Background: an optimization exercise with open tools, aiming at small area and a short achievable clock period. Do not read the settings as production practice. The RTL was checked by simulation tests, not by an equivalence proof against the original design. The series may have gaps, and a smaller design here may also do less where the tests do not look.

[flow/run.sh]
#!/bin/bash
# synth_recipe.tcl (not shown) runs the flow's synth.tcl, then flattens the netlist and writes it again
# the make line also repeats each setting of config.mk as NAME=value (left out here)
make -C /OpenROAD-flow-scripts/flow DESIGN_CONFIG=/design/flow/config.mk WORK_HOME=/design/flow/orfs CLKGATE_MAP_FILE= SYNTH_SCRIPT=/design/flow/synth_recipe.tcl finish
[flow/config.mk]
export PLATFORM = sky130hd
export DESIGN_NAME = top_module
export DESIGN_NICKNAME = top_module
export VERILOG_FILES = /design/flow/design.v
export SDC_FILE = /design/flow/constraint.sdc
export NUM_CORES = 4
export LEC_CHECK = 0
export CAP_MARGIN = 20
export CORE_MARGIN = 2
export CORE_UTILIZATION = 40
export SLEW_MARGIN = 20
[flow/constraint.sdc]
create_clock -name core_clock -period 5.0 [get_ports {clk}]
set_input_delay 1.0000 -clock core_clock [delete_from_list [all_inputs] [get_ports {clk}]]
set_output_delay 1.0000 -clock core_clock [all_outputs]
set_load 0.01 [all_outputs]
[flow/design.v]
module top_module(
    input clk,
    input load,
    input [255:0] data,
    output reg [255:0] q ); 
    integer i, j, x, y, w, h;
    reg [15:0] next_q [15:0];
    reg [3:0] counter [0:15][0:15];
    always@(*) begin
        for(i=0; i<16; i=i+1) begin
            next_q[i] = q[i*16 +: 16];
            for(j=0; j<16; j=j+1) begin
                counter[i][j] = 0;
            end
        end
        for(i=0; i<16; i=i+1) begin
            for(j=0; j<16; j=j+1) begin
                x = (16+(i-1))%16;
                y = (16+(j-1))%16;
                w = (16+(i+1))%16;
                h = (16+(j+1))%16;
                counter[i][j] = 
                	next_q[x][y] + next_q[x][j] + next_q[x][h] + 
                    next_q[i][y] +                next_q[i][h] + 
                    next_q[w][y] + next_q[w][j] + next_q[w][h];
            end
        end
        for(i=0; i<16; i=i+1) begin
            for(j=0; j<16; j=j+1) begin
                if(counter[i][j] <= 4'd1)
                    next_q[i][j] = 0;
                else if(counter[i][j] == 4'd3)
                    next_q[i][j] = 1;
                else if(counter[i][j] >= 4'd4)
                    next_q[i][j] = 0;
            end
        end
    end
    always@(posedge clk) begin
        if(load)
            q <= data;
        else begin
            for(i=0; i<16; i=i+1) begin
                for(j=0; j<16; j=j+1) begin
                    q[i*16 + j] <= next_q[i][j]; 
                end
            end
        end
    end
endmodule
==> run summary, run 1 <==
* Cell class ranked first by area: multi-input combinational cells
* Synth area leaders: fa_1 (37%), ha_1 (17%), edfxtp_1 (14%), inv_1 (9.1%), a21oi_1 (4.2%)
* Mapped Nets at 7,546
* Tcrit/Tclk final at 80.41%
* Mapped Cells at 5,497
* Buffering overhead at 8.397%
* First-pass GRT wire length at 240,600 um
* CTS tree: built
* Number of sequential cells at 256
* Critical path's slowest cell: fa_1
* Worst Path Required at 5.37 ns
* Area growth, synth to finish at 14.96%
* Crit path max-delay family: adder cells
* Clock buf count at 61
* Number of inserted diodes at 1
* Post-CTS Resized at 0
* RSZ-0062 raised after global routing: false
* Main synth FF type: edfxtp_1
* Critical path peak fanout at 6
* Largest family of logic cells by synthesized area: adder cells
* CTS clock-pin slew for the worst setup and hold paths at 0.06 ns
* Setup WS post-layout at 0.9797 ns
* Seq cells post-synth at 256
* Multi-input gates at 3,821
* Register area at 0.007687 mm2
* Hold_ws at 0.8313 ns
* Fillers at 12,820
* Final Critical Period at 4.020 ns
* Post-Synth XOR/XNOR Area at 0%
* Number of synthesized flops with an enable pin at 256
* R2R Path Start: q[156]$_DFFE_PP_
* Count leader, synth: inv_1
* M1 WL at 67,760 um
* Die height at 374.8 um
* Setup crit end kind: flop
* Tap cells at 1,794
* # DRC at 0
* Worst hold endpoint: q[147]$_DFFE_PP_
* Starting Density at 40.14%
* Crit-path cells: inv_1 -> fa_1 -> fa_1 -> fa_1 -> inv_1 -> ha_1 -> inv_1 -> fa_1 -> nor3b_1 -> a21oi_1 -> or4_1
* H-tree depth at 2
* Die area at 0.1404 mm2
* Io pins at 514
* Max clock buf depth at 3
* Critical path's most frequent cell: fa_1
* Signal buffers at 527
* Worst Path Buf+Inv at 3
* Yosys top cell area share at 37.25%
* Grt met1 use at 30.32%
* FF-to-FF End: q[172]$_DFFE_PP_
* Drt via density at 5.076
* Largest net degree at the start of global routing at 115
* Buffers on Ports at 513
* Grt peak-use layer: met2
* Post-layout nets at 8,035
* Max-Cap Viols at 0
* First DRT Iteration DRCs at 2,039
* Clock Tree Root: clkbuf_16
* Element type at the critical path start: flop
* Maximum clock rate at 248.7 MHz
* Synthesized area at 0.05498 mm2
* Syn_area_per_cell at 10.00 um2
* Nonclk inv count at 1,335
* Async S/R FF share, synth at 0%
* Met3 Use GR at 4.040%
* Die X at 374.8 um
* Worst skew pair latency at 0.64 ns
* Arrival time at the worst endpoint at 4.39 ns
* Hold-fix buffers, CTS at 0
* Ys Warns at 3
* Reg-to-reg slack, setup at 0.98 ns
* Stages on the worst setup path at 11
* Multi-input logic area at 0.04164 mm2
* Worst Skew at 0.02324 ns
* Post-synth top cells: inv_1 (1,335), fa_1 (1,023), ha_1 (768), nand2_1 (516), a21oi_1 (457)
* Most frequent cells in the layout: inv_1 (1,335), fa_1 (1,023), ha_1 (768)
* Multi-input gate share of total cell area at 65.88%
* Area fraction in compound gates after synthesis at 8.210%
* Worst setup path start: q[156]$_DFFE_PP_
* Met3 wire len at 8847 um
* DP Cell Count at 7,733
* GRT overflow at 0
* Largest stage delay, worst path at 0.52 ns
* Mux contribution to synthesized area at 0.09102%
* TritonRoute pass-1 iters at 5
* Vias in the first global route at 41,580
* Simple-Gate Fraction of Synth Area at 12.71%
* Metal2 WL at 71,910 um
* Placed Area at 0.06189 mm2
* Max layer used: met5
* Post-CTS Setup Bufs at 0
* R2r worst-path depth at 11
* Synth area leader: fa_1
* Largest Register: q
* Detail Route Antenna Nets at 0
* Hold depth at 2
* Fin. Hold Viols at 0
* Max reg flops at 256
* Final setup TNS at 0 ns
* DP Worst Slack at 1.028 ns
* Ratio of cells with drive above 1 in the final layout at 1.380%
* Min-delay src: q[132]$_DFFE_PP_
* CP Class: reg -> reg
* Detailed placement HPWL at 129,700 um
* Top Registers: q (256)
* Clock-cell share of area at 2.078%
* Critical Path Sink: q[172]$_DFFE_PP_
* Actual slew at the worst max-slew pin at 0.8450 ns
* Status: no timing/DRC/antenna violations
* CTS Sinks at 256
* Slew HR at 43.67%
* # setup viols final at 0
* Yosys cell types at 22
* Routability cong. at 0.8808
* Initial antenna violation count at 5
* Post-synthesis sequential area ratio at 13.98%
* Commonest non-fill, non-tap cell in the layout: inv_1
* Layout Cells excl Fill at 7,809
==> run_1/placement_by_type.png <==
Scale: 1 px per um.
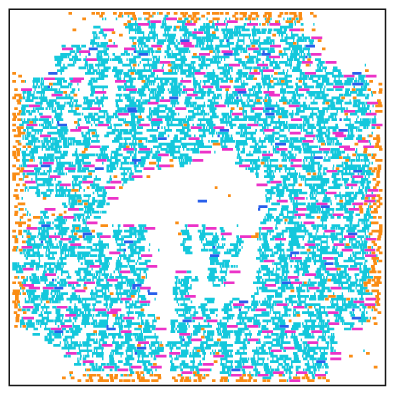
legend:
  blue:
    class: clock drivers and dummy loads
    cells: 75
  orange:
    class: other buffers and delay cells
    cells: 527
  magenta:
    class: flops
    cells: 256
  cyan:
    class: combinational and other logic
    cells: 5,156
fraction of area in registers: 12.16%
row cnt: 136
Core Util, Final: 46.15%
core area: 0.1370 mm2
final instance area: 0.06321 mm2

==> run_1/layer_met2.png <==
Scale: 1 px per um.
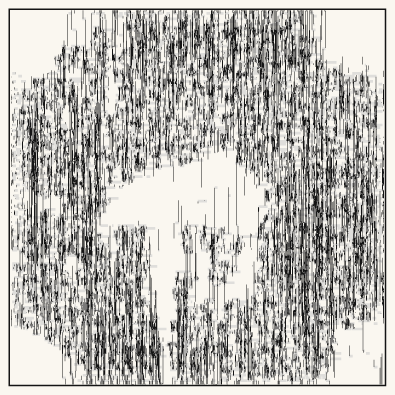
wire length on this layer: 71.9 mm
share of all routed wire: 47%
longest straight run: 166 um
via count: 39,640
GRT met2 Usage: 36.87%
final WL: 153,300 um

==> run_1/wires.png <==
Scale: 1 px per um.
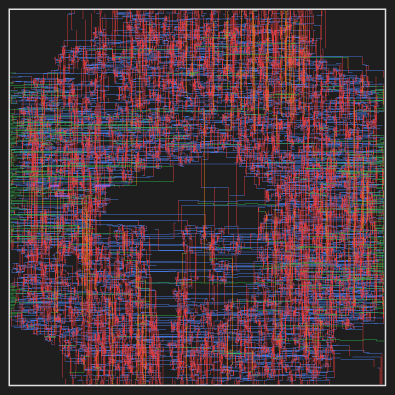
legend:
  green:
    layer: metal 3
    wire_length: 8,850 um
  red:
    layer: metal 2
    wire_length: 71.9 mm
  blue:
    layer: metal 1
    wire_length: 67.8 mm
  orange:
    layer: metal 4
    wire_length: 4,760 um
  purple:
    layer: metal 5
    wire_length: 34.0 um
Global Route Usage Sum: 22.42%
WL per Instance: 19.63 um

## Run 2: what changed since run 1
==> flow/design.v (replaced) <==
module lf_fa(input a, input b, input c, output s, output co);
    assign s  = a ^ b ^ c;
    assign co = (a & b) | (a & c) | (b & c);
endmodule
module lf_next(input z0, input z1, input x0, input d, input self,
               input load, input data, output n);
    wire c0 = x0 ^ d;
    wire y  = x0 & d;
    assign n = load ? data : (~z1 & (z0 ^ y) & (c0 | self));
endmodule
module top_module(
    input clk,
    input load,
    input [255:0] data,
    output reg [255:0] q );
    wire [255:0] v0, v1, nxt;
    genvar i, j;
    generate
        for (i = 0; i < 16; i = i + 1) begin : row
            for (j = 0; j < 16; j = j + 1) begin : col
                lf_fa uv (.a(q[((i+15)%16)*16+j]), .b(q[i*16+j]), .c(q[((i+1)%16)*16+j]),
                          .s(v0[i*16+j]), .co(v1[i*16+j]));
            end
            for (j = 0; j < 16; j = j + 1) begin : cl
                localparam M = i*16+j;
                localparam L = i*16+((j+15)%16);
                localparam R = i*16+((j+1)%16);
                wire x0, x1, z0, z1;
                lf_fa ux (.a(v0[L]), .b(v0[R]), .c(q[((i+15)%16)*16+j]), .s(x0), .co(x1));
                lf_fa uz (.a(v1[L]), .b(v1[R]), .c(x1), .s(z0), .co(z1));
                lf_next un (.z0(z0), .z1(z1), .x0(x0), .d(q[((i+1)%16)*16+j]), .self(q[M]),
                            .load(load), .data(data[M]), .n(nxt[M]));
            end
        end
    endgenerate
    always @(posedge clk)
        q <= nxt;
endmodule
==> run_2/congestion.png <==
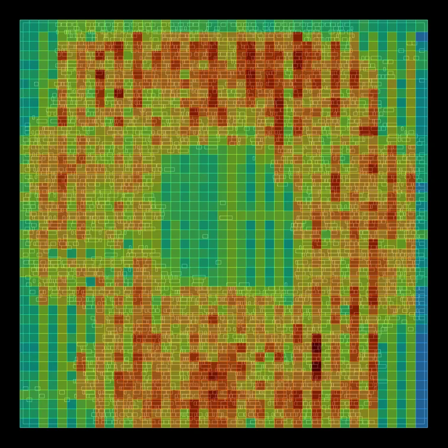
Core Util, Final: 46.68%
WL per Instance: 22.43 um
met3 Use GR: 4.311%

==> run_2/wires.png <==
Scale: 1.5 px per um.
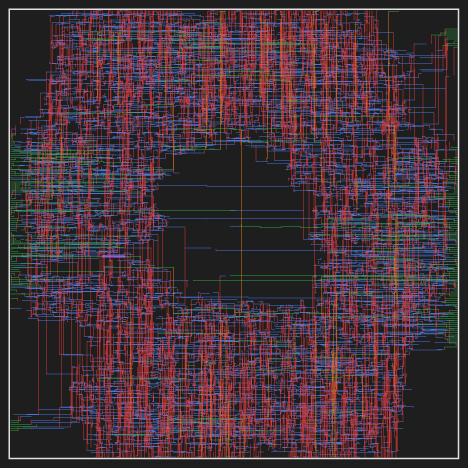
legend:
  red:
    layer: metal 2
    wire_length: 50.6 mm
  purple:
    layer: metal 5
    wire_length: 13.8 um
  blue:
    layer: metal 1
    wire_length: 44.2 mm
  orange:
    layer: metal 4
    wire_length: 2,960 um
  green:
    layer: metal 3
    wire_length: 6,130 um
via count: 22,780
Global Route Usage Sum: 23.95%
final WL: 103,900 um

==> run 2 against run 1 <==
Against the previous run: still clean; via count is 43% lower; first-iteration DRC count down 43%; utilization grew 0.53 points; sequential share of layout area grew 0.55 points; clock skew rose by 0.0064 ns; routed wire length is 32% lower; largest cell class unchanged; critical path type is now reg -> out; synthesized area down 37%; critical endpoint is now q[200].
==> run summary, run 2 <==
* Largest Register: q
* Final setup TNS at 0 ns
* Commonest non-fill, non-tap cell in the layout: fa_1
* Yosys top cell area share at 44.31%
* Main synth FF type: dfxtp_1
* Nonclk inv count at 584
* Critical Path Sink: q[200]
* Slew HR at 45.85%
* # setup viols final at 0
* Worst setup path start: q[200]$_DFF_P_
* Largest net degree at the start of global routing at 115
* Post-layout nets at 4,731
* Post-Synth XOR/XNOR Area at 6.462%
* FF-to-FF End: q[246]$_DFF_P_
* Synth area leader: fa_1
* Number of synthesized flops with an enable pin at 0
* Area growth, synth to finish at 16.16%
* Fillers at 7,994
* Post-CTS Setup Bufs at 0
* Multi-input gates at 2,048
* GRT overflow at 0
* Hold-fix buffers, CTS at 0
* Tcrit/Tclk final at 60.61%
* Area fraction in compound gates after synthesis at 9.101%
* Starting Density at 40.18%
* RSZ-0062 raised after global routing: false
* Yosys cell types at 16
* Ratio of cells with drive above 1 in the final layout at 1.842%
* # DRC at 0
* Largest family of logic cells by synthesized area: adder cells
* Synth area leaders: fa_1 (44%), dfxtp_1 (15%), ha_1 (9.2%), inv_1 (6.3%), xor2_1 (6.2%)
* Seq cells post-synth at 256
* Status: no timing/DRC/antenna violations
* Worst Path Required at 4.00 ns
* Fin. max-slew vios at 0
* Top Registers: q (256)
* Post-synth top cells: fa_1 (768), inv_1 (584)
* Signal buffers at 520
* Number of inserted diodes at 3
* DP Cell Count at 4,563
* Die height at 298.5 um
* GRT met2 Usage at 40.06%
* Max reg flops at 256
* Met3 wire len at 6133 um
* Clock buf count at 61
* First-pass GRT wire length at 159,500 um
* H-tree depth at 2
* Die area at 0.08912 mm2
* Synthesized area at 0.03470 mm2
* Buffering overhead at 12.98%
* Fin. Hold Viols at 0
* Post-synthesis sequential area ratio at 14.77%
* Hold depth at 2
* TritonCTS buffer count at 39
* Setup WS post-layout at 1.970 ns
* Die X at 298.5 um
* Largest stage delay, worst path at 0.83 ns
* Number of sequential cells at 256
* Simple-Gate Fraction of Synth Area at 2.899%
* Most frequent cells in the layout: fa_1 (768), inv_1 (584), clkdlybuf4s50_1 (512)
* Fraction of area in registers at 12.72%
* Tap cells at 1,155
* Element type at the critical path start: flop
* TritonRoute pass-1 iters at 7
* Post-Synth Adder-Cell Area at 53.54%
* CP Class: reg -> out
* R2r worst-path depth at 7
* Final instance area at 0.04030 mm2
* Vias in the first global route at 24,470
* Drt via density at 4.916
* Crit path max-delay family: buffers and inverters
* Multi-input gate share of total cell area at 61.99%
* Mapped Cells at 3,201
* Mapped Nets at 4,483
* Register area at 0.005125 mm2
* Min-delay src: q[153]$_DFF_P_
* Initial antenna violation count at 3
* Layout Cells excl Fill at 4,633
* Clock-cell share of area at 3.278%
* First DRT Iteration DRCs at 1,167
* DP Worst Slack at 2.209 ns
* Detail Route Antenna Nets at 0
* CTS Sinks at 256
* Setup crit end kind: output port
* Final Critical Period at 3.030 ns
* Critical path's slowest cell: clkdlybuf4s50_1
* Io pins at 514
* Detailed placement HPWL at 88,150 um
* Maximum clock rate at 330.0 MHz
* Grt peak-use layer: met2
* Actual slew at the worst max-slew pin at 0.8123 ns
* Mux contribution to synthesized area at 0%
* Post-CTS Resized at 0
* Critical path peak fanout at 7
* Worst Path Buf+Inv at 1
* R2R Path Start: q[5]$_DFF_P_
* Reg-to-reg slack, setup at 2.20 ns
* Arrival time at the worst endpoint at 2.03 ns
* Worst skew pair latency at 0.57 ns
* Grt met1 use at 32.12%
* CTS tree: built
* Worst hold endpoint: q[153]$_DFF_P_
* Multi-input logic area at 0.02498 mm2
* Row cnt at 108
* Routability cong. at 0.8705
* Hold_ws at 0.6824 ns
* CTS clock-pin slew for the worst setup and hold paths at 0.06 ns
* Core area at 0.08635 mm2
* Max layer used: met5
* Clock Tree Root: clkbuf_16
* Crit-path cells: clkdlybuf4s50_1
* Max-Cap Viols at 0
* Count leader, synth: fa_1
* M1 WL at 44,170 um
* Syn_area_per_cell at 10.84 um2
* Placed Area at 0.03898 mm2
* Stages on the worst setup path at 1
* Max clock buf depth at 3
* Hold WC Path Type: reg -> reg
* Ys Warns at 1
* Worst Skew at 0.02967 ns
* Cell class ranked first by area: multi-input combinational cells
* Buffers on Ports at 513
* Metal2 WL at 50,650 um
* Async S/R FF share, synth at 0%
==> run_2/layer_met2.png <==
Scale: 1.5 px per um.
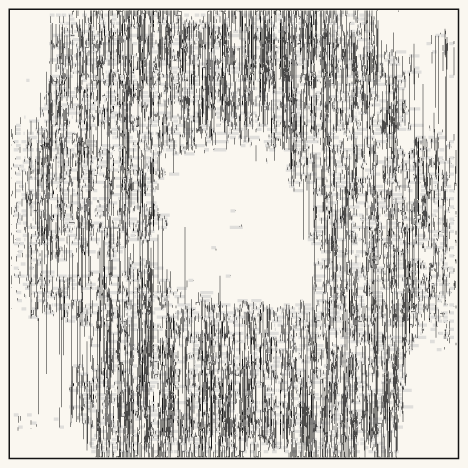
nets with wire on the layer: 3,843
wire length on this layer: 50.6 mm

==> run_2/placement_by_type.png <==
Scale: 1.5 px per um.
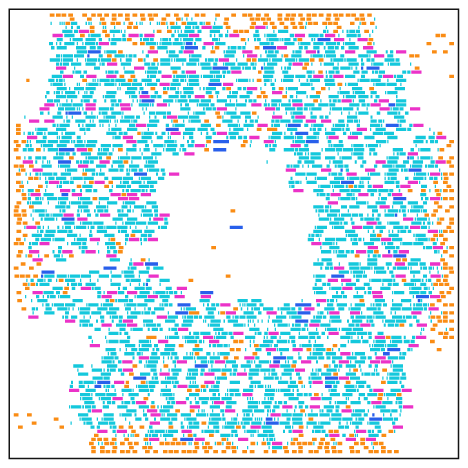
legend:
  magenta:
    class: flops
    cells: 256
  blue:
    class: clock drivers and dummy loads
    cells: 67
  orange:
    class: other buffers and delay cells
    cells: 520
  cyan:
    class: combinational and other logic
    cells: 2,632

## Run 3: what changed since run 2
--- a/flow/config.mk
+++ b/flow/config.mk
@@ -9,3 +9,5 @@
 export CORE_MARGIN = 2
 export CORE_UTILIZATION = 40
 export SLEW_MARGIN = 20
+export SYNTH_HIERARCHICAL = 1
+export SYNTH_MINIMUM_KEEP_SIZE = 0
==> run_3/placement_by_type.png <==
Scale: 1.5 px per um.
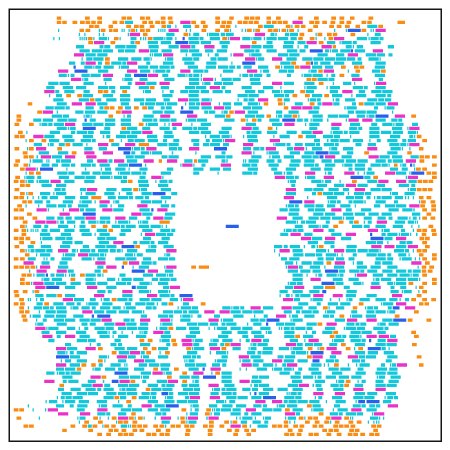
legend:
  magenta:
    class: flops
    cells: 256
  blue:
    class: clock drivers and dummy loads
    cells: 64
  cyan:
    class: combinational and other logic
    cells: 2,048
  orange:
    class: other buffers and delay cells
    cells: 523

==> run_3/wires.png <==
Scale: 1.5 px per um.
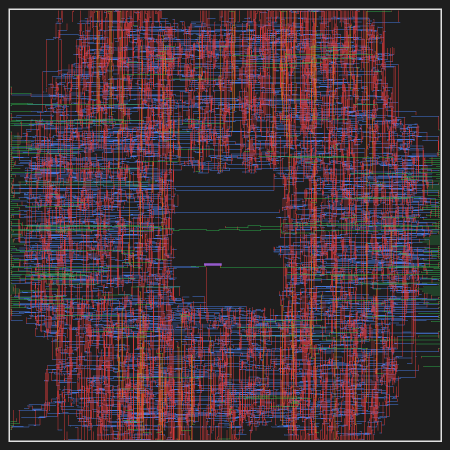
legend:
  green:
    layer: metal 3
    wire_length: 5,290 um
  blue:
    layer: metal 1
    wire_length: 42.5 mm
  red:
    layer: metal 2
    wire_length: 51.3 mm
  orange:
    layer: metal 4
    wire_length: 3,940 um
  purple:
    layer: metal 5
    wire_length: 10.1 um

==> run 3 against run 2 <==
Against the previous run: maximum frequency is 2.0% higher; hold slack better by 0.042 ns; still clean.
==> run summary, run 3 <==
* TritonCTS buffer count at 39
* Simple-Gate Fraction of Synth Area at 6.000%
* Fillers at 6,918
* CTS Sinks at 256
* Post-CTS Resized at 0
* Hold WC Path Type: reg -> reg
* CP Class: reg -> out
* Row cnt at 103
* Starting Density at 40.48%
* Multi-input gate share of total cell area at 67.65%
* First DRT Iteration DRCs at 928
* Core Util, Final at 50.26%
* Max-Cap Viols at 0
* Stages on the worst setup path at 1
* Worst setup path start: q[188]$_DFF_P_
* Vias in the first global route at 25,200
* Mapped Cells at 2,304
* Largest family of logic cells by synthesized area: adder cells
* Detailed placement HPWL at 87,600 um
* Largest Register: q
* Fin. max-slew vios at 0
* Signal buffers at 523
* # setup viols final at 0
* Final WL at 103,100 um
* Fraction of area in registers at 12.89%
* Post-synthesis sequential area ratio at 16.00%
* H-tree depth at 2
* Reg-to-reg slack, setup at 2.21 ns
* GRT met2 Usage at 43.61%
* Initial antenna violation count at 2
* Maximum clock rate at 336.7 MHz
* Largest stage delay, worst path at 0.71 ns
* FF-to-FF End: q[27]$_DFF_P_
* Crit-path cells: clkdlybuf4s50_1
* Max clock buf depth at 3
* Mapped Nets at 3,586
* Critical path peak fanout at 7
* GRT overflow at 0
* Element type at the critical path start: flop
* DP Cell Count at 3,877
* Mux contribution to synthesized area at 0%
* Tap cells at 1,050
* CTS tree: built
* Post-layout nets at 4,150
* Worst Skew at 0.01339 ns
* Ratio of cells with drive above 1 in the final layout at 10.97%
* Most frequent cells in the layout: fa_1 (768), clkdlybuf4s50_1 (512)
* Syn_area_per_cell at 13.90 um2
* Actual slew at the worst max-slew pin at 0.9099 ns
* Register area at 0.005125 mm2
* Max layer used: met5
* Clock Tree Root: clkbuf_16
* Final Critical Period at 2.970 ns
* Status: no timing/DRC/antenna violations
* Top Registers: q (256)
* Area growth, synth to finish at 24.17%
* Worst Path Required at 4.00 ns
* Metal2 WL at 51,340 um
* Main synth FF type: dfxtp_1
* Synth area leader: fa_1
* Worst Path Buf+Inv at 1
* Hold_ws at 0.7247 ns
* Ys Warns at 7
* Number of sequential cells at 256
* Hold-fix buffers, CTS at 0
* Buffers on Ports at 513
* Worst hold endpoint: q[6]$_DFF_P_
* Count leader, synth: fa_1
==> run_3/congestion.png <==
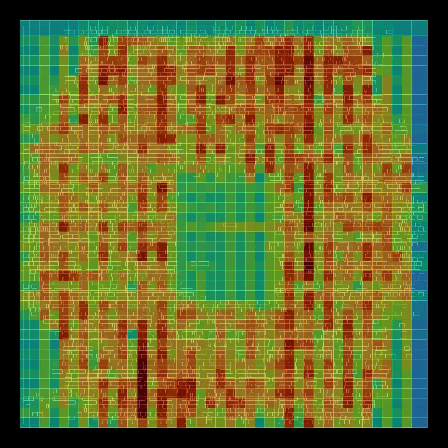
met3 Use GR: 4.714%
grt peak-use layer: met2
WL per Instance: 26.16 um
Global Route Usage Sum: 25.88%

==> run_3/clk_routes.png <==
Scale: 2 px per um.
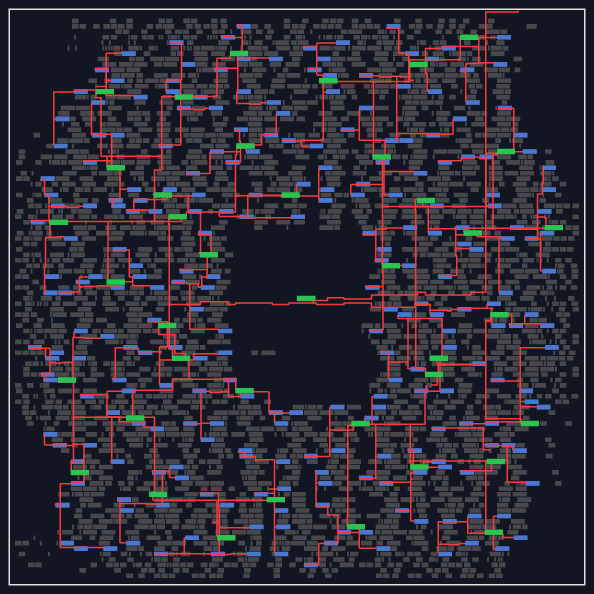
legend:
  red:
    item: clock wires
    length: 5,510 um
  blue:
    item: flip-flops
    count: 256
  green:
    item: clock drivers
    count: 39
routed clock nets: 40

## Run 4: what changed since run 3
==> flow/flow/run.sh (new file) <==
#!/bin/bash
# Layout flow: the standard ORFS flow (standard.sh), with
#  - port buffers made from $PORT_BUF instead of the default delay buffer,
#  - after floorplan, cells resized by flow/resize.tcl (flip-flops to a
#    stronger drive, oversized logic gates back to size 1).
# Each tool's output goes to the logs under orfs/logs and to standard.log here.
set -euo pipefail
here=$(pwd)
source "$here/flow/opts.sh"
{
  echo "export BUFFER_PORTS_ARGS = -buffer_cell $PORT_BUF"
  echo "export POST_FLOORPLAN_TCL = $here/flow/resize.tcl"
  echo "export FF_CELL = $FF_CELL"
} >> "$FLOW_CONFIG"
bash standard.sh > standard.log 2>&1
==> flow/flow/opts.sh (new file) <==
PORT_BUF=sky130_fd_sc_hd__buf_1
FF_CELL=sky130_fd_sc_hd__dfxtp_2
==> flow/flow/resize.tcl (new file) <==
# Resize cells after floorplan: flip-flops to $FF_CELL, and the
# "_2" sizes that synthesis picked for single logic gates back to "_1".
set ff [get_lib_cell $::env(FF_CELL)]
set n_ff 0
set n_dn 0
foreach inst [get_cells *] {
  set m [get_property [get_property $inst lib_cell] name]
  if {$m eq "sky130_fd_sc_hd__dfxtp_1" && $m ne $::env(FF_CELL)} {
    replace_cell $inst $ff
    incr n_ff
  } elseif {[regexp {^(sky130_fd_sc_hd__(o41ai|o31ai|a31oi|nor4bb|o21ai|a21oi|nand2|nor2|xnor2|xor2))_2$} $m -> base]} {
    replace_cell $inst [get_lib_cell ${base}_1]
    incr n_dn
  }
}
puts "resize.tcl: $n_ff flip-flops to $::env(FF_CELL), $n_dn gates to size 1"
==> flow/standard.sh (new file) <==
#!/bin/bash
# synth_recipe.tcl (not shown) runs the flow's synth.tcl, then flattens the netlist and writes it again
# the make line also repeats each setting of config.mk as NAME=value (left out here)
make -C /OpenROAD-flow-scripts/flow DESIGN_CONFIG=/design/flow/config.mk WORK_HOME=/design/flow/orfs CLKGATE_MAP_FILE= SYNTH_SCRIPT=/design/flow/synth_recipe.tcl "${@:-finish}"
--- a/flow/config.mk
+++ b/flow/config.mk
@@ -11,3 +11,6 @@
 export SLEW_MARGIN = 20
 export SYNTH_HIERARCHICAL = 1
 export SYNTH_MINIMUM_KEEP_SIZE = 0
+export BUFFER_PORTS_ARGS = -buffer_cell sky130_fd_sc_hd__buf_1
+export POST_FLOORPLAN_TCL = /design/flow/flow/resize.tcl
+export FF_CELL = sky130_fd_sc_hd__dfxtp_2
removed: flow/run.sh
==> run 4 against run 3 <==
Against the previous run: the flow now stops in 2_1_floorplan; synthesized cell count unchanged; synthesized area unchanged.
==> run summary, run 4 <==
* Seq cells post-synth at 256
* Synthesized area at 0.03203 mm2
* Post-synthesis sequential area ratio at 16.00%
* Yosys cell types at 7
* Synth area leader: fa_1
* Async S/R FF share, synth at 0%
* Main synth FF type: dfxtp_1
* Mapped Nets at 3,586
* Die height at 287.0 um
* Mapped Cells at 2,304
* Row cnt at 103
* Post-Synth Adder-Cell Area at 58.00%
* Largest family of logic cells by synthesized area: adder cells
* Count leader, synth: fa_1
* Starting Density at 40.48%
* Synth area leaders: fa_1 (48%), dfxtp_1 (16%), o41ai_2 (13%), ha_1 (10%), xnor2_1 (7.0%)
* Area fraction in compound gates after synthesis at 13.00%
* Fail Step: 2_1_floorplan
* Syn_area_per_cell at 13.90 um2
* Post-Synth XOR/XNOR Area at 7.000%
* Die X at 287.0 um
* Number of synthesized flops with an enable pin at 0
* Ys Warns at 7
* Simple-Gate Fraction of Synth Area at 6.000%
* Status: stopped before the end
* Yosys top cell area share at 48.00%
* Error msg: Error: floorplan.tcl, 161 instance objects do not have a lib_cell property.
* Mux contribution to synthesized area at 0%
## Run 5: what changed since run 4
==> flow/flow/opts.sh (replaced) <==
PORT_BUF=sky130_fd_sc_hd__buf_1
FF_CELL=sky130_fd_sc_hd__dfxtp_4
--- a/flow/config.mk
+++ b/flow/config.mk
@@ -8,9 +8,10 @@
 export CAP_MARGIN = 20
 export CORE_MARGIN = 2
 export CORE_UTILIZATION = 40
+export CTS_CLUSTER_SIZE = 32
 export SLEW_MARGIN = 20
 export SYNTH_HIERARCHICAL = 1
 export SYNTH_MINIMUM_KEEP_SIZE = 0
 export BUFFER_PORTS_ARGS = -buffer_cell sky130_fd_sc_hd__buf_1
 export POST_FLOORPLAN_TCL = /design/flow/flow/resize.tcl
-export FF_CELL = sky130_fd_sc_hd__dfxtp_2
+export FF_CELL = sky130_fd_sc_hd__dfxtp_4
==> run 5 against run 4 <==
Against the previous run: the flow again stops in 2_1_floorplan; synthesized cell count unchanged; synthesized area stayed put.
==> run summary, run 5 <==
* Status: stopped before the end
* Fail Step: 2_1_floorplan
* Error msg: Error: floorplan.tcl, 161 instance objects do not have a lib_cell property.
* Post-Synth XOR/XNOR Area at 7.000%
* Seq cells post-synth at 256
* Area fraction in compound gates after synthesis at 13.00%
* Synthesized area at 0.03203 mm2
* Yosys top cell area share at 48.00%
* Row cnt at 103
* Count leader, synth: fa_1
* Synth area leaders: fa_1 (48%), dfxtp_1 (16%), o41ai_2 (13%), ha_1 (10%), xnor2_1 (7.0%)
* Syn_area_per_cell at 13.90 um2
* Number of synthesized flops with an enable pin at 0
* Post-Synth Adder-Cell Area at 58.00%
* Starting Density at 40.48%
* Die height at 287.0 um
* Main synth FF type: dfxtp_1
* Post-synthesis sequential area ratio at 16.00%
* Mapped Cells at 2,304
* Ys Warns at 7
* Die X at 287.0 um
* Mux contribution to synthesized area at 0%
* Largest family of logic cells by synthesized area: adder cells
* Mapped Nets at 3,586
* Yosys cell types at 7
* Async S/R FF share, synth at 0%
* Synth area leader: fa_1
* Simple-Gate Fraction of Synth Area at 6.000%
## Run 6: what changed since run 5
==> flow/flow/resize.tcl (replaced) <==
# Resize cells after floorplan: flip-flops to $FF_CELL, and the
# "_2" sizes that synthesis picked for single logic gates back to "_1".
set n_ff 0
set n_dn 0
foreach inst [[ord::get_db_block] getInsts] {
  set m [[$inst getMaster] getName]
  set name [$inst getName]
  if {$m eq "sky130_fd_sc_hd__dfxtp_1" && $m ne $::env(FF_CELL)} {
    replace_cell [get_cells $name] [get_lib_cells $::env(FF_CELL)]
    incr n_ff
  } elseif {[regexp {^(sky130_fd_sc_hd__(o41ai|o31ai|a31oi|nor4bb|o21ai|a21oi|nand2|nor2|xnor2|xor2))_2$} $m -> base]} {
    replace_cell [get_cells $name] [get_lib_cells ${base}_1]
    incr n_dn
  }
}
puts "resize.tcl: $n_ff flip-flops to $::env(FF_CELL), $n_dn gates to size 1"
==> run 6 against run 5 <==
Against the previous run: now clean on timing, DRC and antenna; synthesized area did not move; synthesized cell count unchanged.
==> run summary, run 6 <==
* Status: no timing/DRC/antenna violations
* Vias in the first global route at 25,290
* Signal buffers at 522
* Simple-Gate Fraction of Synth Area at 6.000%
* Crit path max-delay family: adder cells
* Synth area leaders: fa_1 (48%), dfxtp_1 (16%), o41ai_2 (13%), ha_1 (10%), xnor2_1 (7.0%)
* Maximum clock rate at 392.4 MHz
* Slew HR at 36.31%
* TritonRoute pass-1 iters at 5
* Largest family of logic cells by synthesized area: adder cells
* GRT overflow at 0
* Max reg flops at 256
* Stages on the worst setup path at 5
* Number of inserted diodes at 12
* CTS Sinks at 256
* Fin. Hold Viols at 0
* Multi-input gates at 2,048
* Hold depth at 2
* RSZ-0062 raised after global routing: false
* Post-synthesis sequential area ratio at 16.00%
* Mux contribution to synthesized area at 0%
* # DRC at 0
* Nonclk inv count at 0
* Post-CTS Resized at 0
* Crit-path cells: fa_1 -> fa_1 -> fa_1 -> xnor2_1 -> o41ai_1
* DP Worst Slack at 2.186 ns
* Max-Cap Viols at 0
* Met3 wire len at 7514 um
* Most frequent cells in the layout: fa_1 (768), buf_1 (512)
* R2R Path Start: q[203]$_DFF_P_
* First DRT Iteration DRCs at 1,033
* Area fraction in compound gates after synthesis at 13.00%
* Initial antenna violation count at 17
* Critical path's most frequent cell: fa_1
* Io pins at 514
* Post-CTS Setup Bufs at 0
* Number of sequential cells at 256
* Post-layout nets at 4,149
* Metal2 WL at 49,480 um
* Seq cells post-synth at 256
* Setup crit end kind: flop
* Detail Route Antenna Nets at 0
* Critical Path Sink: q[220]$_DFF_P_
* Largest net degree at the start of global routing at 138
* Yosys top cell area share at 48.00%
* Detailed placement HPWL at 84,960 um
* First-pass GRT wire length at 154,200 um
* Fin. max-slew vios at 0
* Worst Skew at 0.01112 ns
* Tap cells at 1,050
* Hold WC Path Type: reg -> reg
* Async S/R FF share, synth at 0%
* Final Critical Period at 2.548 ns
* Worst Path Required at 5.42 ns
* Starting Density at 40.48%
==> run_6/layer_met2.png <==
Scale: 1.5 px per um.
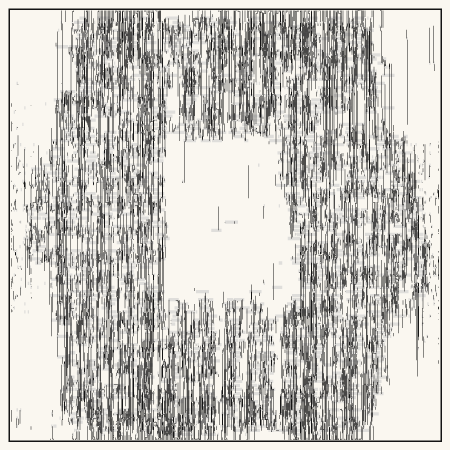
wire length on this layer: 49.5 mm
nets with wire on the layer: 3,671
GRT met2 Usage: 41.78%
final WL: 100,600 um
via count: 21,540

==> run_6/placement_by_type.png <==
Scale: 1.5 px per um.
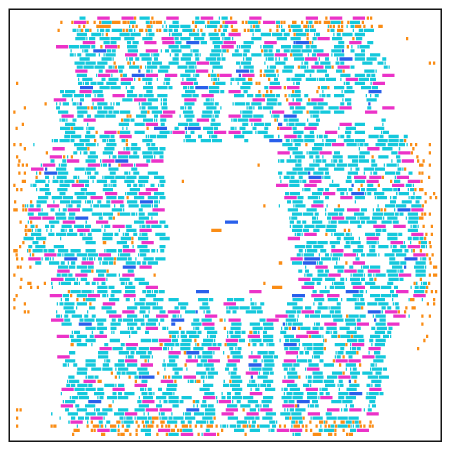
legend:
  blue:
    class: clock drivers and dummy loads
    cells: 63
  cyan:
    class: combinational and other logic
    cells: 2,048
  orange:
    class: other buffers and delay cells
    cells: 522
  magenta:
    class: flops
    cells: 256
Core Util, Final: 44.93%
row cnt: 103
final instance area: 0.03555 mm2
core area: 0.07913 mm2
fraction of area in registers: 17.12%

==> run_6/wires.png <==
Scale: 1.5 px per um.
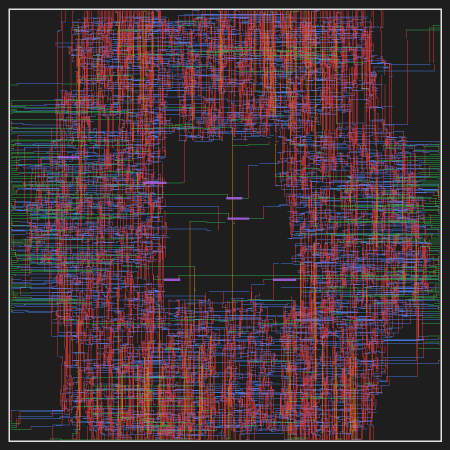
legend:
  green:
    layer: metal 3
    wire_length: 7,510 um
  orange:
    layer: metal 4
    wire_length: 4,230 um
  blue:
    layer: metal 1
    wire_length: 39.3 mm
  purple:
    layer: metal 5
    wire_length: 71.8 um
  red:
    layer: metal 2
    wire_length: 49.5 mm
WL per Instance: 25.45 um
Global Route Usage Sum: 25.04%

==> run_6/congestion.png <==
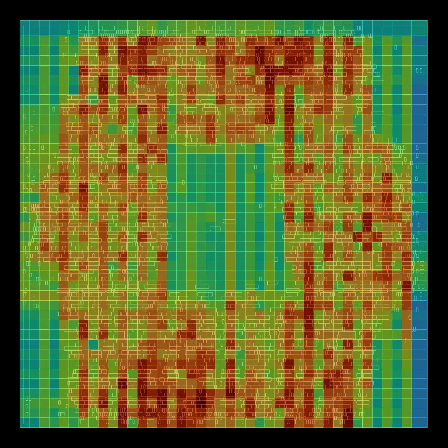
grt met1 use: 30.79%
met3 Use GR: 6.706%

==> run_6/clk_routes.png <==
Scale: 2 px per um.
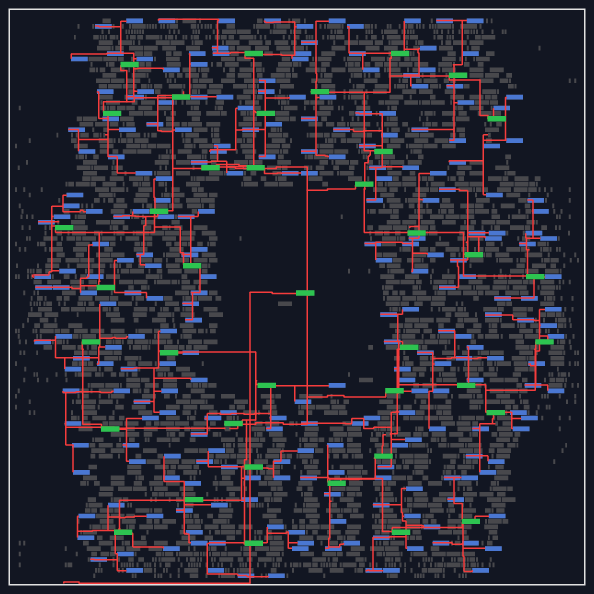

## Run 7: what changed since run 6
==> flow/flow/opts.sh (replaced) <==
PORT_BUF=sky130_fd_sc_hd__buf_1
FF_CELL=sky130_fd_sc_hd__dfxtp_2
--- a/flow/config.mk
+++ b/flow/config.mk
@@ -8,10 +8,9 @@
 export CAP_MARGIN = 20
 export CORE_MARGIN = 2
 export CORE_UTILIZATION = 40
-export CTS_CLUSTER_SIZE = 32
 export SLEW_MARGIN = 20
 export SYNTH_HIERARCHICAL = 1
 export SYNTH_MINIMUM_KEEP_SIZE = 0
 export BUFFER_PORTS_ARGS = -buffer_cell sky130_fd_sc_hd__buf_1
 export POST_FLOORPLAN_TCL = /design/flow/flow/resize.tcl
-export FF_CELL = sky130_fd_sc_hd__dfxtp_4
+export FF_CELL = sky130_fd_sc_hd__dfxtp_2
==> run_7/clk_routes.png <==
Scale: 2 px per um.
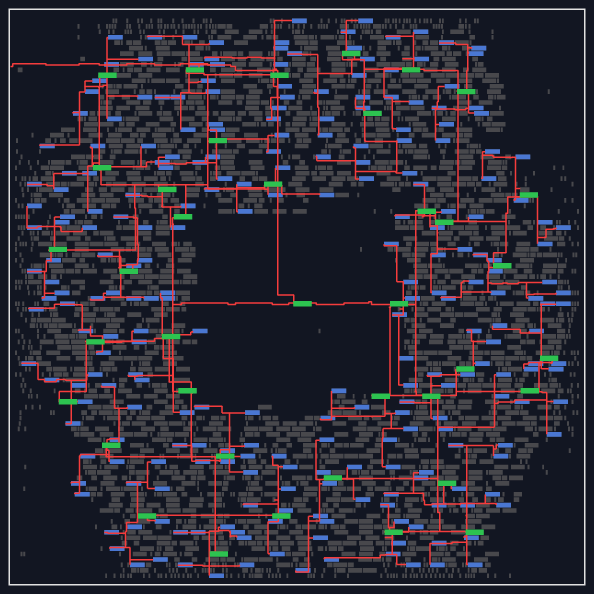
legend:
  red:
    item: clock wires
    length: 5,420 um
  blue:
    item: flip-flops
    count: 256
  green:
    item: clock drivers
    count: 38
routed clock nets: 39
Worst Skew: 0.02212 ns
worst skew pair latency: 0.56 ns

==> run_7/congestion.png <==
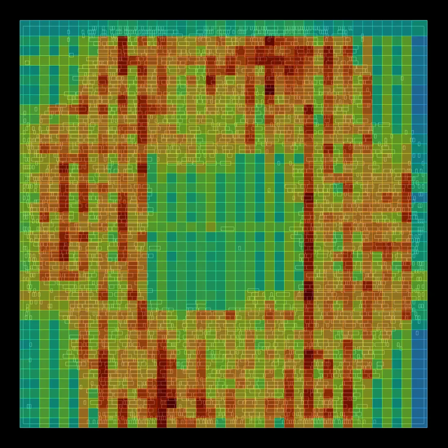
Core Util, Final: 44.25%
GRT met2 Usage: 37.74%

==> run_7/layer_met2.png <==
Scale: 1.5 px per um.
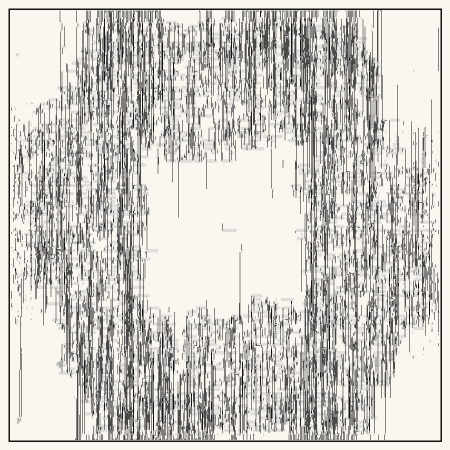
final WL: 93,730 um
via count: 20,720

==> run_7/wires.png <==
Scale: 1.5 px per um.
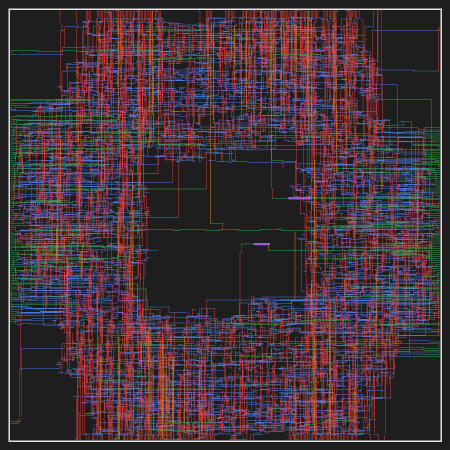
legend:
  purple:
    layer: metal 5
    wire_length: 23.0 um
  orange:
    layer: metal 4
    wire_length: 4,230 um
  red:
    layer: metal 2
    wire_length: 43.9 mm
  blue:
    layer: metal 1
    wire_length: 39.7 mm
  green:
    layer: metal 3
    wire_length: 5,900 um
WL per Instance: 23.75 um
Global Route Usage Sum: 23.57%

==> run 7 against run 6 <==
Against the previous run: hold slack improved by 0.0064 ns; non-clock buffer count unchanged; utilization shrank 0.67 points; maximum frequency decreased by 2.0%; synthesized cell count unchanged; cell count decreased by 0.13%; register-to-register slack worse by 0.05 ns; clock skew rose by 0.011 ns; largest cell class unchanged.
==> run summary, run 7 <==
* Setup crit end kind: flop
* Arrival time at the worst endpoint at 3.04 ns
* Most frequent cells in the layout: fa_1 (768), buf_1 (512)
* CTS clock-pin slew for the worst setup and hold paths at 0.06 ns
* Commonest non-fill, non-tap cell in the layout: fa_1
* Max reg flops at 256
* Slew HR at 35.90%
* Detailed placement HPWL at 79,580 um
* H-tree depth at 2
* Synth area leader: fa_1
* Fillers at 7,566
* Buffers on Ports at 513
* Worst setup path start: q[115]$_DFF_P_
* Die X at 287.0 um
* Final instance area at 0.03502 mm2
* Largest net degree at the start of global routing at 149
* DP Worst Slack at 2.230 ns
* Post-CTS Setup Bufs at 0
* Worst Path Buf+Inv at 0
* Signal buffers at 522
* Yosys cell types at 7
* Multi-input gate share of total cell area at 71.35%
* Critical path's most frequent cell: fa_1
* Clock Tree Root: clkbuf_16
* Largest family of logic cells by synthesized area: adder cells
* Min-delay src: q[170]$_DFF_P_
* Max-Cap Viols at 0
* Seq cells post-synth at 256
* Vias in the first global route at 23,260
* Crit path max-delay family: adder cells
* Largest Register: q
* Post-CTS Resized at 0
* Area growth, synth to finish at 9.324%
* Initial antenna violation count at 6
* Number of inserted diodes at 4
* Post-layout nets at 4,148
* Fin. Hold Viols at 0
* Nonclk inv count at 0
* Layout Cells excl Fill at 3,946
* Synth area leaders: fa_1 (48%), dfxtp_1 (16%), o41ai_2 (13%), ha_1 (10%), xnor2_1 (7.0%)
* Number of sequential cells at 256
* DP Cell Count at 3,876
* Element type at the critical path start: flop
* Async S/R FF share, synth at 0%
* M1 WL at 39,690 um
* Simple-Gate Fraction of Synth Area at 6.000%
* Main synth FF type: dfxtp_1
* Tcrit/Tclk final at 52.03%
* Die area at 0.08236 mm2
* Die height at 287.0 um
* Post-Synth Adder-Cell Area at 58.00%
* Placed Area at 0.03376 mm2
* Grt met1 use at 31.51%
* Syn_area_per_cell at 13.90 um2
* Status: no timing/DRC/antenna violations
* Final setup TNS at 0 ns
* Max layer used: met5
* Met3 Use GR at 4.468%
* Largest stage delay, worst path at 0.56 ns
* Setup WS post-layout at 2.399 ns
* Hold-fix buffers, CTS at 0
* Met3 wire len at 5897 um
* CTS Sinks at 256
* Worst Path Required at 5.44 ns
* Io pins at 514
* Max clock buf depth at 3
* GRT overflow at 0
* Fraction of area in registers at 15.55%
* Critical Path Sink: q[116]$_DFF_P_
* Synthesized area at 0.03203 mm2
* Post-synthesis sequential area ratio at 16.00%
* Detail Route Antenna Nets at 0
* First-pass GRT wire length at 144,200 um
* Ratio of cells with drive above 1 in the final layout at 11.13%
* Buffering overhead at 5.774%
* R2R Path Start: q[115]$_DFF_P_
* Cell class ranked first by area: multi-input combinational cells
* Critical path's slowest cell: fa_1
* Tap cells at 1,050
* Maximum clock rate at 384.4 MHz
* # DRC at 0
* Clock buf count at 56
* Register area at 0.005445 mm2
* Drt via density at 5.251
* First DRT Iteration DRCs at 1,042
* CTS tree: built
* Worst hold endpoint: q[170]$_DFF_P_
* Row cnt at 103
* Mux contribution to synthesized area at 0%
* Clock-cell share of area at 3.548%
* Multi-input logic area at 0.02498 mm2
* Stages on the worst setup path at 5
* Hold_ws at 0.5903 ns
* Post-Synth XOR/XNOR Area at 7.000%
* Area fraction in compound gates after synthesis at 13.00%
## Run 8: what changed since run 7
==> flow/flow/opts.sh (replaced) <==
PORT_BUF=sky130_fd_sc_hd__buf_1
FF_CELL=sky130_fd_sc_hd__dfxtp_4
--- a/flow/config.mk
+++ b/flow/config.mk
@@ -7,10 +7,13 @@
 export LEC_CHECK = 0
 export CAP_MARGIN = 20
 export CORE_MARGIN = 2
-export CORE_UTILIZATION = 40
+export CORE_UTILIZATION = 60
+export CTS_BUF_LIST = sky130_fd_sc_hd__clkbuf_8
+export CTS_CLUSTER_DIAMETER = 60
+export CTS_CLUSTER_SIZE = 30
 export SLEW_MARGIN = 20
 export SYNTH_HIERARCHICAL = 1
 export SYNTH_MINIMUM_KEEP_SIZE = 0
 export BUFFER_PORTS_ARGS = -buffer_cell sky130_fd_sc_hd__buf_1
 export POST_FLOORPLAN_TCL = /design/flow/flow/resize.tcl
-export FF_CELL = sky130_fd_sc_hd__dfxtp_2
+export FF_CELL = sky130_fd_sc_hd__dfxtp_4
==> run 8 against run 7 <==
Against the previous run: via count is 3.3% higher; setup slack better by 0.069 ns; synthesized cell count is the same.
==> run summary, run 8 <==
* Largest net degree at the start of global routing at 145
* # DRC at 0
* Mapped Cells at 2,304
* Yosys cell types at 7
* CTS Sinks at 256
* Starting Density at 60.83%
* Min-delay src: data[48]
* H-tree depth at 2
* Clock-cell share of area at 2.261%
* Cell class ranked first by area: multi-input combinational cells
* Die X at 235.1 um
* R2r worst-path depth at 5
* Async S/R FF share, synth at 0%
* RSZ-0062 raised after global routing: false
* Commonest non-fill, non-tap cell in the layout: fa_1
* Post-CTS Resized at 0
* Count leader, synth: fa_1
* Multi-input gates at 2,048
* Syn_area_per_cell at 13.90 um2
* Seq cells post-synth at 256
* # setup viols final at 0
* Met3 wire len at 6622 um
* Max layer used: met5
* Die area at 0.05525 mm2
* Signal buffers at 520
* Mapped Nets at 3,586
* Fin. max-slew vios at 0
* Routability cong. at 0.9330
* Worst Path Required at 5.50 ns
* Worst Path Buf+Inv at 0
* Arrival time at the worst endpoint at 3.03 ns
* Max clock buf depth at 3
* Max reg flops at 256
* Setup WS post-layout at 2.468 ns
* Hold WC Path Type: in -> reg
* Fin. Hold Viols at 0
* Area growth, synth to finish at 8.508%
* Row cnt at 84
* Final Critical Period at 2.532 ns
* Simple-Gate Fraction of Synth Area at 6.000%
* Stages on the worst setup path at 5
* Setup crit end kind: flop
* Ys Warns at 7
* CTS clock-pin slew for the worst setup and hold paths at 0.07 ns
* Post-synthesis sequential area ratio at 16.00%
* Largest Register: q
* Layout Cells excl Fill at 3,593
* Met3 Use GR at 7.695%
* Element type at the critical path start: flop
* FF-to-FF End: q[136]$_DFF_P_
* Maximum clock rate at 394.9 MHz
* Clock buf count at 41
* Max-Cap Viols at 0
* Tap cells at 688
* Multi-input gate share of total cell area at 71.88%
* Buffers on Ports at 513
* Crit-path cells: fa_1 -> fa_1 -> fa_1 -> xnor2_1 -> o41ai_1
* Drt via density at 5.959
* Status: no timing/DRC/antenna violations
* Slew HR at 45.20%
* Mux contribution to synthesized area at 0%
* Number of sequential cells at 256
==> run_8/clk_routes.png <==
Scale: 2 px per um.
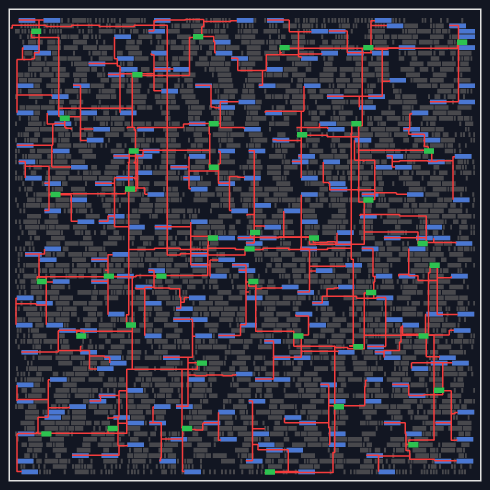
legend:
  red:
    item: clock wires
    length: 5,290 um
  green:
    item: clock drivers
    count: 40
  blue:
    item: flip-flops
    count: 256
flops lie: all over the die

==> run_8/placement_by_type.png <==
Scale: 2 px per um.
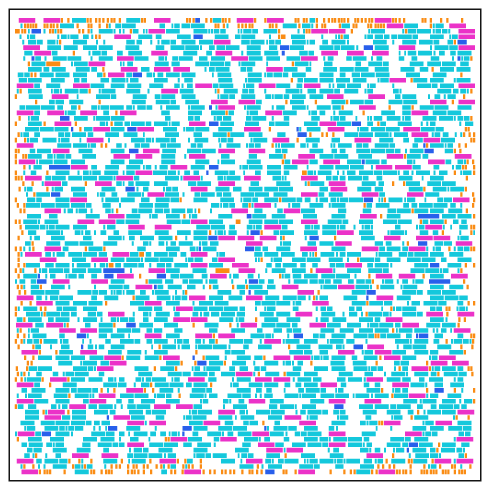
legend:
  blue:
    class: clock drivers and dummy loads
    cells: 68
  orange:
    class: other buffers and delay cells
    cells: 520
  cyan:
    class: combinational and other logic
    cells: 2,048
  magenta:
    class: flops
    cells: 256
core area: 0.05266 mm2
final instance area: 0.03476 mm2
fraction of area in registers: 17.51%

==> run_8/wires.png <==
Scale: 2 px per um.
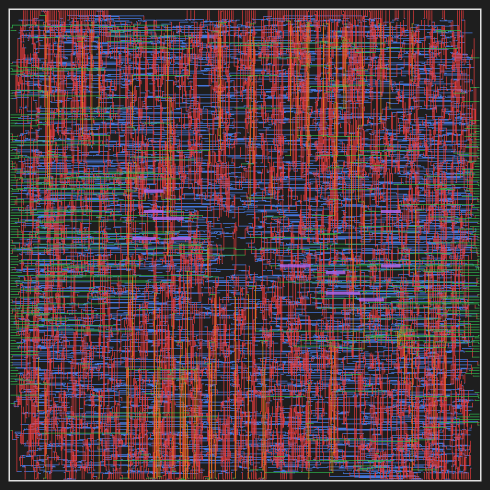
WL per Instance: 25.74 um
via count: 21,410

==> run_8/congestion.png <==
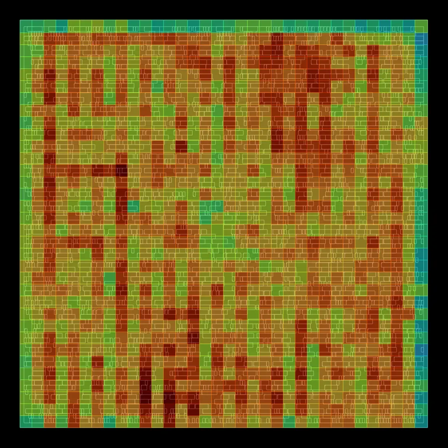
grt met1 use: 47.51%
GRT met2 Usage: 55.27%
Core Util, Final: 66.01%
Global Route Usage Sum: 34.96%

## Run 9: what changed since run 8
--- a/flow/config.mk
+++ b/flow/config.mk
@@ -7,10 +7,8 @@
 export LEC_CHECK = 0
 export CAP_MARGIN = 20
 export CORE_MARGIN = 2
-export CORE_UTILIZATION = 60
-export CTS_BUF_LIST = sky130_fd_sc_hd__clkbuf_8
-export CTS_CLUSTER_DIAMETER = 60
-export CTS_CLUSTER_SIZE = 30
+export CORE_UTILIZATION = 70
+export CTS_BUF_LIST = sky130_fd_sc_hd__clkbuf_4 sky130_fd_sc_hd__clkbuf_8
 export SLEW_MARGIN = 20
 export SYNTH_HIERARCHICAL = 1
 export SYNTH_MINIMUM_KEEP_SIZE = 0
==> run_9/layer_met2.png <==
Scale: 2 px per um.
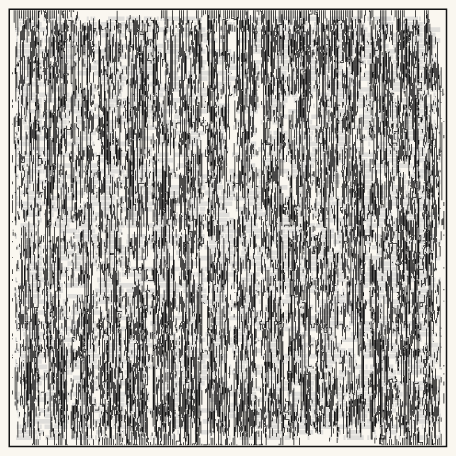
final WL: 91,520 um
GRT met2 Usage: 65.53%
via count: 22,150

==> run_9/placement_by_type.png <==
Scale: 2 px per um.
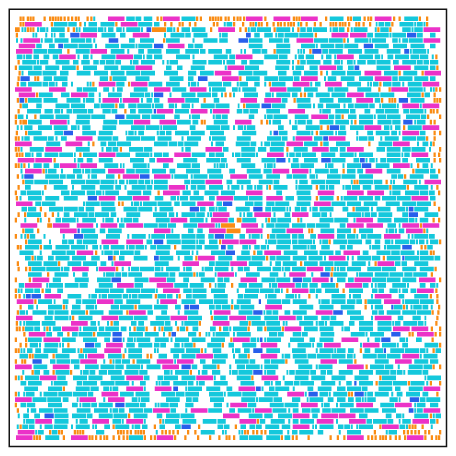
final instance area: 0.03478 mm2
fraction of area in registers: 17.50%

==> run_9/congestion.png <==
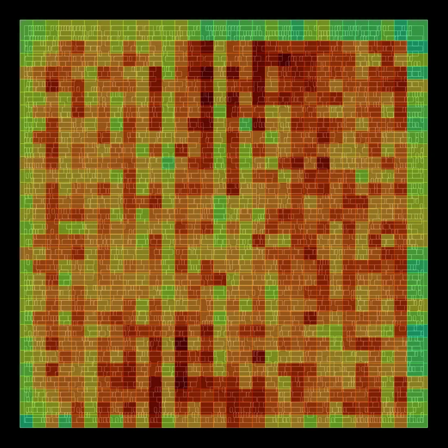
Global Route Usage Sum: 40.60%
grt met1 use: 53.05%

==> run_9/clk_routes.png <==
Scale: 2 px per um.
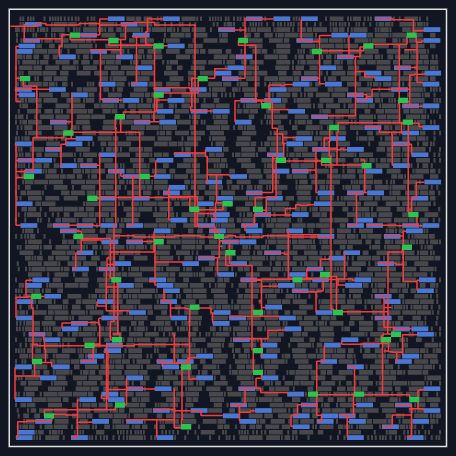
legend:
  blue:
    item: flip-flops
    count: 256
  green:
    item: clock drivers
    count: 52
  red:
    item: clock wires
    length: 5,010 um
routed clock nets: 53
flops lie: all over the die
Worst Skew: 0.02744 ns
worst skew pair latency: 0.66 ns

==> run 9 against run 8 <==
Against the previous run: hold slack got worse by 0.013 ns; critical path type unchanged; non-clock buffer count decreased by 1; maximum frequency decreased by 1.8%; largest cell class unchanged; critical path depth unchanged.
==> run summary, run 9 <==
* Arrival time at the worst endpoint at 3.09 ns
* Fin. Hold Viols at 0
* Register area at 0.006086 mm2
* CP Class: reg -> reg
* Post-Synth Adder-Cell Area at 58.00%
* Worst Path Required at 5.51 ns
* Crit-path cells: fa_1 -> fa_1 -> fa_1 -> xnor2_1 -> o41ai_1
* Ratio of cells with drive above 1 in the final layout at 11.57%
* Largest family of logic cells by synthesized area: adder cells
* Critical path's slowest cell: fa_1
* Yosys top cell area share at 48.00%
* Seq cells post-synth at 256
* # DRC at 0
* Setup WS post-layout at 2.422 ns
* Area growth, synth to finish at 8.598%
* Top Registers: q (256)
* TritonRoute pass-1 iters at 5
* Signal buffers at 519
* Nonclk inv count at 0
* Die X at 217.9 um
* Grt peak-use layer: met2
* Syn_area_per_cell at 13.90 um2
* Area fraction in compound gates after synthesis at 13.00%
* Vias in the first global route at 24,790
* Largest net degree at the start of global routing at 139
* Max layer used: met5
* Max clock buf depth at 3
* M1 WL at 34,970 um
* CTS tree: built
* Number of sequential cells at 256
* Fillers at 3,069
* Min-delay src: data[47]
* Die area at 0.04748 mm2
* # setup viols final at 0
* Ys Warns at 7
* Core area at 0.04528 mm2
* Multi-input gates at 2,048
* Post-Synth XOR/XNOR Area at 7.000%
* Mapped Cells at 2,304
* Final setup TNS at 0 ns
* Count leader, synth: fa_1
* Met3 wire len at 7588 um
* Critical Path Sink: q[219]$_DFF_P_
* Post-synthesis sequential area ratio at 16.00%
* Synthesized area at 0.03203 mm2
* Largest Register: q
* Routability cong. at 0.9525
* Crit path max-delay family: adder cells
* Detailed placement HPWL at 76,910 um
* Maximum clock rate at 387.8 MHz
* WL per Instance at 25.98 um
* Tcrit/Tclk final at 51.57%
* Met3 Use GR at 8.954%
* Worst Path Buf+Inv at 0
* Synth area leaders: fa_1 (48%), dfxtp_1 (16%), o41ai_2 (13%), ha_1 (10%), xnor2_1 (7.0%)
* Io pins at 514
* Buffers on Ports at 513
* Max-Cap Viols at 0
* Clock Tree Root: clkbuf_8
* Mux contribution to synthesized area at 0%
* GRT overflow at 0
* Clock buf count at 72
* Post-CTS Setup Bufs at 0
* Async S/R FF share, synth at 0%
* Placed Area at 0.03383 mm2
* Tap cells at 600
* Row cnt at 78
* Status: no timing/DRC/antenna violations
* DP Worst Slack at 2.187 ns
* R2R Path Start: q[202]$_DFF_P_
* Critical path peak fanout at 7
* Most frequent cells in the layout: fa_1 (768), buf_1 (512)
* Main synth FF type: dfxtp_1
* Drt via density at 6.289
* Element type at the critical path start: flop
* Critical path's most frequent cell: fa_1
* Initial antenna violation count at 21
* Layout Cells excl Fill at 3,522
* Hold depth at 3
## Run 10: what changed since run 9
==> flow/design.v (replaced) <==
module lf_fa(input a, input b, input c, output s, output co);
    assign s  = a ^ b ^ c;
    assign co = (a & b) | (a & c) | (b & c);
endmodule
module lf_inv(input a, output y);
    assign y = ~a;
endmodule
module lf_o21ai(input a1, input a2, input b1, output y);
    assign y = ~((a1 | a2) & b1);
endmodule
module lf_a21oi(input a1, input a2, input b1, output y);
    assign y = ~((a1 & a2) | b1);
endmodule
module lf_a31oi(input a1, input a2, input a3, input b1, output y);
    assign y = ~((a1 & a2 & a3) | b1);
endmodule
module lf_a21o(input a1, input a2, input b1, output y);
    assign y = (a1 & a2) | b1;
endmodule
module lf_nand2(input a, input b, output y);
    assign y = ~(a & b);
endmodule
module lf_dec(input s0, input k, input t0, input t1, input self,
              input load, input data, output n);
    wire sn, a, b, c, e, h, dl;
    lf_inv    g1 (.a(s0), .y(sn));
    lf_o21ai  g2 (.a1(k), .a2(t0), .b1(t1), .y(a));            
    lf_a21oi  g3 (.a1(k), .a2(t0), .b1(t1), .y(b));            
    lf_a31oi  g4 (.a1(self), .a2(sn), .a3(a), .b1(b), .y(c));   
    lf_o21ai  g5 (.a1(k), .a2(t0), .b1(s0), .y(e));            
    lf_a21o   g6 (.a1(b), .a2(e), .b1(load), .y(h));           
    lf_nand2  g7 (.a(data), .b(load), .y(dl));
    lf_o21ai  g8 (.a1(c), .a2(h), .b1(dl), .y(n));
endmodule
module top_module(
    input clk,
    input load,
    input [255:0] data,
    output reg [255:0] q );
    wire [255:0] v0, v1, nxt;
    genvar i, j;
    generate
        for (i = 0; i < 16; i = i + 1) begin : row
            for (j = 0; j < 16; j = j + 1) begin : col
                lf_fa uv (.a(q[((i+15)%16)*16+j]), .b(q[i*16+j]), .c(q[((i+1)%16)*16+j]),
                          .s(v0[i*16+j]), .co(v1[i*16+j]));
            end
            for (j = 0; j < 16; j = j + 1) begin : cl
                localparam M = i*16+j;
                localparam L = i*16+((j+15)%16);
                localparam R = i*16+((j+1)%16);
                wire s0, k, t0, t1;
                lf_fa ul (.a(v0[L]), .b(v0[M]), .c(v0[R]), .s(s0), .co(k));
                lf_fa uh (.a(v1[L]), .b(v1[M]), .c(v1[R]), .s(t0), .co(t1));
                lf_dec ud (.s0(s0), .k(k), .t0(t0), .t1(t1), .self(q[M]),
                           .load(load), .data(data[M]), .n(nxt[M]));
            end
        end
    endgenerate
    always @(posedge clk)
        q <= nxt;
endmodule
--- a/flow/config.mk
+++ b/flow/config.mk
@@ -7,8 +7,7 @@
 export LEC_CHECK = 0
 export CAP_MARGIN = 20
 export CORE_MARGIN = 2
-export CORE_UTILIZATION = 70
-export CTS_BUF_LIST = sky130_fd_sc_hd__clkbuf_4 sky130_fd_sc_hd__clkbuf_8
+export CORE_UTILIZATION = 40
 export SLEW_MARGIN = 20
 export SYNTH_HIERARCHICAL = 1
 export SYNTH_MINIMUM_KEEP_SIZE = 0
==> run 10 against run 9 <==
Against the previous run: synthesized area unchanged; setup slack gained 0.33 ns; sequential cell count did not move; via count rose by 18%; sequential share of layout area fell by 0.85 points; register-to-register slack better by 0.52 ns; global-route usage shrank 16 points; utilization fell by 31 points.
==> run summary, run 10 <==
* Setup WS post-layout at 2.751 ns
* Routability cong. at 0.8966
* Vias in the first global route at 26,150
* Metal2 WL at 47,880 um
* Slew HR at 43.14%
* Area fraction in compound gates after synthesis at 30.00%
* Multi-input logic area at 0.02498 mm2
* Fin. max-slew vios at 0
* Worst setup path start: q[20]$_DFF_P_
* Main synth FF type: dfxtp_1
* Detailed placement HPWL at 84,520 um
* Async S/R FF share, synth at 0%
* Detail Route Antenna Nets at 0
* Cell class ranked first by area: multi-input combinational cells
* Final setup TNS at 0 ns
* Synth area leader: fa_1
* Post-synth top cells: fa_1 (768), o21ai_1 (768)
* Status: no timing/DRC/antenna violations
* Mapped Cells at 3,072
* Placed Area at 0.03536 mm2
* Multi-input gate share of total cell area at 68.33%
* Post-Synth Adder-Cell Area at 48.00%
* Setup crit end kind: output port
* Number of synthesized flops with an enable pin at 0
* Maximum clock rate at 444.6 MHz
* M1 WL at 42,220 um
* Stages on the worst setup path at 1
* Tcrit/Tclk final at 44.98%
* RSZ-0062 raised after global routing: false
* Via count at 26,120
* Hold WC Path Type: in -> reg
* Crit-path cells: buf_1
* Min-delay src: data[29]
* Final WL at 100,700 um
* Starting Density at 40.48%
* Die area at 0.08236 mm2
* Register area at 0.006086 mm2
* Mapped Nets at 4,098
* Met3 wire len at 7786 um
* TritonRoute pass-1 iters at 5
* # DRC at 0
* Ys Warns at 7
* Worst Path Required at 4.00 ns
* Layout Cells excl Fill at 4,717
* CP Class: reg -> out
* Simple-Gate Fraction of Synth Area at 3.000%
* CTS Sinks at 256
* TritonCTS buffer count at 39
* Critical path peak fanout at 5
* Worst Path Buf+Inv at 1
* Top Registers: q (256)
* Post-Synth XOR/XNOR Area at 0%
* Critical path's slowest cell: dfxtp_4
* DP Worst Slack at 2.438 ns
* Number of sequential cells at 256
* DP Cell Count at 4,641
* Initial antenna violation count at 6
* Ratio of cells with drive above 1 in the final layout at 8.518%
* Buffering overhead at 5.502%
* Yosys top cell area share at 48.00%
* Grt peak-use layer: met2
* Buffers on Ports at 513
* Largest stage delay, worst path at 0.41 ns
* Max clock buf depth at 3
* R2r worst-path depth at 5
* Die X at 287.0 um
* Post-layout nets at 4,658
* Syn_area_per_cell at 10.43 um2
* Yosys cell types at 8
* Seq cells post-synth at 256
* Hold_ws at 0.6162 ns
* GRT met2 Usage at 40.22%
* Signal buffers at 519
* Final instance area at 0.03657 mm2
* Arrival time at the worst endpoint at 1.25 ns
* Hold depth at 3
* Reg-to-reg slack, setup at 2.94 ns
* Crit path max-delay family: flip-flops
* Fin. Hold Viols at 0
* R2R Path Start: q[135]$_DFF_P_
* Most frequent cells in the layout: o21ai_1 (768), fa_1 (768), buf_1 (512)
* Worst skew pair latency at 0.58 ns
* Global Route Usage Sum at 24.73%
* Multi-input gates at 2,560
* Post-synthesis sequential area ratio at 16.00%
* Element type at the critical path start: flop
* Max layer used: met5
* Mux contribution to synthesized area at 0%
* Drt via density at 5.537
* Area growth, synth to finish at 14.16%
* CTS tree: built
* Worst Skew at 0.02536 ns
* FF-to-FF End: q[152]$_DFF_P_
* CTS clock-pin slew for the worst setup and hold paths at 0.06 ns
* Clock Tree Root: clkbuf_16
* Nonclk inv count at 256
* Max reg flops at 256
* Clock-cell share of area at 3.278%
* First-pass GRT wire length at 154,800 um
* Row cnt at 103
* Critical Path Sink: q[20]
* Die height at 287.0 um
* Clock buf count at 51
* Largest Register: q
* GRT overflow at 0
* Number of inserted diodes at 4
* Post-CTS Setup Bufs at 0
* Hold-fix buffers, CTS at 0
* Synth area leaders: fa_1 (48%), dfxtp_1 (16%), o21ai_1 (12%), a21oi_2 (7.0%), a21o_1 (6.0%)
* Core Util, Final at 46.21%
* Largest family of logic cells by synthesized area: adder cells
* Actual slew at the worst max-slew pin at 0.8529 ns
* Io pins at 514
* H-tree depth at 2
* Tap cells at 1,050
==> run_10/congestion.png <==
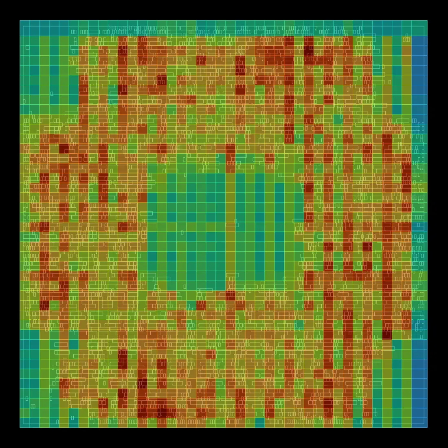
grt met1 use: 33.43%
WL per Instance: 21.34 um

==> run_10/placement_by_type.png <==
Scale: 1.5 px per um.
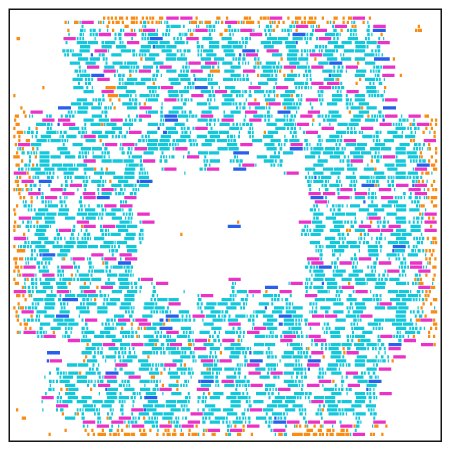
fraction of area in registers: 16.64%
core area: 0.07913 mm2

==> run_10/clk_routes.png <==
Scale: 2 px per um.
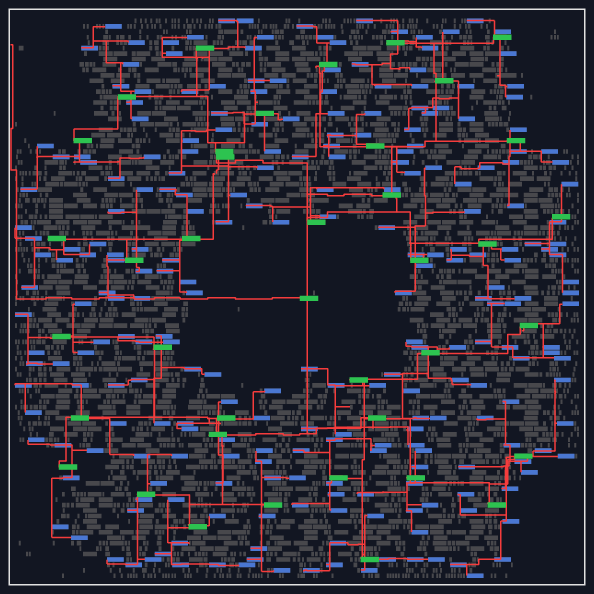

==> run_10/layer_met2.png <==
Scale: 1.5 px per um.
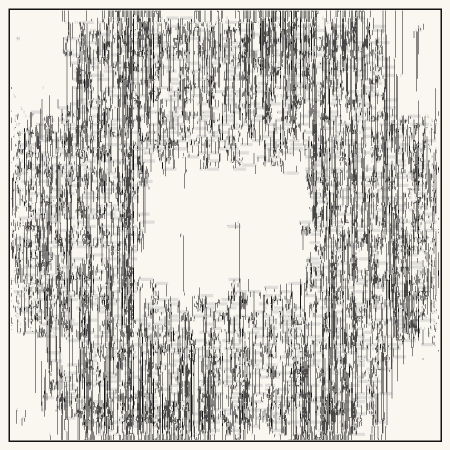
nets with wire on the layer: 4,016
main direction: vertical
longest straight run: 91.8 um

==> run_10/wires.png <==
Scale: 1.5 px per um.
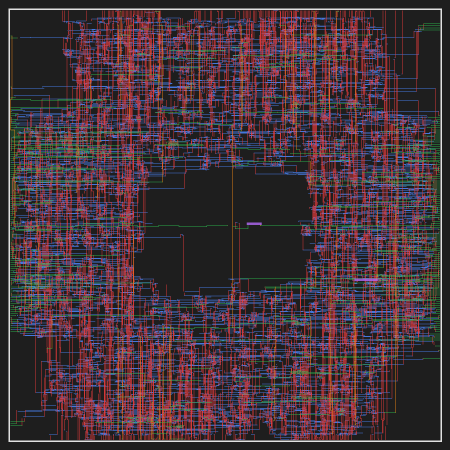

## Run 11: what changed since run 10
==> flow/flow/run.sh (replaced) <==
#!/bin/bash
# Layout flow: the standard ORFS flow (standard.sh), with
#  - port buffers made from $PORT_BUF instead of the default delay buffer,
#  - after floorplan, cells resized by flow/resize.tcl (flip-flops to a
#    stronger drive, oversized logic gates back to size 1),
#  - after global placement, output port buffers resized to $OUT_BUF
#    by flow/post_gp.tcl,
#  - optionally, clock tree synthesis arguments of our own ($CTS_ARGS),
#  - optionally, timing repair limited to the moves in $MOVES.
# Settings are in flow/opts.sh. Each tool's output goes to its log under
# orfs/logs, and make's output to standard.log here.
set -euo pipefail
here=$(pwd)
source "$here/flow/opts.sh"
{
  echo "export BUFFER_PORTS_ARGS = -buffer_cell $PORT_BUF"
  echo "export POST_FLOORPLAN_TCL = $here/flow/resize.tcl"
  echo "export POST_GLOBAL_PLACE_TCL = $here/flow/post_gp.tcl"
  echo "export FF_CELL = $FF_CELL"
  echo "export OUT_BUF = $OUT_BUF"
  if [[ -n "${CTS_ARGS:-}" ]]; then echo "export CTS_ARGS = $CTS_ARGS"; fi
  if [[ -n "${MOVES:-}" ]]; then
    echo "export SETUP_MOVE_SEQUENCE = $MOVES"
    echo "export SKIP_GATE_CLONING = 1"
    echo "export SKIP_LAST_GASP = 1"
  fi
} >> "$FLOW_CONFIG"
bash standard.sh > standard.log 2>&1
==> flow/flow/opts.sh (replaced) <==
PORT_BUF=sky130_fd_sc_hd__buf_1
FF_CELL=sky130_fd_sc_hd__dfxtp_4
OUT_BUF=sky130_fd_sc_hd__buf_2
CTS_ARGS="-sink_clustering_enable -repair_clock_nets -sink_buffer_max_cap_derate 0.05"
==> flow/flow/post_gp.tcl (new file) <==
# After global placement: output port buffers to $OUT_BUF.
set n 0
foreach inst [[ord::get_db_block] getInsts] {
  set m [[$inst getMaster] getName]
  if {$m eq "sky130_fd_sc_hd__buf_1" && [regexp {^output[0-9]+$} [$inst getName]]} {
    replace_cell [get_cells [$inst getName]] [get_lib_cells $::env(OUT_BUF)]
    incr n
  }
}
puts "post_gp.tcl: $n output buffers to $::env(OUT_BUF)"
--- a/flow/config.mk
+++ b/flow/config.mk
@@ -7,10 +7,13 @@
 export LEC_CHECK = 0
 export CAP_MARGIN = 20
 export CORE_MARGIN = 2
-export CORE_UTILIZATION = 40
+export CORE_UTILIZATION = 60
 export SLEW_MARGIN = 20
 export SYNTH_HIERARCHICAL = 1
 export SYNTH_MINIMUM_KEEP_SIZE = 0
 export BUFFER_PORTS_ARGS = -buffer_cell sky130_fd_sc_hd__buf_1
 export POST_FLOORPLAN_TCL = /design/flow/flow/resize.tcl
+export POST_GLOBAL_PLACE_TCL = /design/flow/flow/post_gp.tcl
 export FF_CELL = sky130_fd_sc_hd__dfxtp_4
+export OUT_BUF = sky130_fd_sc_hd__buf_2
+export CTS_ARGS = -sink_clustering_enable -repair_clock_nets -sink_buffer_max_cap_derate 0.05
==> run_11/wires.png <==
Scale: 2 px per um.
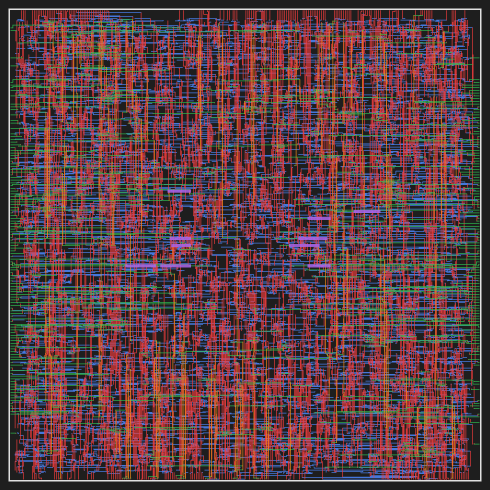
Global Route Usage Sum: 37.19%
via count: 27,680

==> run_11/placement_by_type.png <==
Scale: 2 px per um.
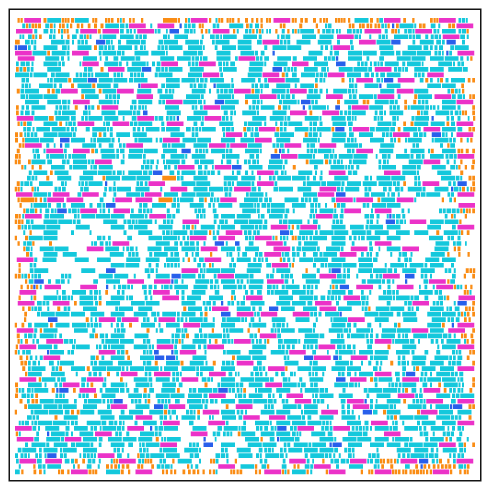
fraction of area in registers: 16.84%
core area: 0.05266 mm2
Core Util, Final: 68.62%

==> run 11 against run 10 <==
Against the previous run: utilization grew 22 points; sequential cell count is the same; critical endpoint is now q[44]; global-route usage grew 12 points.
==> run summary, run 11 <==
* CTS clock-pin slew for the worst setup and hold paths at 0.06 ns
* Reg-to-reg slack, setup at 2.88 ns
* DP Worst Slack at 2.466 ns
* Post-CTS Setup Bufs at 0
* Mapped Cells at 3,072
* Area fraction in compound gates after synthesis at 30.00%
* # setup viols final at 0
* Largest Register: q
* Final instance area at 0.03613 mm2
* Synth area leader: fa_1
* Final Critical Period at 2.502 ns
* Critical Path Sink: q[44]
* Drt via density at 6.322
* Crit path max-delay family: flip-flops
* Row cnt at 84
* Post-Synth XOR/XNOR Area at 0%
* Multi-input logic area at 0.02498 mm2
* Syn_area_per_cell at 10.43 um2
* Met3 Use GR at 9.316%
* Detailed placement HPWL at 84,700 um
* Fin. Hold Viols at 0
* Hold WC Path Type: in -> reg
* CP Class: reg -> out
* Met3 wire len at 9264 um
* TritonRoute pass-1 iters at 6
* Number of synthesized flops with an enable pin at 0
* Mux contribution to synthesized area at 0%
* Post-synth top cells: fa_1 (768), o21ai_1 (768)
* Tap cells at 688
* Max-Cap Viols at 0
* Number of inserted diodes at 7
* Starting Density at 60.83%
* Hold_ws at 0.3164 ns
* Max layer used: met5
* CTS Sinks at 256
* Signal buffers at 518
* Die area at 0.05525 mm2
* Min-delay src: data[226]
* Max clock buf depth at 3
* First-pass GRT wire length at 159,100 um
* Most frequent cells in the layout: o21ai_1 (768), fa_1 (768)
* Initial antenna violation count at 17
* Top Registers: q (256)
* Post-layout nets at 4,672
* Largest stage delay, worst path at 0.43 ns
* Stages on the worst setup path at 1
* Die X at 235.1 um
* Element type at the critical path start: flop
* Worst Path Buf+Inv at 1
* Detail Route Antenna Nets at 0
* R2R Path Start: q[104]$_DFF_P_
* Area growth, synth to finish at 12.81%
* Arrival time at the worst endpoint at 1.50 ns
* Worst skew pair latency at 0.89 ns
* Ys Warns at 7
* Status: no timing/DRC/antenna violations
* Mapped Nets at 4,098
* Post-Synth Adder-Cell Area at 48.00%
* Synthesized area at 0.03203 mm2
* Worst setup path start: q[44]$_DFF_P_
* Tcrit/Tclk final at 50.05%
* Yosys top cell area share at 48.00%
* CTS tree: built
* Layout Cells excl Fill at 4,378
* Seq cells post-synth at 256
* Metal2 WL at 47,900 um
* Simple-Gate Fraction of Synth Area at 3.000%
* Placed Area at 0.03523 mm2
* Setup crit end kind: output port
* H-tree depth at 2
* Worst Path Required at 4.00 ns
* Async S/R FF share, synth at 0%
* First DRT Iteration DRCs at 2,221
* Crit-path cells: buf_2
* GRT overflow at 0
* Largest family of logic cells by synthesized area: adder cells
* Nonclk inv count at 256
* FF-to-FF End: q[121]$_DFF_P_
* Io pins at 514
* # DRC at 0
* Post-CTS Resized at 0
* Ratio of cells with drive above 1 in the final layout at 15.61%
* Post-synthesis sequential area ratio at 16.00%
* Cell class ranked first by area: multi-input combinational cells
* RSZ-0062 raised after global routing: false
* R2r worst-path depth at 5
* Actual slew at the worst max-slew pin at 0.7505 ns
* Maximum clock rate at 399.6 MHz
* Fin. max-slew vios at 0
* Buffering overhead at 6.468%
* Hold-fix buffers, CTS at 0
* Clock buf count at 79
* Clock Tree Root: clkbuf_4
==> run_11/layer_met2.png <==
Scale: 2 px per um.
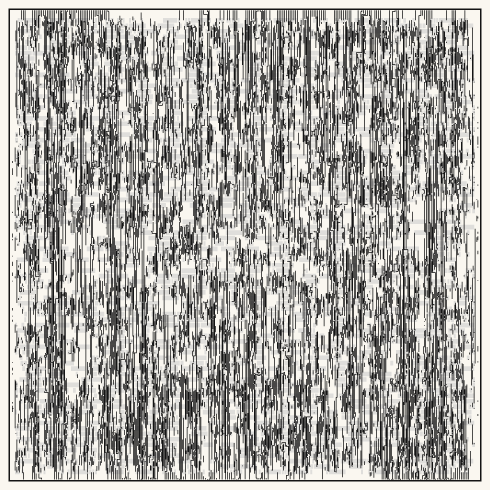
share of all routed wire: 47%
wire length on this layer: 47.9 mm
longest straight run: 97.9 um
nets with wire on the layer: 4,193
GRT met2 Usage: 59.86%
final WL: 101,400 um

==> run_11/congestion.png <==
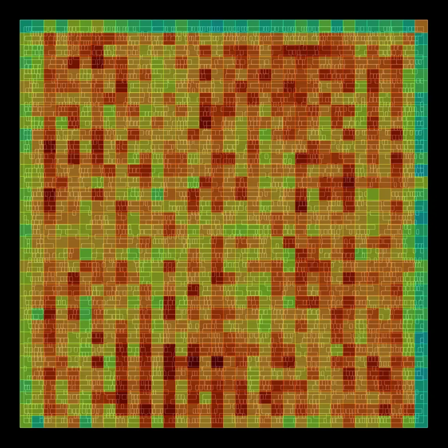
grt met1 use: 47.38%
WL per Instance: 23.16 um

==> run_11/clk_routes.png <==
Scale: 2 px per um.
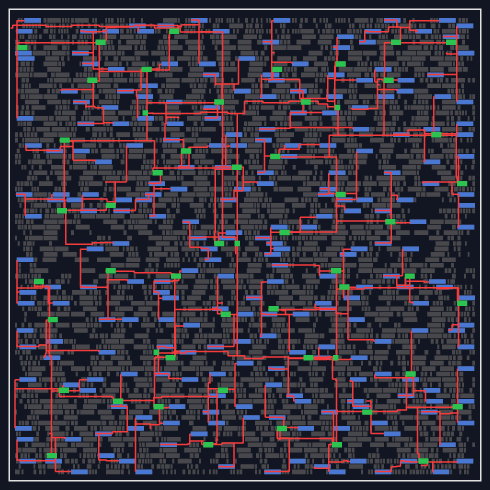

## Run 12: what changed since run 11
==> flow/flow/opts.sh (replaced) <==
PORT_BUF=sky130_fd_sc_hd__buf_1
FF_CELL=sky130_fd_sc_hd__dfxtp_4
OUT_BUF=sky130_fd_sc_hd__buf_2
--- a/flow/config.mk
+++ b/flow/config.mk
@@ -7,7 +7,7 @@
 export LEC_CHECK = 0
 export CAP_MARGIN = 20
 export CORE_MARGIN = 2
-export CORE_UTILIZATION = 60
+export CORE_UTILIZATION = 75
 export SLEW_MARGIN = 20
 export SYNTH_HIERARCHICAL = 1
 export SYNTH_MINIMUM_KEEP_SIZE = 0
@@ -16,4 +16,3 @@
 export POST_GLOBAL_PLACE_TCL = /design/flow/flow/post_gp.tcl
 export FF_CELL = sky130_fd_sc_hd__dfxtp_4
 export OUT_BUF = sky130_fd_sc_hd__buf_2
-export CTS_ARGS = -sink_clustering_enable -repair_clock_nets -sink_buffer_max_cap_derate 0.05
==> run_12/clk_routes.png <==
Scale: 3 px per um.
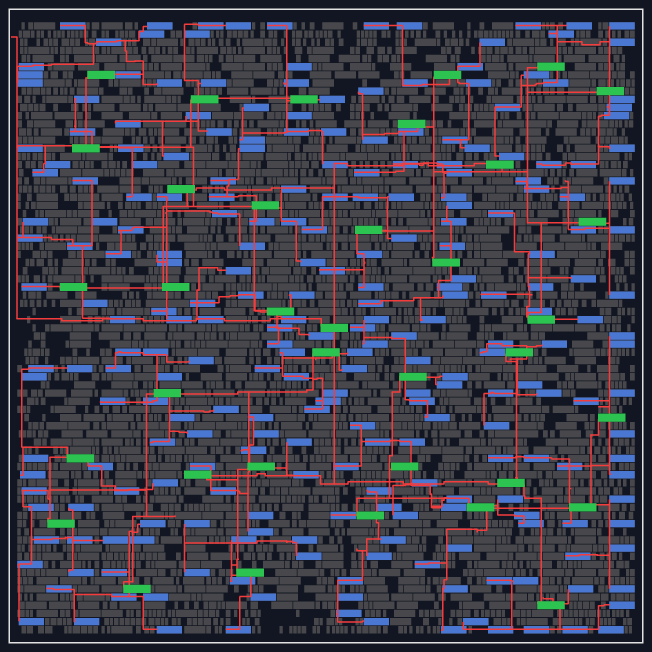
legend:
  green:
    item: clock drivers
    count: 36
  blue:
    item: flip-flops
    count: 256
  red:
    item: clock wires
    length: 4,720 um
routed clock nets: 37
flops lie: all over the die

==> run_12/wires.png <==
Scale: 2 px per um.
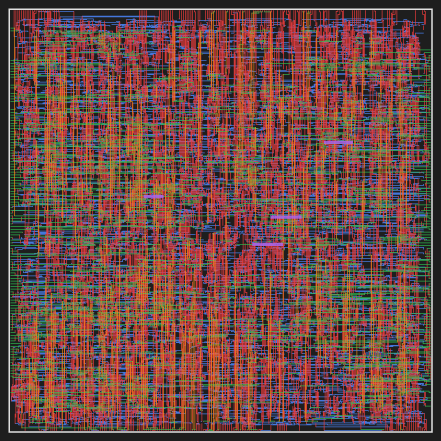
legend:
  green:
    layer: metal 3
    wire_length: 13,700 um
  orange:
    layer: metal 4
    wire_length: 10,200 um
  purple:
    layer: metal 5
    wire_length: 48.8 um
  blue:
    layer: metal 1
    wire_length: 35.0 mm
  red:
    layer: metal 2
    wire_length: 49.3 mm
via count: 30,200
Global Route Usage Sum: 49.63%
final WL: 108,100 um
WL per Instance: 25.76 um

==> run_12/congestion.png <==
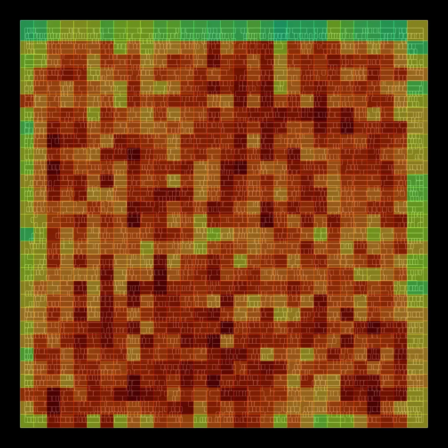
GRT met2 Usage: 76.90%
Core Util, Final: 85.78%
met3 Use GR: 14.59%

==> run_12/layer_met2.png <==
Scale: 2 px per um.
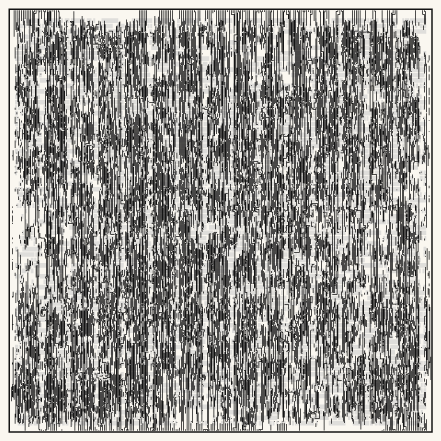
main direction: vertical
wire length on this layer: 49.3 mm
nets with wire on the layer: 4,278
share of all routed wire: 46%

==> run 12 against run 11 <==
Against the previous run: still clean on timing, DRC and antenna; critical path depth up 4; non-clock buffer count shrank 2; setup slack better by 0.27 ns; utilization increased by 17 points; via count increased by 9.1%; maximum frequency up 12%; global-route usage increased by 12 points; routed wire length grew 6.6%; die area is 20% lower.
==> run summary, run 12 <==
* Number of inserted diodes at 10
* Fin. Hold Viols at 0
* Nonclk inv count at 256
* M1 WL at 34,950 um
* Mapped Nets at 4,098
* Arrival time at the worst endpoint at 2.68 ns
* Multi-input gates at 2,560
* CTS clock-pin slew for the worst setup and hold paths at 0.06 ns
* Post-CTS Setup Bufs at 0
* Worst Path Buf+Inv at 0
* Largest family of logic cells by synthesized area: adder cells
* Multi-input gate share of total cell area at 69.28%
* Layout Cells excl Fill at 4,197
* Post-layout nets at 4,652
* FF-to-FF End: q[216]$_DFF_P_
* Row cnt at 75
* Max-Cap Viols at 0
* Die height at 210.7 um
* Register area at 0.006086 mm2
* Ratio of cells with drive above 1 in the final layout at 15.35%
* CTS tree: built
* Final Critical Period at 2.233 ns
* Area fraction in compound gates after synthesis at 30.00%
* Slew HR at 31.17%
* Syn_area_per_cell at 10.43 um2
* Max clock buf depth at 3
* Signal buffers at 516
* Status: no timing/DRC/antenna violations
* Cell class ranked first by area: multi-input combinational cells
* Hold WC Path Type: in -> reg
* Clock Tree Root: clkbuf_16
* Buffers on Ports at 513
* Hold_ws at 0.6262 ns
* H-tree depth at 2
* Drt via density at 7.197
* Worst Path Required at 5.45 ns
* Worst skew pair latency at 0.57 ns
* Synth area leader: fa_1
* Metal2 WL at 49,280 um
* TritonCTS buffer count at 36
* Die X at 210.7 um
* Post-CTS Resized at 0
* Synthesized area at 0.03203 mm2
* Mux contribution to synthesized area at 0%
* TritonRoute pass-1 iters at 6
* Grt met1 use at 59.33%
* Synth area leaders: fa_1 (48%), dfxtp_1 (16%), o21ai_1 (12%), a21oi_2 (7.0%), a21o_1 (6.0%)
* Fraction of area in registers at 16.88%
* Tcrit/Tclk final at 44.67%
* First DRT Iteration DRCs at 4,096
* Ys Warns at 7
* Simple-Gate Fraction of Synth Area at 3.000%
* First-pass GRT wire length at 167,000 um
* Vias in the first global route at 31,580
* Post-Synth XOR/XNOR Area at 0%
* Post-synthesis sequential area ratio at 16.00%
* Final instance area at 0.03606 mm2
* RSZ-0062 raised after global routing: false
* Tap cells at 539
* DP Cell Count at 4,127
* CTS Sinks at 256
* Element type at the critical path start: flop
* Yosys cell types at 8
* # setup viols final at 0
* Min-delay src: data[1]
* Io pins at 514
## Run 13: what changed since run 12
==> flow/flow/opts.sh (replaced) <==
PORT_BUF=sky130_fd_sc_hd__buf_1
FF_CELL=sky130_fd_sc_hd__dfxtp_4
OUT_BUF=sky130_fd_sc_hd__buf_2
MOVES=sizeup,swap
--- a/flow/config.mk
+++ b/flow/config.mk
@@ -7,7 +7,8 @@
 export LEC_CHECK = 0
 export CAP_MARGIN = 20
 export CORE_MARGIN = 2
-export CORE_UTILIZATION = 75
+export CORE_UTILIZATION = 60
+export SETUP_SLACK_MARGIN = 3.0
 export SLEW_MARGIN = 20
 export SYNTH_HIERARCHICAL = 1
 export SYNTH_MINIMUM_KEEP_SIZE = 0
@@ -16,3 +17,6 @@
 export POST_GLOBAL_PLACE_TCL = /design/flow/flow/post_gp.tcl
 export FF_CELL = sky130_fd_sc_hd__dfxtp_4
 export OUT_BUF = sky130_fd_sc_hd__buf_2
+export SETUP_MOVE_SEQUENCE = sizeup,swap
+export SKIP_GATE_CLONING = 1
+export SKIP_LAST_GASP = 1
==> run_13/wires.png <==
Scale: 2 px per um.
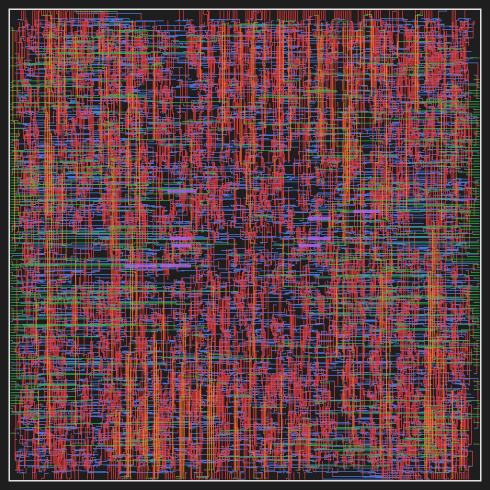
WL per Instance: 24.89 um
Global Route Usage Sum: 38.28%
via count: 28,390

==> run_13/placement_by_type.png <==
Scale: 2 px per um.
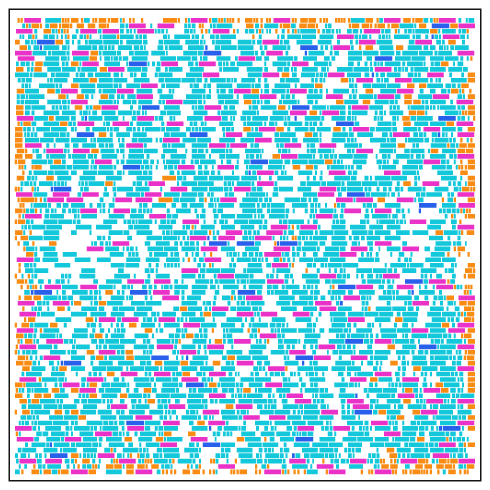
final instance area: 0.03969 mm2
fraction of area in registers: 15.33%
row cnt: 84

==> run_13/layer_met2.png <==
Scale: 2 px per um.
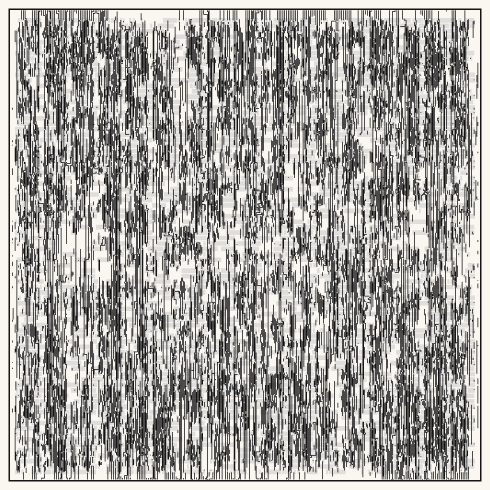
main direction: vertical
longest straight run: 89.9 um
share of all routed wire: 48%
wire length on this layer: 52.2 mm
nets with wire on the layer: 4,238

==> run_13/clk_routes.png <==
Scale: 2 px per um.
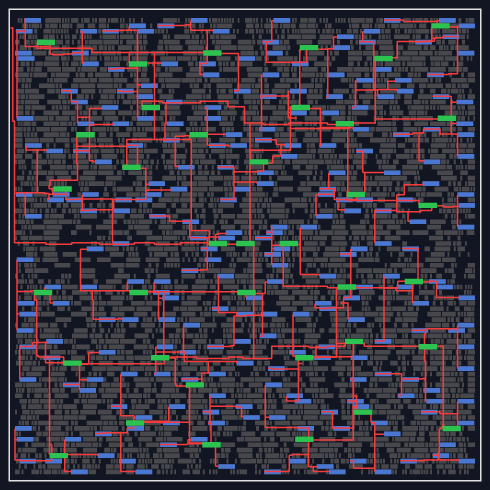
legend:
  red:
    item: clock wires
    length: 5,080 um
  green:
    item: clock drivers
    count: 37
  blue:
    item: flip-flops
    count: 256
routed clock nets: 38

==> run 13 against run 12 <==
Against the previous run: synthesized cell count stayed put; highest routed layer unchanged; setup slack better by 0.078 ns; sequential share of layout area is 1.5 points lower; register-to-register slack better by 0.12 ns; clock skew hardly changed; non-clock buffer count is 2 higher; synthesized area stayed put; critical path depth is 4 lower.
==> run summary, run 13 <==
* Max layer used: met5
* Final Critical Period at 2.155 ns
* Worst Skew at 0.01057 ns
* H-tree depth at 2
* Clock buf count at 49
* Arrival time at the worst endpoint at 1.16 ns
* Cell class ranked first by area: multi-input combinational cells
* Core Util, Final at 75.38%
* TritonRoute pass-1 iters at 5
* Starting Density at 60.83%
* Tcrit/Tclk final at 43.11%
* Tap cells at 688
* Ys Warns at 7
* Register area at 0.006086 mm2
* Post-CTS Resized at 556
* Grt met1 use at 48.28%
* Seq cells post-synth at 256
* R2R Path Start: q[164]$_DFF_P_
* Most frequent cells in the layout: o21ai_1 (740), fa_1 (441), fa_2 (327)
* Crit path max-delay family: flip-flops
* Largest family of logic cells by synthesized area: adder cells
* Metal2 WL at 52,190 um
* Post-synth top cells: fa_1 (768), o21ai_1 (768)
* # DRC at 0
* Stages on the worst setup path at 1
* Actual slew at the worst max-slew pin at 0.7025 ns
* DP Cell Count at 4,278
* Die height at 235.1 um
* Initial antenna violation count at 15
* Top Registers: q (256)
* FF-to-FF End: q[181]$_DFF_P_
* Number of inserted diodes at 8
* Min-delay src: q[134]$_DFF_P_
* GRT overflow at 0
* Post-synthesis sequential area ratio at 16.00%
* Nonclk inv count at 256
* Synth area leader: fa_1
* CP Class: reg -> out
* Final WL at 108,200 um
* Fin. Hold Viols at 0
* TritonCTS buffer count at 37
* Setup WS post-layout at 2.845 ns
* GRT met2 Usage at 61.67%
* Max clock buf depth at 3
* Layout Cells excl Fill at 4,347
* Max-Cap Viols at 0
* Io pins at 514
* Critical path peak fanout at 5
* Main synth FF type: dfxtp_1
* Maximum clock rate at 464.0 MHz
* Ratio of cells with drive above 1 in the final layout at 31.31%
* Hold WC Path Type: reg -> reg
* Syn_area_per_cell at 10.43 um2
* Die X at 235.1 um
* Worst hold endpoint: q[134]$_DFF_P_
* CTS clock-pin slew for the worst setup and hold paths at 0.06 ns
* Hold-fix buffers, CTS at 0
* Post-CTS Setup Bufs at 0
* Core area at 0.05266 mm2
* Post-Synth Adder-Cell Area at 48.00%
* Signal buffers at 518
* First DRT Iteration DRCs at 2,304
* Async S/R FF share, synth at 0%
* Final setup TNS at 0 ns
* Number of synthesized flops with an enable pin at 0
* Crit-path cells: buf_6
* Worst skew pair latency at 0.56 ns
* Yosys top cell area share at 48.00%
* Largest net degree at the start of global routing at 120
* Commonest non-fill, non-tap cell in the layout: o21ai_1
* Worst setup path start: q[41]$_DFF_P_
* Grt peak-use layer: met2
* Critical path's slowest cell: dfxtp_4
* Critical Path Sink: q[41]
* CTS tree: built
* Setup crit end kind: output port
* Hold depth at 2
* Area fraction in compound gates after synthesis at 30.00%
* Element type at the critical path start: flop
* Clock-cell share of area at 2.572%
* Fin. max-slew vios at 0
* M1 WL at 39,960 um
* Multi-input gates at 2,560
* Status: no timing/DRC/antenna violations
* CTS Sinks at 256
* Buffering overhead at 9.924%
* Drt via density at 6.530
* R2r worst-path depth at 5
* Max reg flops at 256
* Worst Path Required at 4.00 ns
* Simple-Gate Fraction of Synth Area at 3.000%
* Detailed placement HPWL at 84,700 um
* Number of sequential cells at 256
* Worst Path Buf+Inv at 1
* Mapped Cells at 3,072
* Detail Route Antenna Nets at 0
## Run 14: what changed since run 13
==> flow/flow/opts.sh (replaced) <==
PORT_BUF=sky130_fd_sc_hd__buf_1
FF_CELL=sky130_fd_sc_hd__dfxtp_2
OUT_BUF=sky130_fd_sc_hd__buf_2
==> flow/config.mk (replaced) <==
export PLATFORM = sky130hd
export DESIGN_NAME = top_module
export DESIGN_NICKNAME = top_module
export VERILOG_FILES = /design/flow/design.v
export SDC_FILE = /design/flow/constraint.sdc
export NUM_CORES = 4
export LEC_CHECK = 0
export CAP_MARGIN = 20
export CORE_MARGIN = 2
export CORE_UTILIZATION = 60
export SLEW_MARGIN = 20
export SYNTH_HIERARCHICAL = 1
export SYNTH_MINIMUM_KEEP_SIZE = 0
export BUFFER_PORTS_ARGS = -buffer_cell sky130_fd_sc_hd__buf_1
export POST_FLOORPLAN_TCL = /design/flow/flow/resize.tcl
export POST_GLOBAL_PLACE_TCL = /design/flow/flow/post_gp.tcl
export FF_CELL = sky130_fd_sc_hd__dfxtp_2
export OUT_BUF = sky130_fd_sc_hd__buf_2
==> run 14 against run 13 <==
Against the previous run: still clean; global-route usage shrank 1.1 points; sequential share of layout area down 0.18 points; non-clock buffer count rose by 5; largest cell class unchanged.
==> run summary, run 14 <==
* Area fraction in compound gates after synthesis at 30.00%
* Multi-input logic area at 0.02498 mm2
* Max reg flops at 256
* Worst hold endpoint: q[160]$_DFF_P_
* Max-Cap Viols at 0
* Grt peak-use layer: met2
* CP Class: reg -> out
* Mux contribution to synthesized area at 0%
* Post-Synth Adder-Cell Area at 48.00%
* Synth area leaders: fa_1 (48%), dfxtp_1 (16%), o21ai_1 (12%), a21oi_2 (7.0%), a21o_1 (6.0%)
* CTS tree: built
* Detailed placement HPWL at 84,970 um
* Async S/R FF share, synth at 0%
* Largest family of logic cells by synthesized area: adder cells
* Yosys cell types at 8
* Max clock buf depth at 3
* First-pass GRT wire length at 158,500 um
* Stages on the worst setup path at 1
* Die area at 0.05525 mm2
* CTS clock-pin slew for the worst setup and hold paths at 0.06 ns
* Cell class ranked first by area: multi-input combinational cells
* # setup viols final at 0
* Crit path max-delay family: flip-flops
* Status: no timing/DRC/antenna violations
* # DRC at 0
* Placed Area at 0.03461 mm2
* Critical path peak fanout at 5
* TritonRoute pass-1 iters at 6
* Yosys top cell area share at 48.00%
* Seq cells post-synth at 256
* Largest stage delay, worst path at 0.50 ns
* Arrival time at the worst endpoint at 1.28 ns
* Critical path's slowest cell: dfxtp_2
* M1 WL at 38,900 um
* Die height at 235.1 um
* Register area at 0.005445 mm2
* GRT overflow at 0
* Final Critical Period at 2.282 ns
* Max layer used: met5
* RSZ-0062 raised after global routing: false
* Critical Path Sink: q[108]
* Multi-input gate share of total cell area at 69.54%
* DP Cell Count at 4,283
* Clock buf count at 64
* Final setup TNS at 0 ns
* DP Worst Slack at 2.415 ns
* Signal buffers at 523
* Setup WS post-layout at 2.718 ns
* Nonclk inv count at 256
* Layout Cells excl Fill at 4,363
* H-tree depth at 2
* Slew HR at 41.54%
* Setup crit end kind: output port
* Main synth FF type: dfxtp_1
* Worst setup path start: q[108]$_DFF_P_
* R2r worst-path depth at 5
* Largest Register: q
* Drt via density at 6.343
* TritonCTS buffer count at 38
* Synth area leader: fa_1
* Simple-Gate Fraction of Synth Area at 3.000%
* Worst Skew at 0.02553 ns
* Fin. Hold Viols at 0
* Met3 wire len at 9281 um
* R2R Path Start: q[108]$_DFF_P_
* Vias in the first global route at 28,630
* Synthesized area at 0.03203 mm2
* Ratio of cells with drive above 1 in the final layout at 15.92%
* CTS Sinks at 256
* Actual slew at the worst max-slew pin at 0.8769 ns
* Top Registers: q (256)
* Worst Path Buf+Inv at 1
* Largest net degree at the start of global routing at 112
* Worst Path Required at 4.00 ns
* Starting Density at 60.83%
==> run_14/layer_met2.png <==
Scale: 2 px per um.
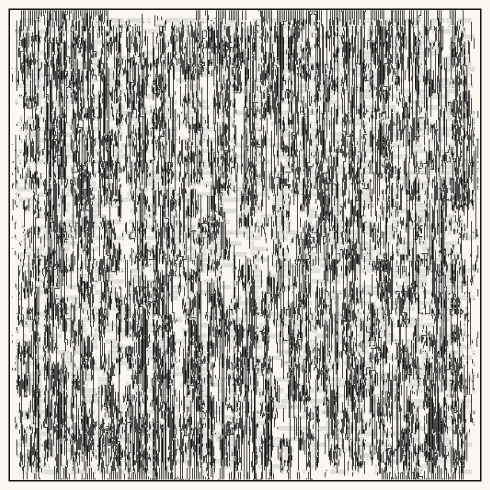
longest straight run: 98.9 um
nets with wire on the layer: 4,190
main direction: vertical
share of all routed wire: 48%
wire length on this layer: 48.9 mm

==> run_14/wires.png <==
Scale: 2 px per um.
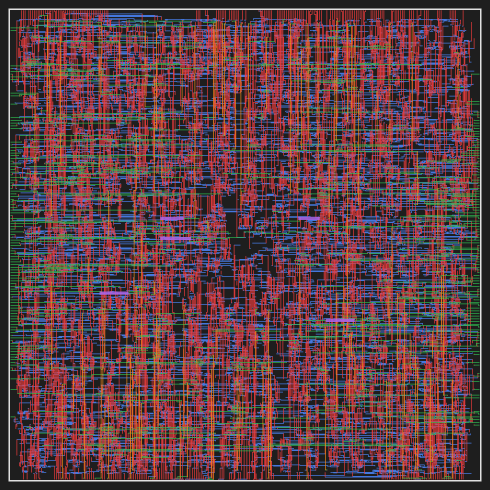
via count: 27,670
final WL: 102,200 um
WL per Instance: 23.43 um
Global Route Usage Sum: 37.13%

==> run_14/clk_routes.png <==
Scale: 2 px per um.
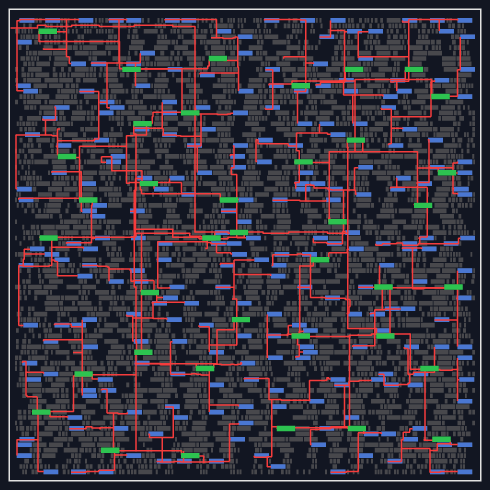
legend:
  green:
    item: clock drivers
    count: 38
  red:
    item: clock wires
    length: 5,390 um
  blue:
    item: flip-flops
    count: 256
flops lie: all over the die
routed clock nets: 39
worst skew pair latency: 0.59 ns

==> run_14/congestion.png <==
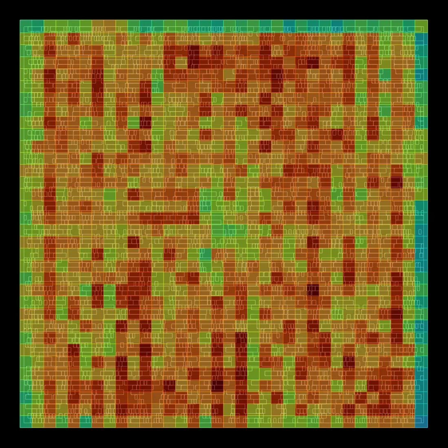
grt met1 use: 48.20%
Core Util, Final: 68.23%
GRT met2 Usage: 59.29%
met3 Use GR: 8.435%

## Run 15: what changed since run 14
==> flow/flow/opts.sh (replaced) <==
PORT_BUF=sky130_fd_sc_hd__buf_1
FF_CELL=sky130_fd_sc_hd__dfxtp_4
OUT_BUF=sky130_fd_sc_hd__buf_2
CTS_ARGS="-sink_clustering_enable -repair_clock_nets -sink_clustering_size 20 -sink_clustering_max_diameter 100 -buf_list sky130_fd_sc_hd__clkbuf_16 -root_buf sky130_fd_sc_hd__clkbuf_16"
--- a/flow/config.mk
+++ b/flow/config.mk
@@ -14,5 +14,6 @@
 export BUFFER_PORTS_ARGS = -buffer_cell sky130_fd_sc_hd__buf_1
 export POST_FLOORPLAN_TCL = /design/flow/flow/resize.tcl
 export POST_GLOBAL_PLACE_TCL = /design/flow/flow/post_gp.tcl
-export FF_CELL = sky130_fd_sc_hd__dfxtp_2
+export FF_CELL = sky130_fd_sc_hd__dfxtp_4
 export OUT_BUF = sky130_fd_sc_hd__buf_2
+export CTS_ARGS = -sink_clustering_enable -repair_clock_nets -sink_clustering_size 20 -sink_clustering_max_diameter 100 -buf_list sky130_fd_sc_hd__clkbuf_16 -root_buf sky130_fd_sc_hd__clkbuf_16
==> run_15/clk_routes.png <==
Scale: 2 px per um.
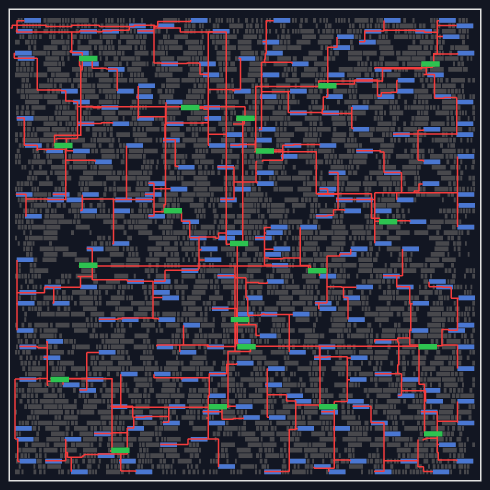
legend:
  green:
    item: clock drivers
    count: 20
  blue:
    item: flip-flops
    count: 256
  red:
    item: clock wires
    length: 4,710 um
routed clock nets: 21
worst skew pair latency: 0.57 ns

==> run_15/congestion.png <==
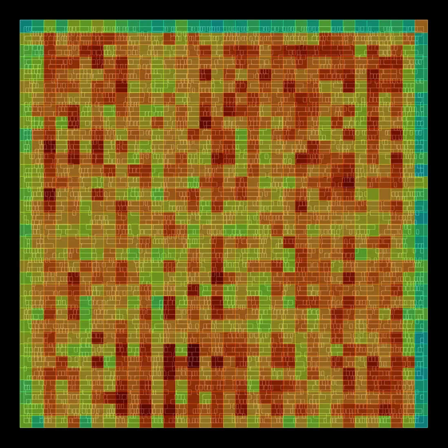
met3 Use GR: 7.307%
Core Util, Final: 68.21%

==> run_15/placement_by_type.png <==
Scale: 2 px per um.
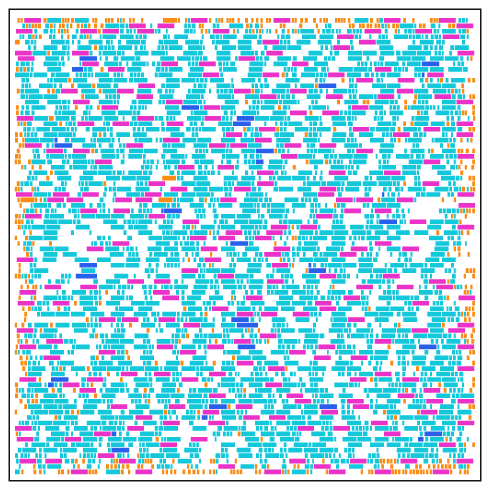
legend:
  magenta:
    class: flops
    cells: 256
  orange:
    class: other buffers and delay cells
    cells: 518
  blue:
    class: clock drivers and dummy loads
    cells: 34
  cyan:
    class: combinational and other logic
    cells: 2,816
fraction of area in registers: 16.94%
final instance area: 0.03592 mm2

==> run_15/wires.png <==
Scale: 2 px per um.
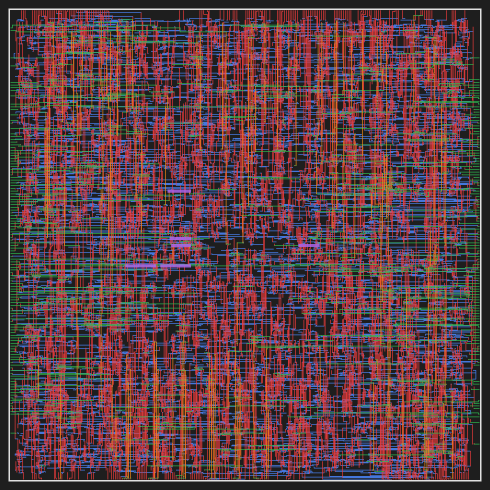
legend:
  orange:
    layer: metal 4
    wire_length: 5,360 um
  green:
    layer: metal 3
    wire_length: 8,900 um
  blue:
    layer: metal 1
    wire_length: 38.8 mm
  purple:
    layer: metal 5
    wire_length: 64.4 um
  red:
    layer: metal 2
    wire_length: 47.9 mm
WL per Instance: 23.40 um
final WL: 101,100 um
Global Route Usage Sum: 36.90%
via count: 27,630

==> run 15 against run 14 <==
Against the previous run: still clean on timing, DRC and antenna; hold slack improved by 0.021 ns; clock skew shrank 0.0020 ns; die area did not move; critical endpoint is now q[164].
==> run summary, run 15 <==
* Max clock buf depth at 3
* Critical path peak fanout at 5
* Async S/R FF share, synth at 0%
* DP Cell Count at 4,278
* Worst Skew at 0.02357 ns
* Post-Synth XOR/XNOR Area at 0%
* Max-Cap Viols at 0
* Starting Density at 60.83%
* Post-layout nets at 4,638
* First DRT Iteration DRCs at 2,364
* R2r worst-path depth at 5
* Post-CTS Resized at 0
* Yosys top cell area share at 48.00%
* TritonCTS buffer count at 20
* Fin. Hold Viols at 0
* Fillers at 4,032
* Core area at 0.05266 mm2
* Die X at 235.1 um
* Element type at the critical path start: flop
* Buffering overhead at 6.507%
* Syn_area_per_cell at 10.43 um2
* Most frequent cells in the layout: o21ai_1 (768), fa_1 (768), inv_1 (257)
* CP Class: reg -> out
* Area growth, synth to finish at 12.14%
* Ratio of cells with drive above 1 in the final layout at 15.18%
* Multi-input gates at 2,560
* Final Critical Period at 2.197 ns
* Reg-to-reg slack, setup at 2.84 ns
* RSZ-0062 raised after global routing: false
* Synthesized area at 0.03203 mm2
* Drt via density at 6.396
* Worst setup path start: q[164]$_DFF_P_
* Nonclk inv count at 256
* Top Registers: q (256)
* Setup WS post-layout at 2.803 ns
* Tcrit/Tclk final at 43.94%
* Buffers on Ports at 513
* Min-delay src: q[63]$_DFF_P_
* DP Worst Slack at 2.466 ns
* H-tree depth at 1
* Critical path's slowest cell: dfxtp_4
* Hold depth at 2
* Metal2 WL at 47,910 um
* Mapped Nets at 4,098
* R2R Path Start: q[125]$_DFF_P_
* CTS clock-pin slew for the worst setup and hold paths at 0.08 ns
* Status: no timing/DRC/antenna violations
* Synth area leaders: fa_1 (48%), dfxtp_1 (16%), o21ai_1 (12%), a21oi_2 (7.0%), a21o_1 (6.0%)
* Maximum clock rate at 455.2 MHz
* Detail Route Antenna Nets at 0
* Clock buf count at 21
* # DRC at 0
* Crit-path cells: buf_2
* Mapped Cells at 3,072
* Max reg flops at 256
* FF-to-FF End: q[141]$_DFF_P_
* Die height at 235.1 um
* Largest Register: q
* Post-CTS Setup Bufs at 0
* Detailed placement HPWL at 84,700 um
* Placed Area at 0.03523 mm2
* Mux contribution to synthesized area at 0%
* Ys Warns at 7
* M1 WL at 38,840 um
* Main synth FF type: dfxtp_1
* Vias in the first global route at 28,940
* TritonRoute pass-1 iters at 6
* Post-synthesis sequential area ratio at 16.00%
* Multi-input gate share of total cell area at 69.56%
* Largest net degree at the start of global routing at 120
* Area fraction in compound gates after synthesis at 30.00%
* CTS tree: built
* Layout Cells excl Fill at 4,320
* Number of synthesized flops with an enable pin at 0
* Hold-fix buffers, CTS at 0
* Max layer used: met5
* Clock-cell share of area at 1.864%
* Initial antenna violation count at 13
* Worst Path Buf+Inv at 1
* Register area at 0.006086 mm2
* Post-synth top cells: fa_1 (768), o21ai_1 (768)
* Crit path max-delay family: flip-flops
* Seq cells post-synth at 256
* First-pass GRT wire length at 158,300 um
* Setup crit end kind: output port
* Tap cells at 688
* Slew HR at 50.18%
* Simple-Gate Fraction of Synth Area at 3.000%
* Grt met1 use at 48.07%
* Largest family of logic cells by synthesized area: adder cells
* Die area at 0.05525 mm2
* GRT overflow at 0
* Yosys cell types at 8
* Synth area leader: fa_1
* Largest stage delay, worst path at 0.45 ns
* Hold_ws at 0.6253 ns
* Arrival time at the worst endpoint at 1.20 ns
* # setup viols final at 0
* Fin. max-slew vios at 0
* Worst hold endpoint: q[63]$_DFF_P_
* GRT met2 Usage at 59.99%
* Grt peak-use layer: met2
* Cell class ranked first by area: multi-input combinational cells
* Hold WC Path Type: reg -> reg
* Io pins at 514
* Critical Path Sink: q[164]
* Worst Path Required at 4.00 ns
* Stages on the worst setup path at 1
* Actual slew at the worst max-slew pin at 0.7472 ns
* CTS Sinks at 256
* Number of inserted diodes at 8
* Row cnt at 84
* Met3 wire len at 8896 um
* Signal buffers at 518
* Post-Synth Adder-Cell Area at 48.00%
* Multi-input logic area at 0.02498 mm2
* Number of sequential cells at 256
* Final setup TNS at 0 ns
* Clock Tree Root: clkbuf_16

==> screenshots <==
The metal 2 layer.
Plate I
Scale: 2 px per um.
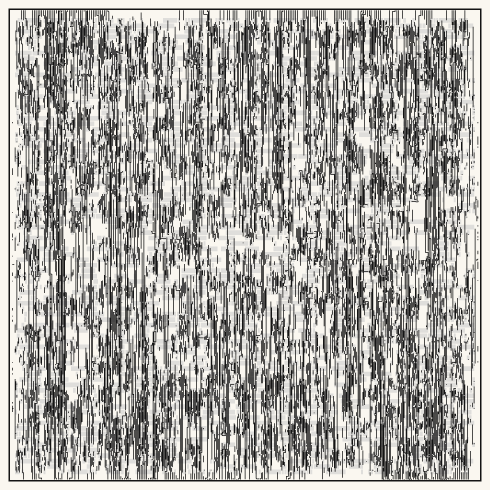
Plate II
Scale: 2 px per um.
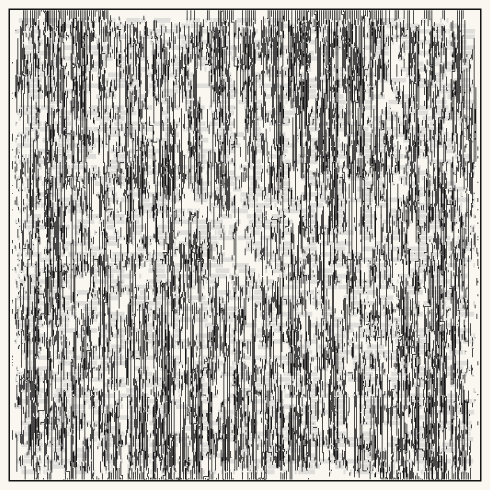
Plate III
Scale: 1.5 px per um.
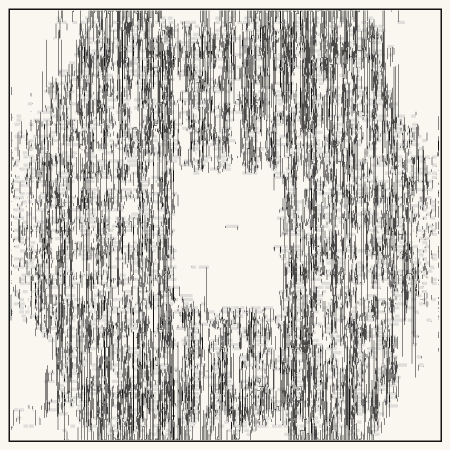
- largest die: Plate III
For run 8, see Plate II.
For run 15, see Plate I.
For run 3, see Plate III.

Key to Plate I:
longest straight run: 86.4 um
nets with wire on the layer: 4,160


==> layout pictures side by side <==
Cells colored by class.
panel A
Scale: 1.5 px per um.
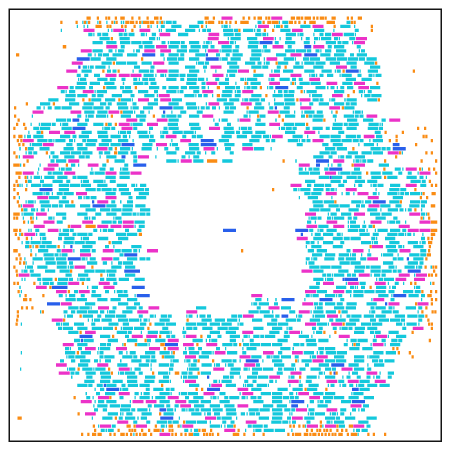
panel B
Scale: 2 px per um.
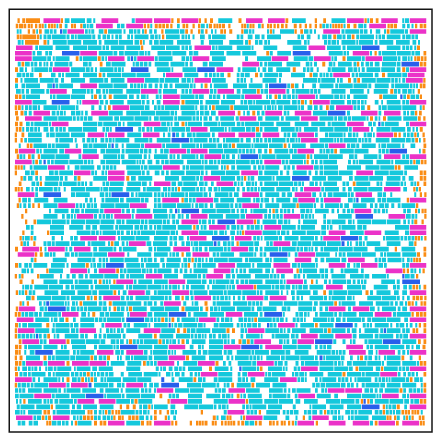
panel C
Scale: 2 px per um.
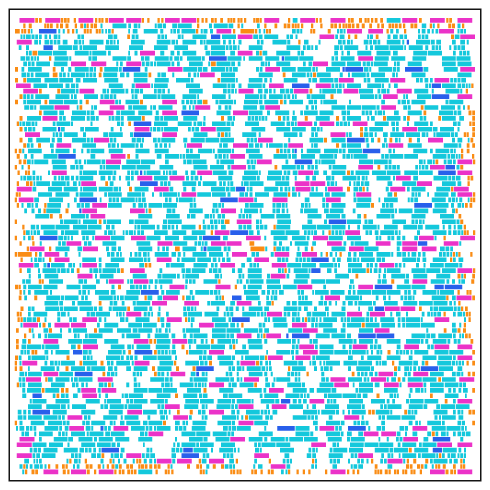
Panel C is run 14.
Panel A is run 7.
Panel B is run 12.
Of these, highest utilization: panel B
Of these, lowest utilization: panel A

Key to panel B:
legend:
  cyan:
    class: combinational and other logic
    cells: 2,816
  magenta:
    class: flops
    cells: 256
  blue:
    class: clock drivers and dummy loads
    cells: 60
  orange:
    class: other buffers and delay cells
    cells: 516

port drivers added, routing unchanged:
The flow's constraints put no driver on any port. The routed layouts listed below were extracted and timed again, unchanged, in two steps.
Step 1 assumes that a clkbuf_16 drives the clock port and a buf_2 every other input.
Step 2 moves the port delays by t, midway between the first and last clock arrival at a register: inputs arrive t later, outputs are due t later. That takes back most of the time a late clock gives input paths.
Three values: ideal ports, drivers, drivers and shift; two values: the first two.
run	shift t [ns]	setup WS [ns]	slew at the worst register clock pin (ns)
run 1	0.701	0.980 / 0.980 / 0.980	0.06 / 0.06
run 2	0.621	1.970 / 1.905 / 2.201	0.07 / 0.07
run 3	0.625	2.030 / 1.964 / 2.213	0.06 / 0.06
run 6	0.612	2.452 / 2.452 / 2.154	0.06 / 0.06
run 7	0.618	2.399 / 2.399 / 2.135	0.06 / 0.06
run 8	0.685	2.468 / 2.468 / 2.231	0.08 / 0.08
run 9	0.698	2.422 / 2.422 / 2.136	0.07 / 0.07
run 10	0.633	2.751 / 2.686 / 2.371	0.06 / 0.06
run 11	0.933	2.498 / 2.438 / 2.403	0.07 / 0.07
run 12	0.624	2.767 / 2.727 / 2.645	0.06 / 0.06
run 13	0.619	2.845 / 2.784 / 2.442	0.06 / 0.06
run 14	0.637	2.718 / 2.655 / 2.360	0.06 / 0.06
run 15	0.617	2.803 / 2.742 / 2.389	0.10 / 0.10
After both steps every run listed still meets setup and hold. For run 15, which loses most, drivers alone change the setup slack by -0.061 ns; drivers and shift together by -0.414 ns.
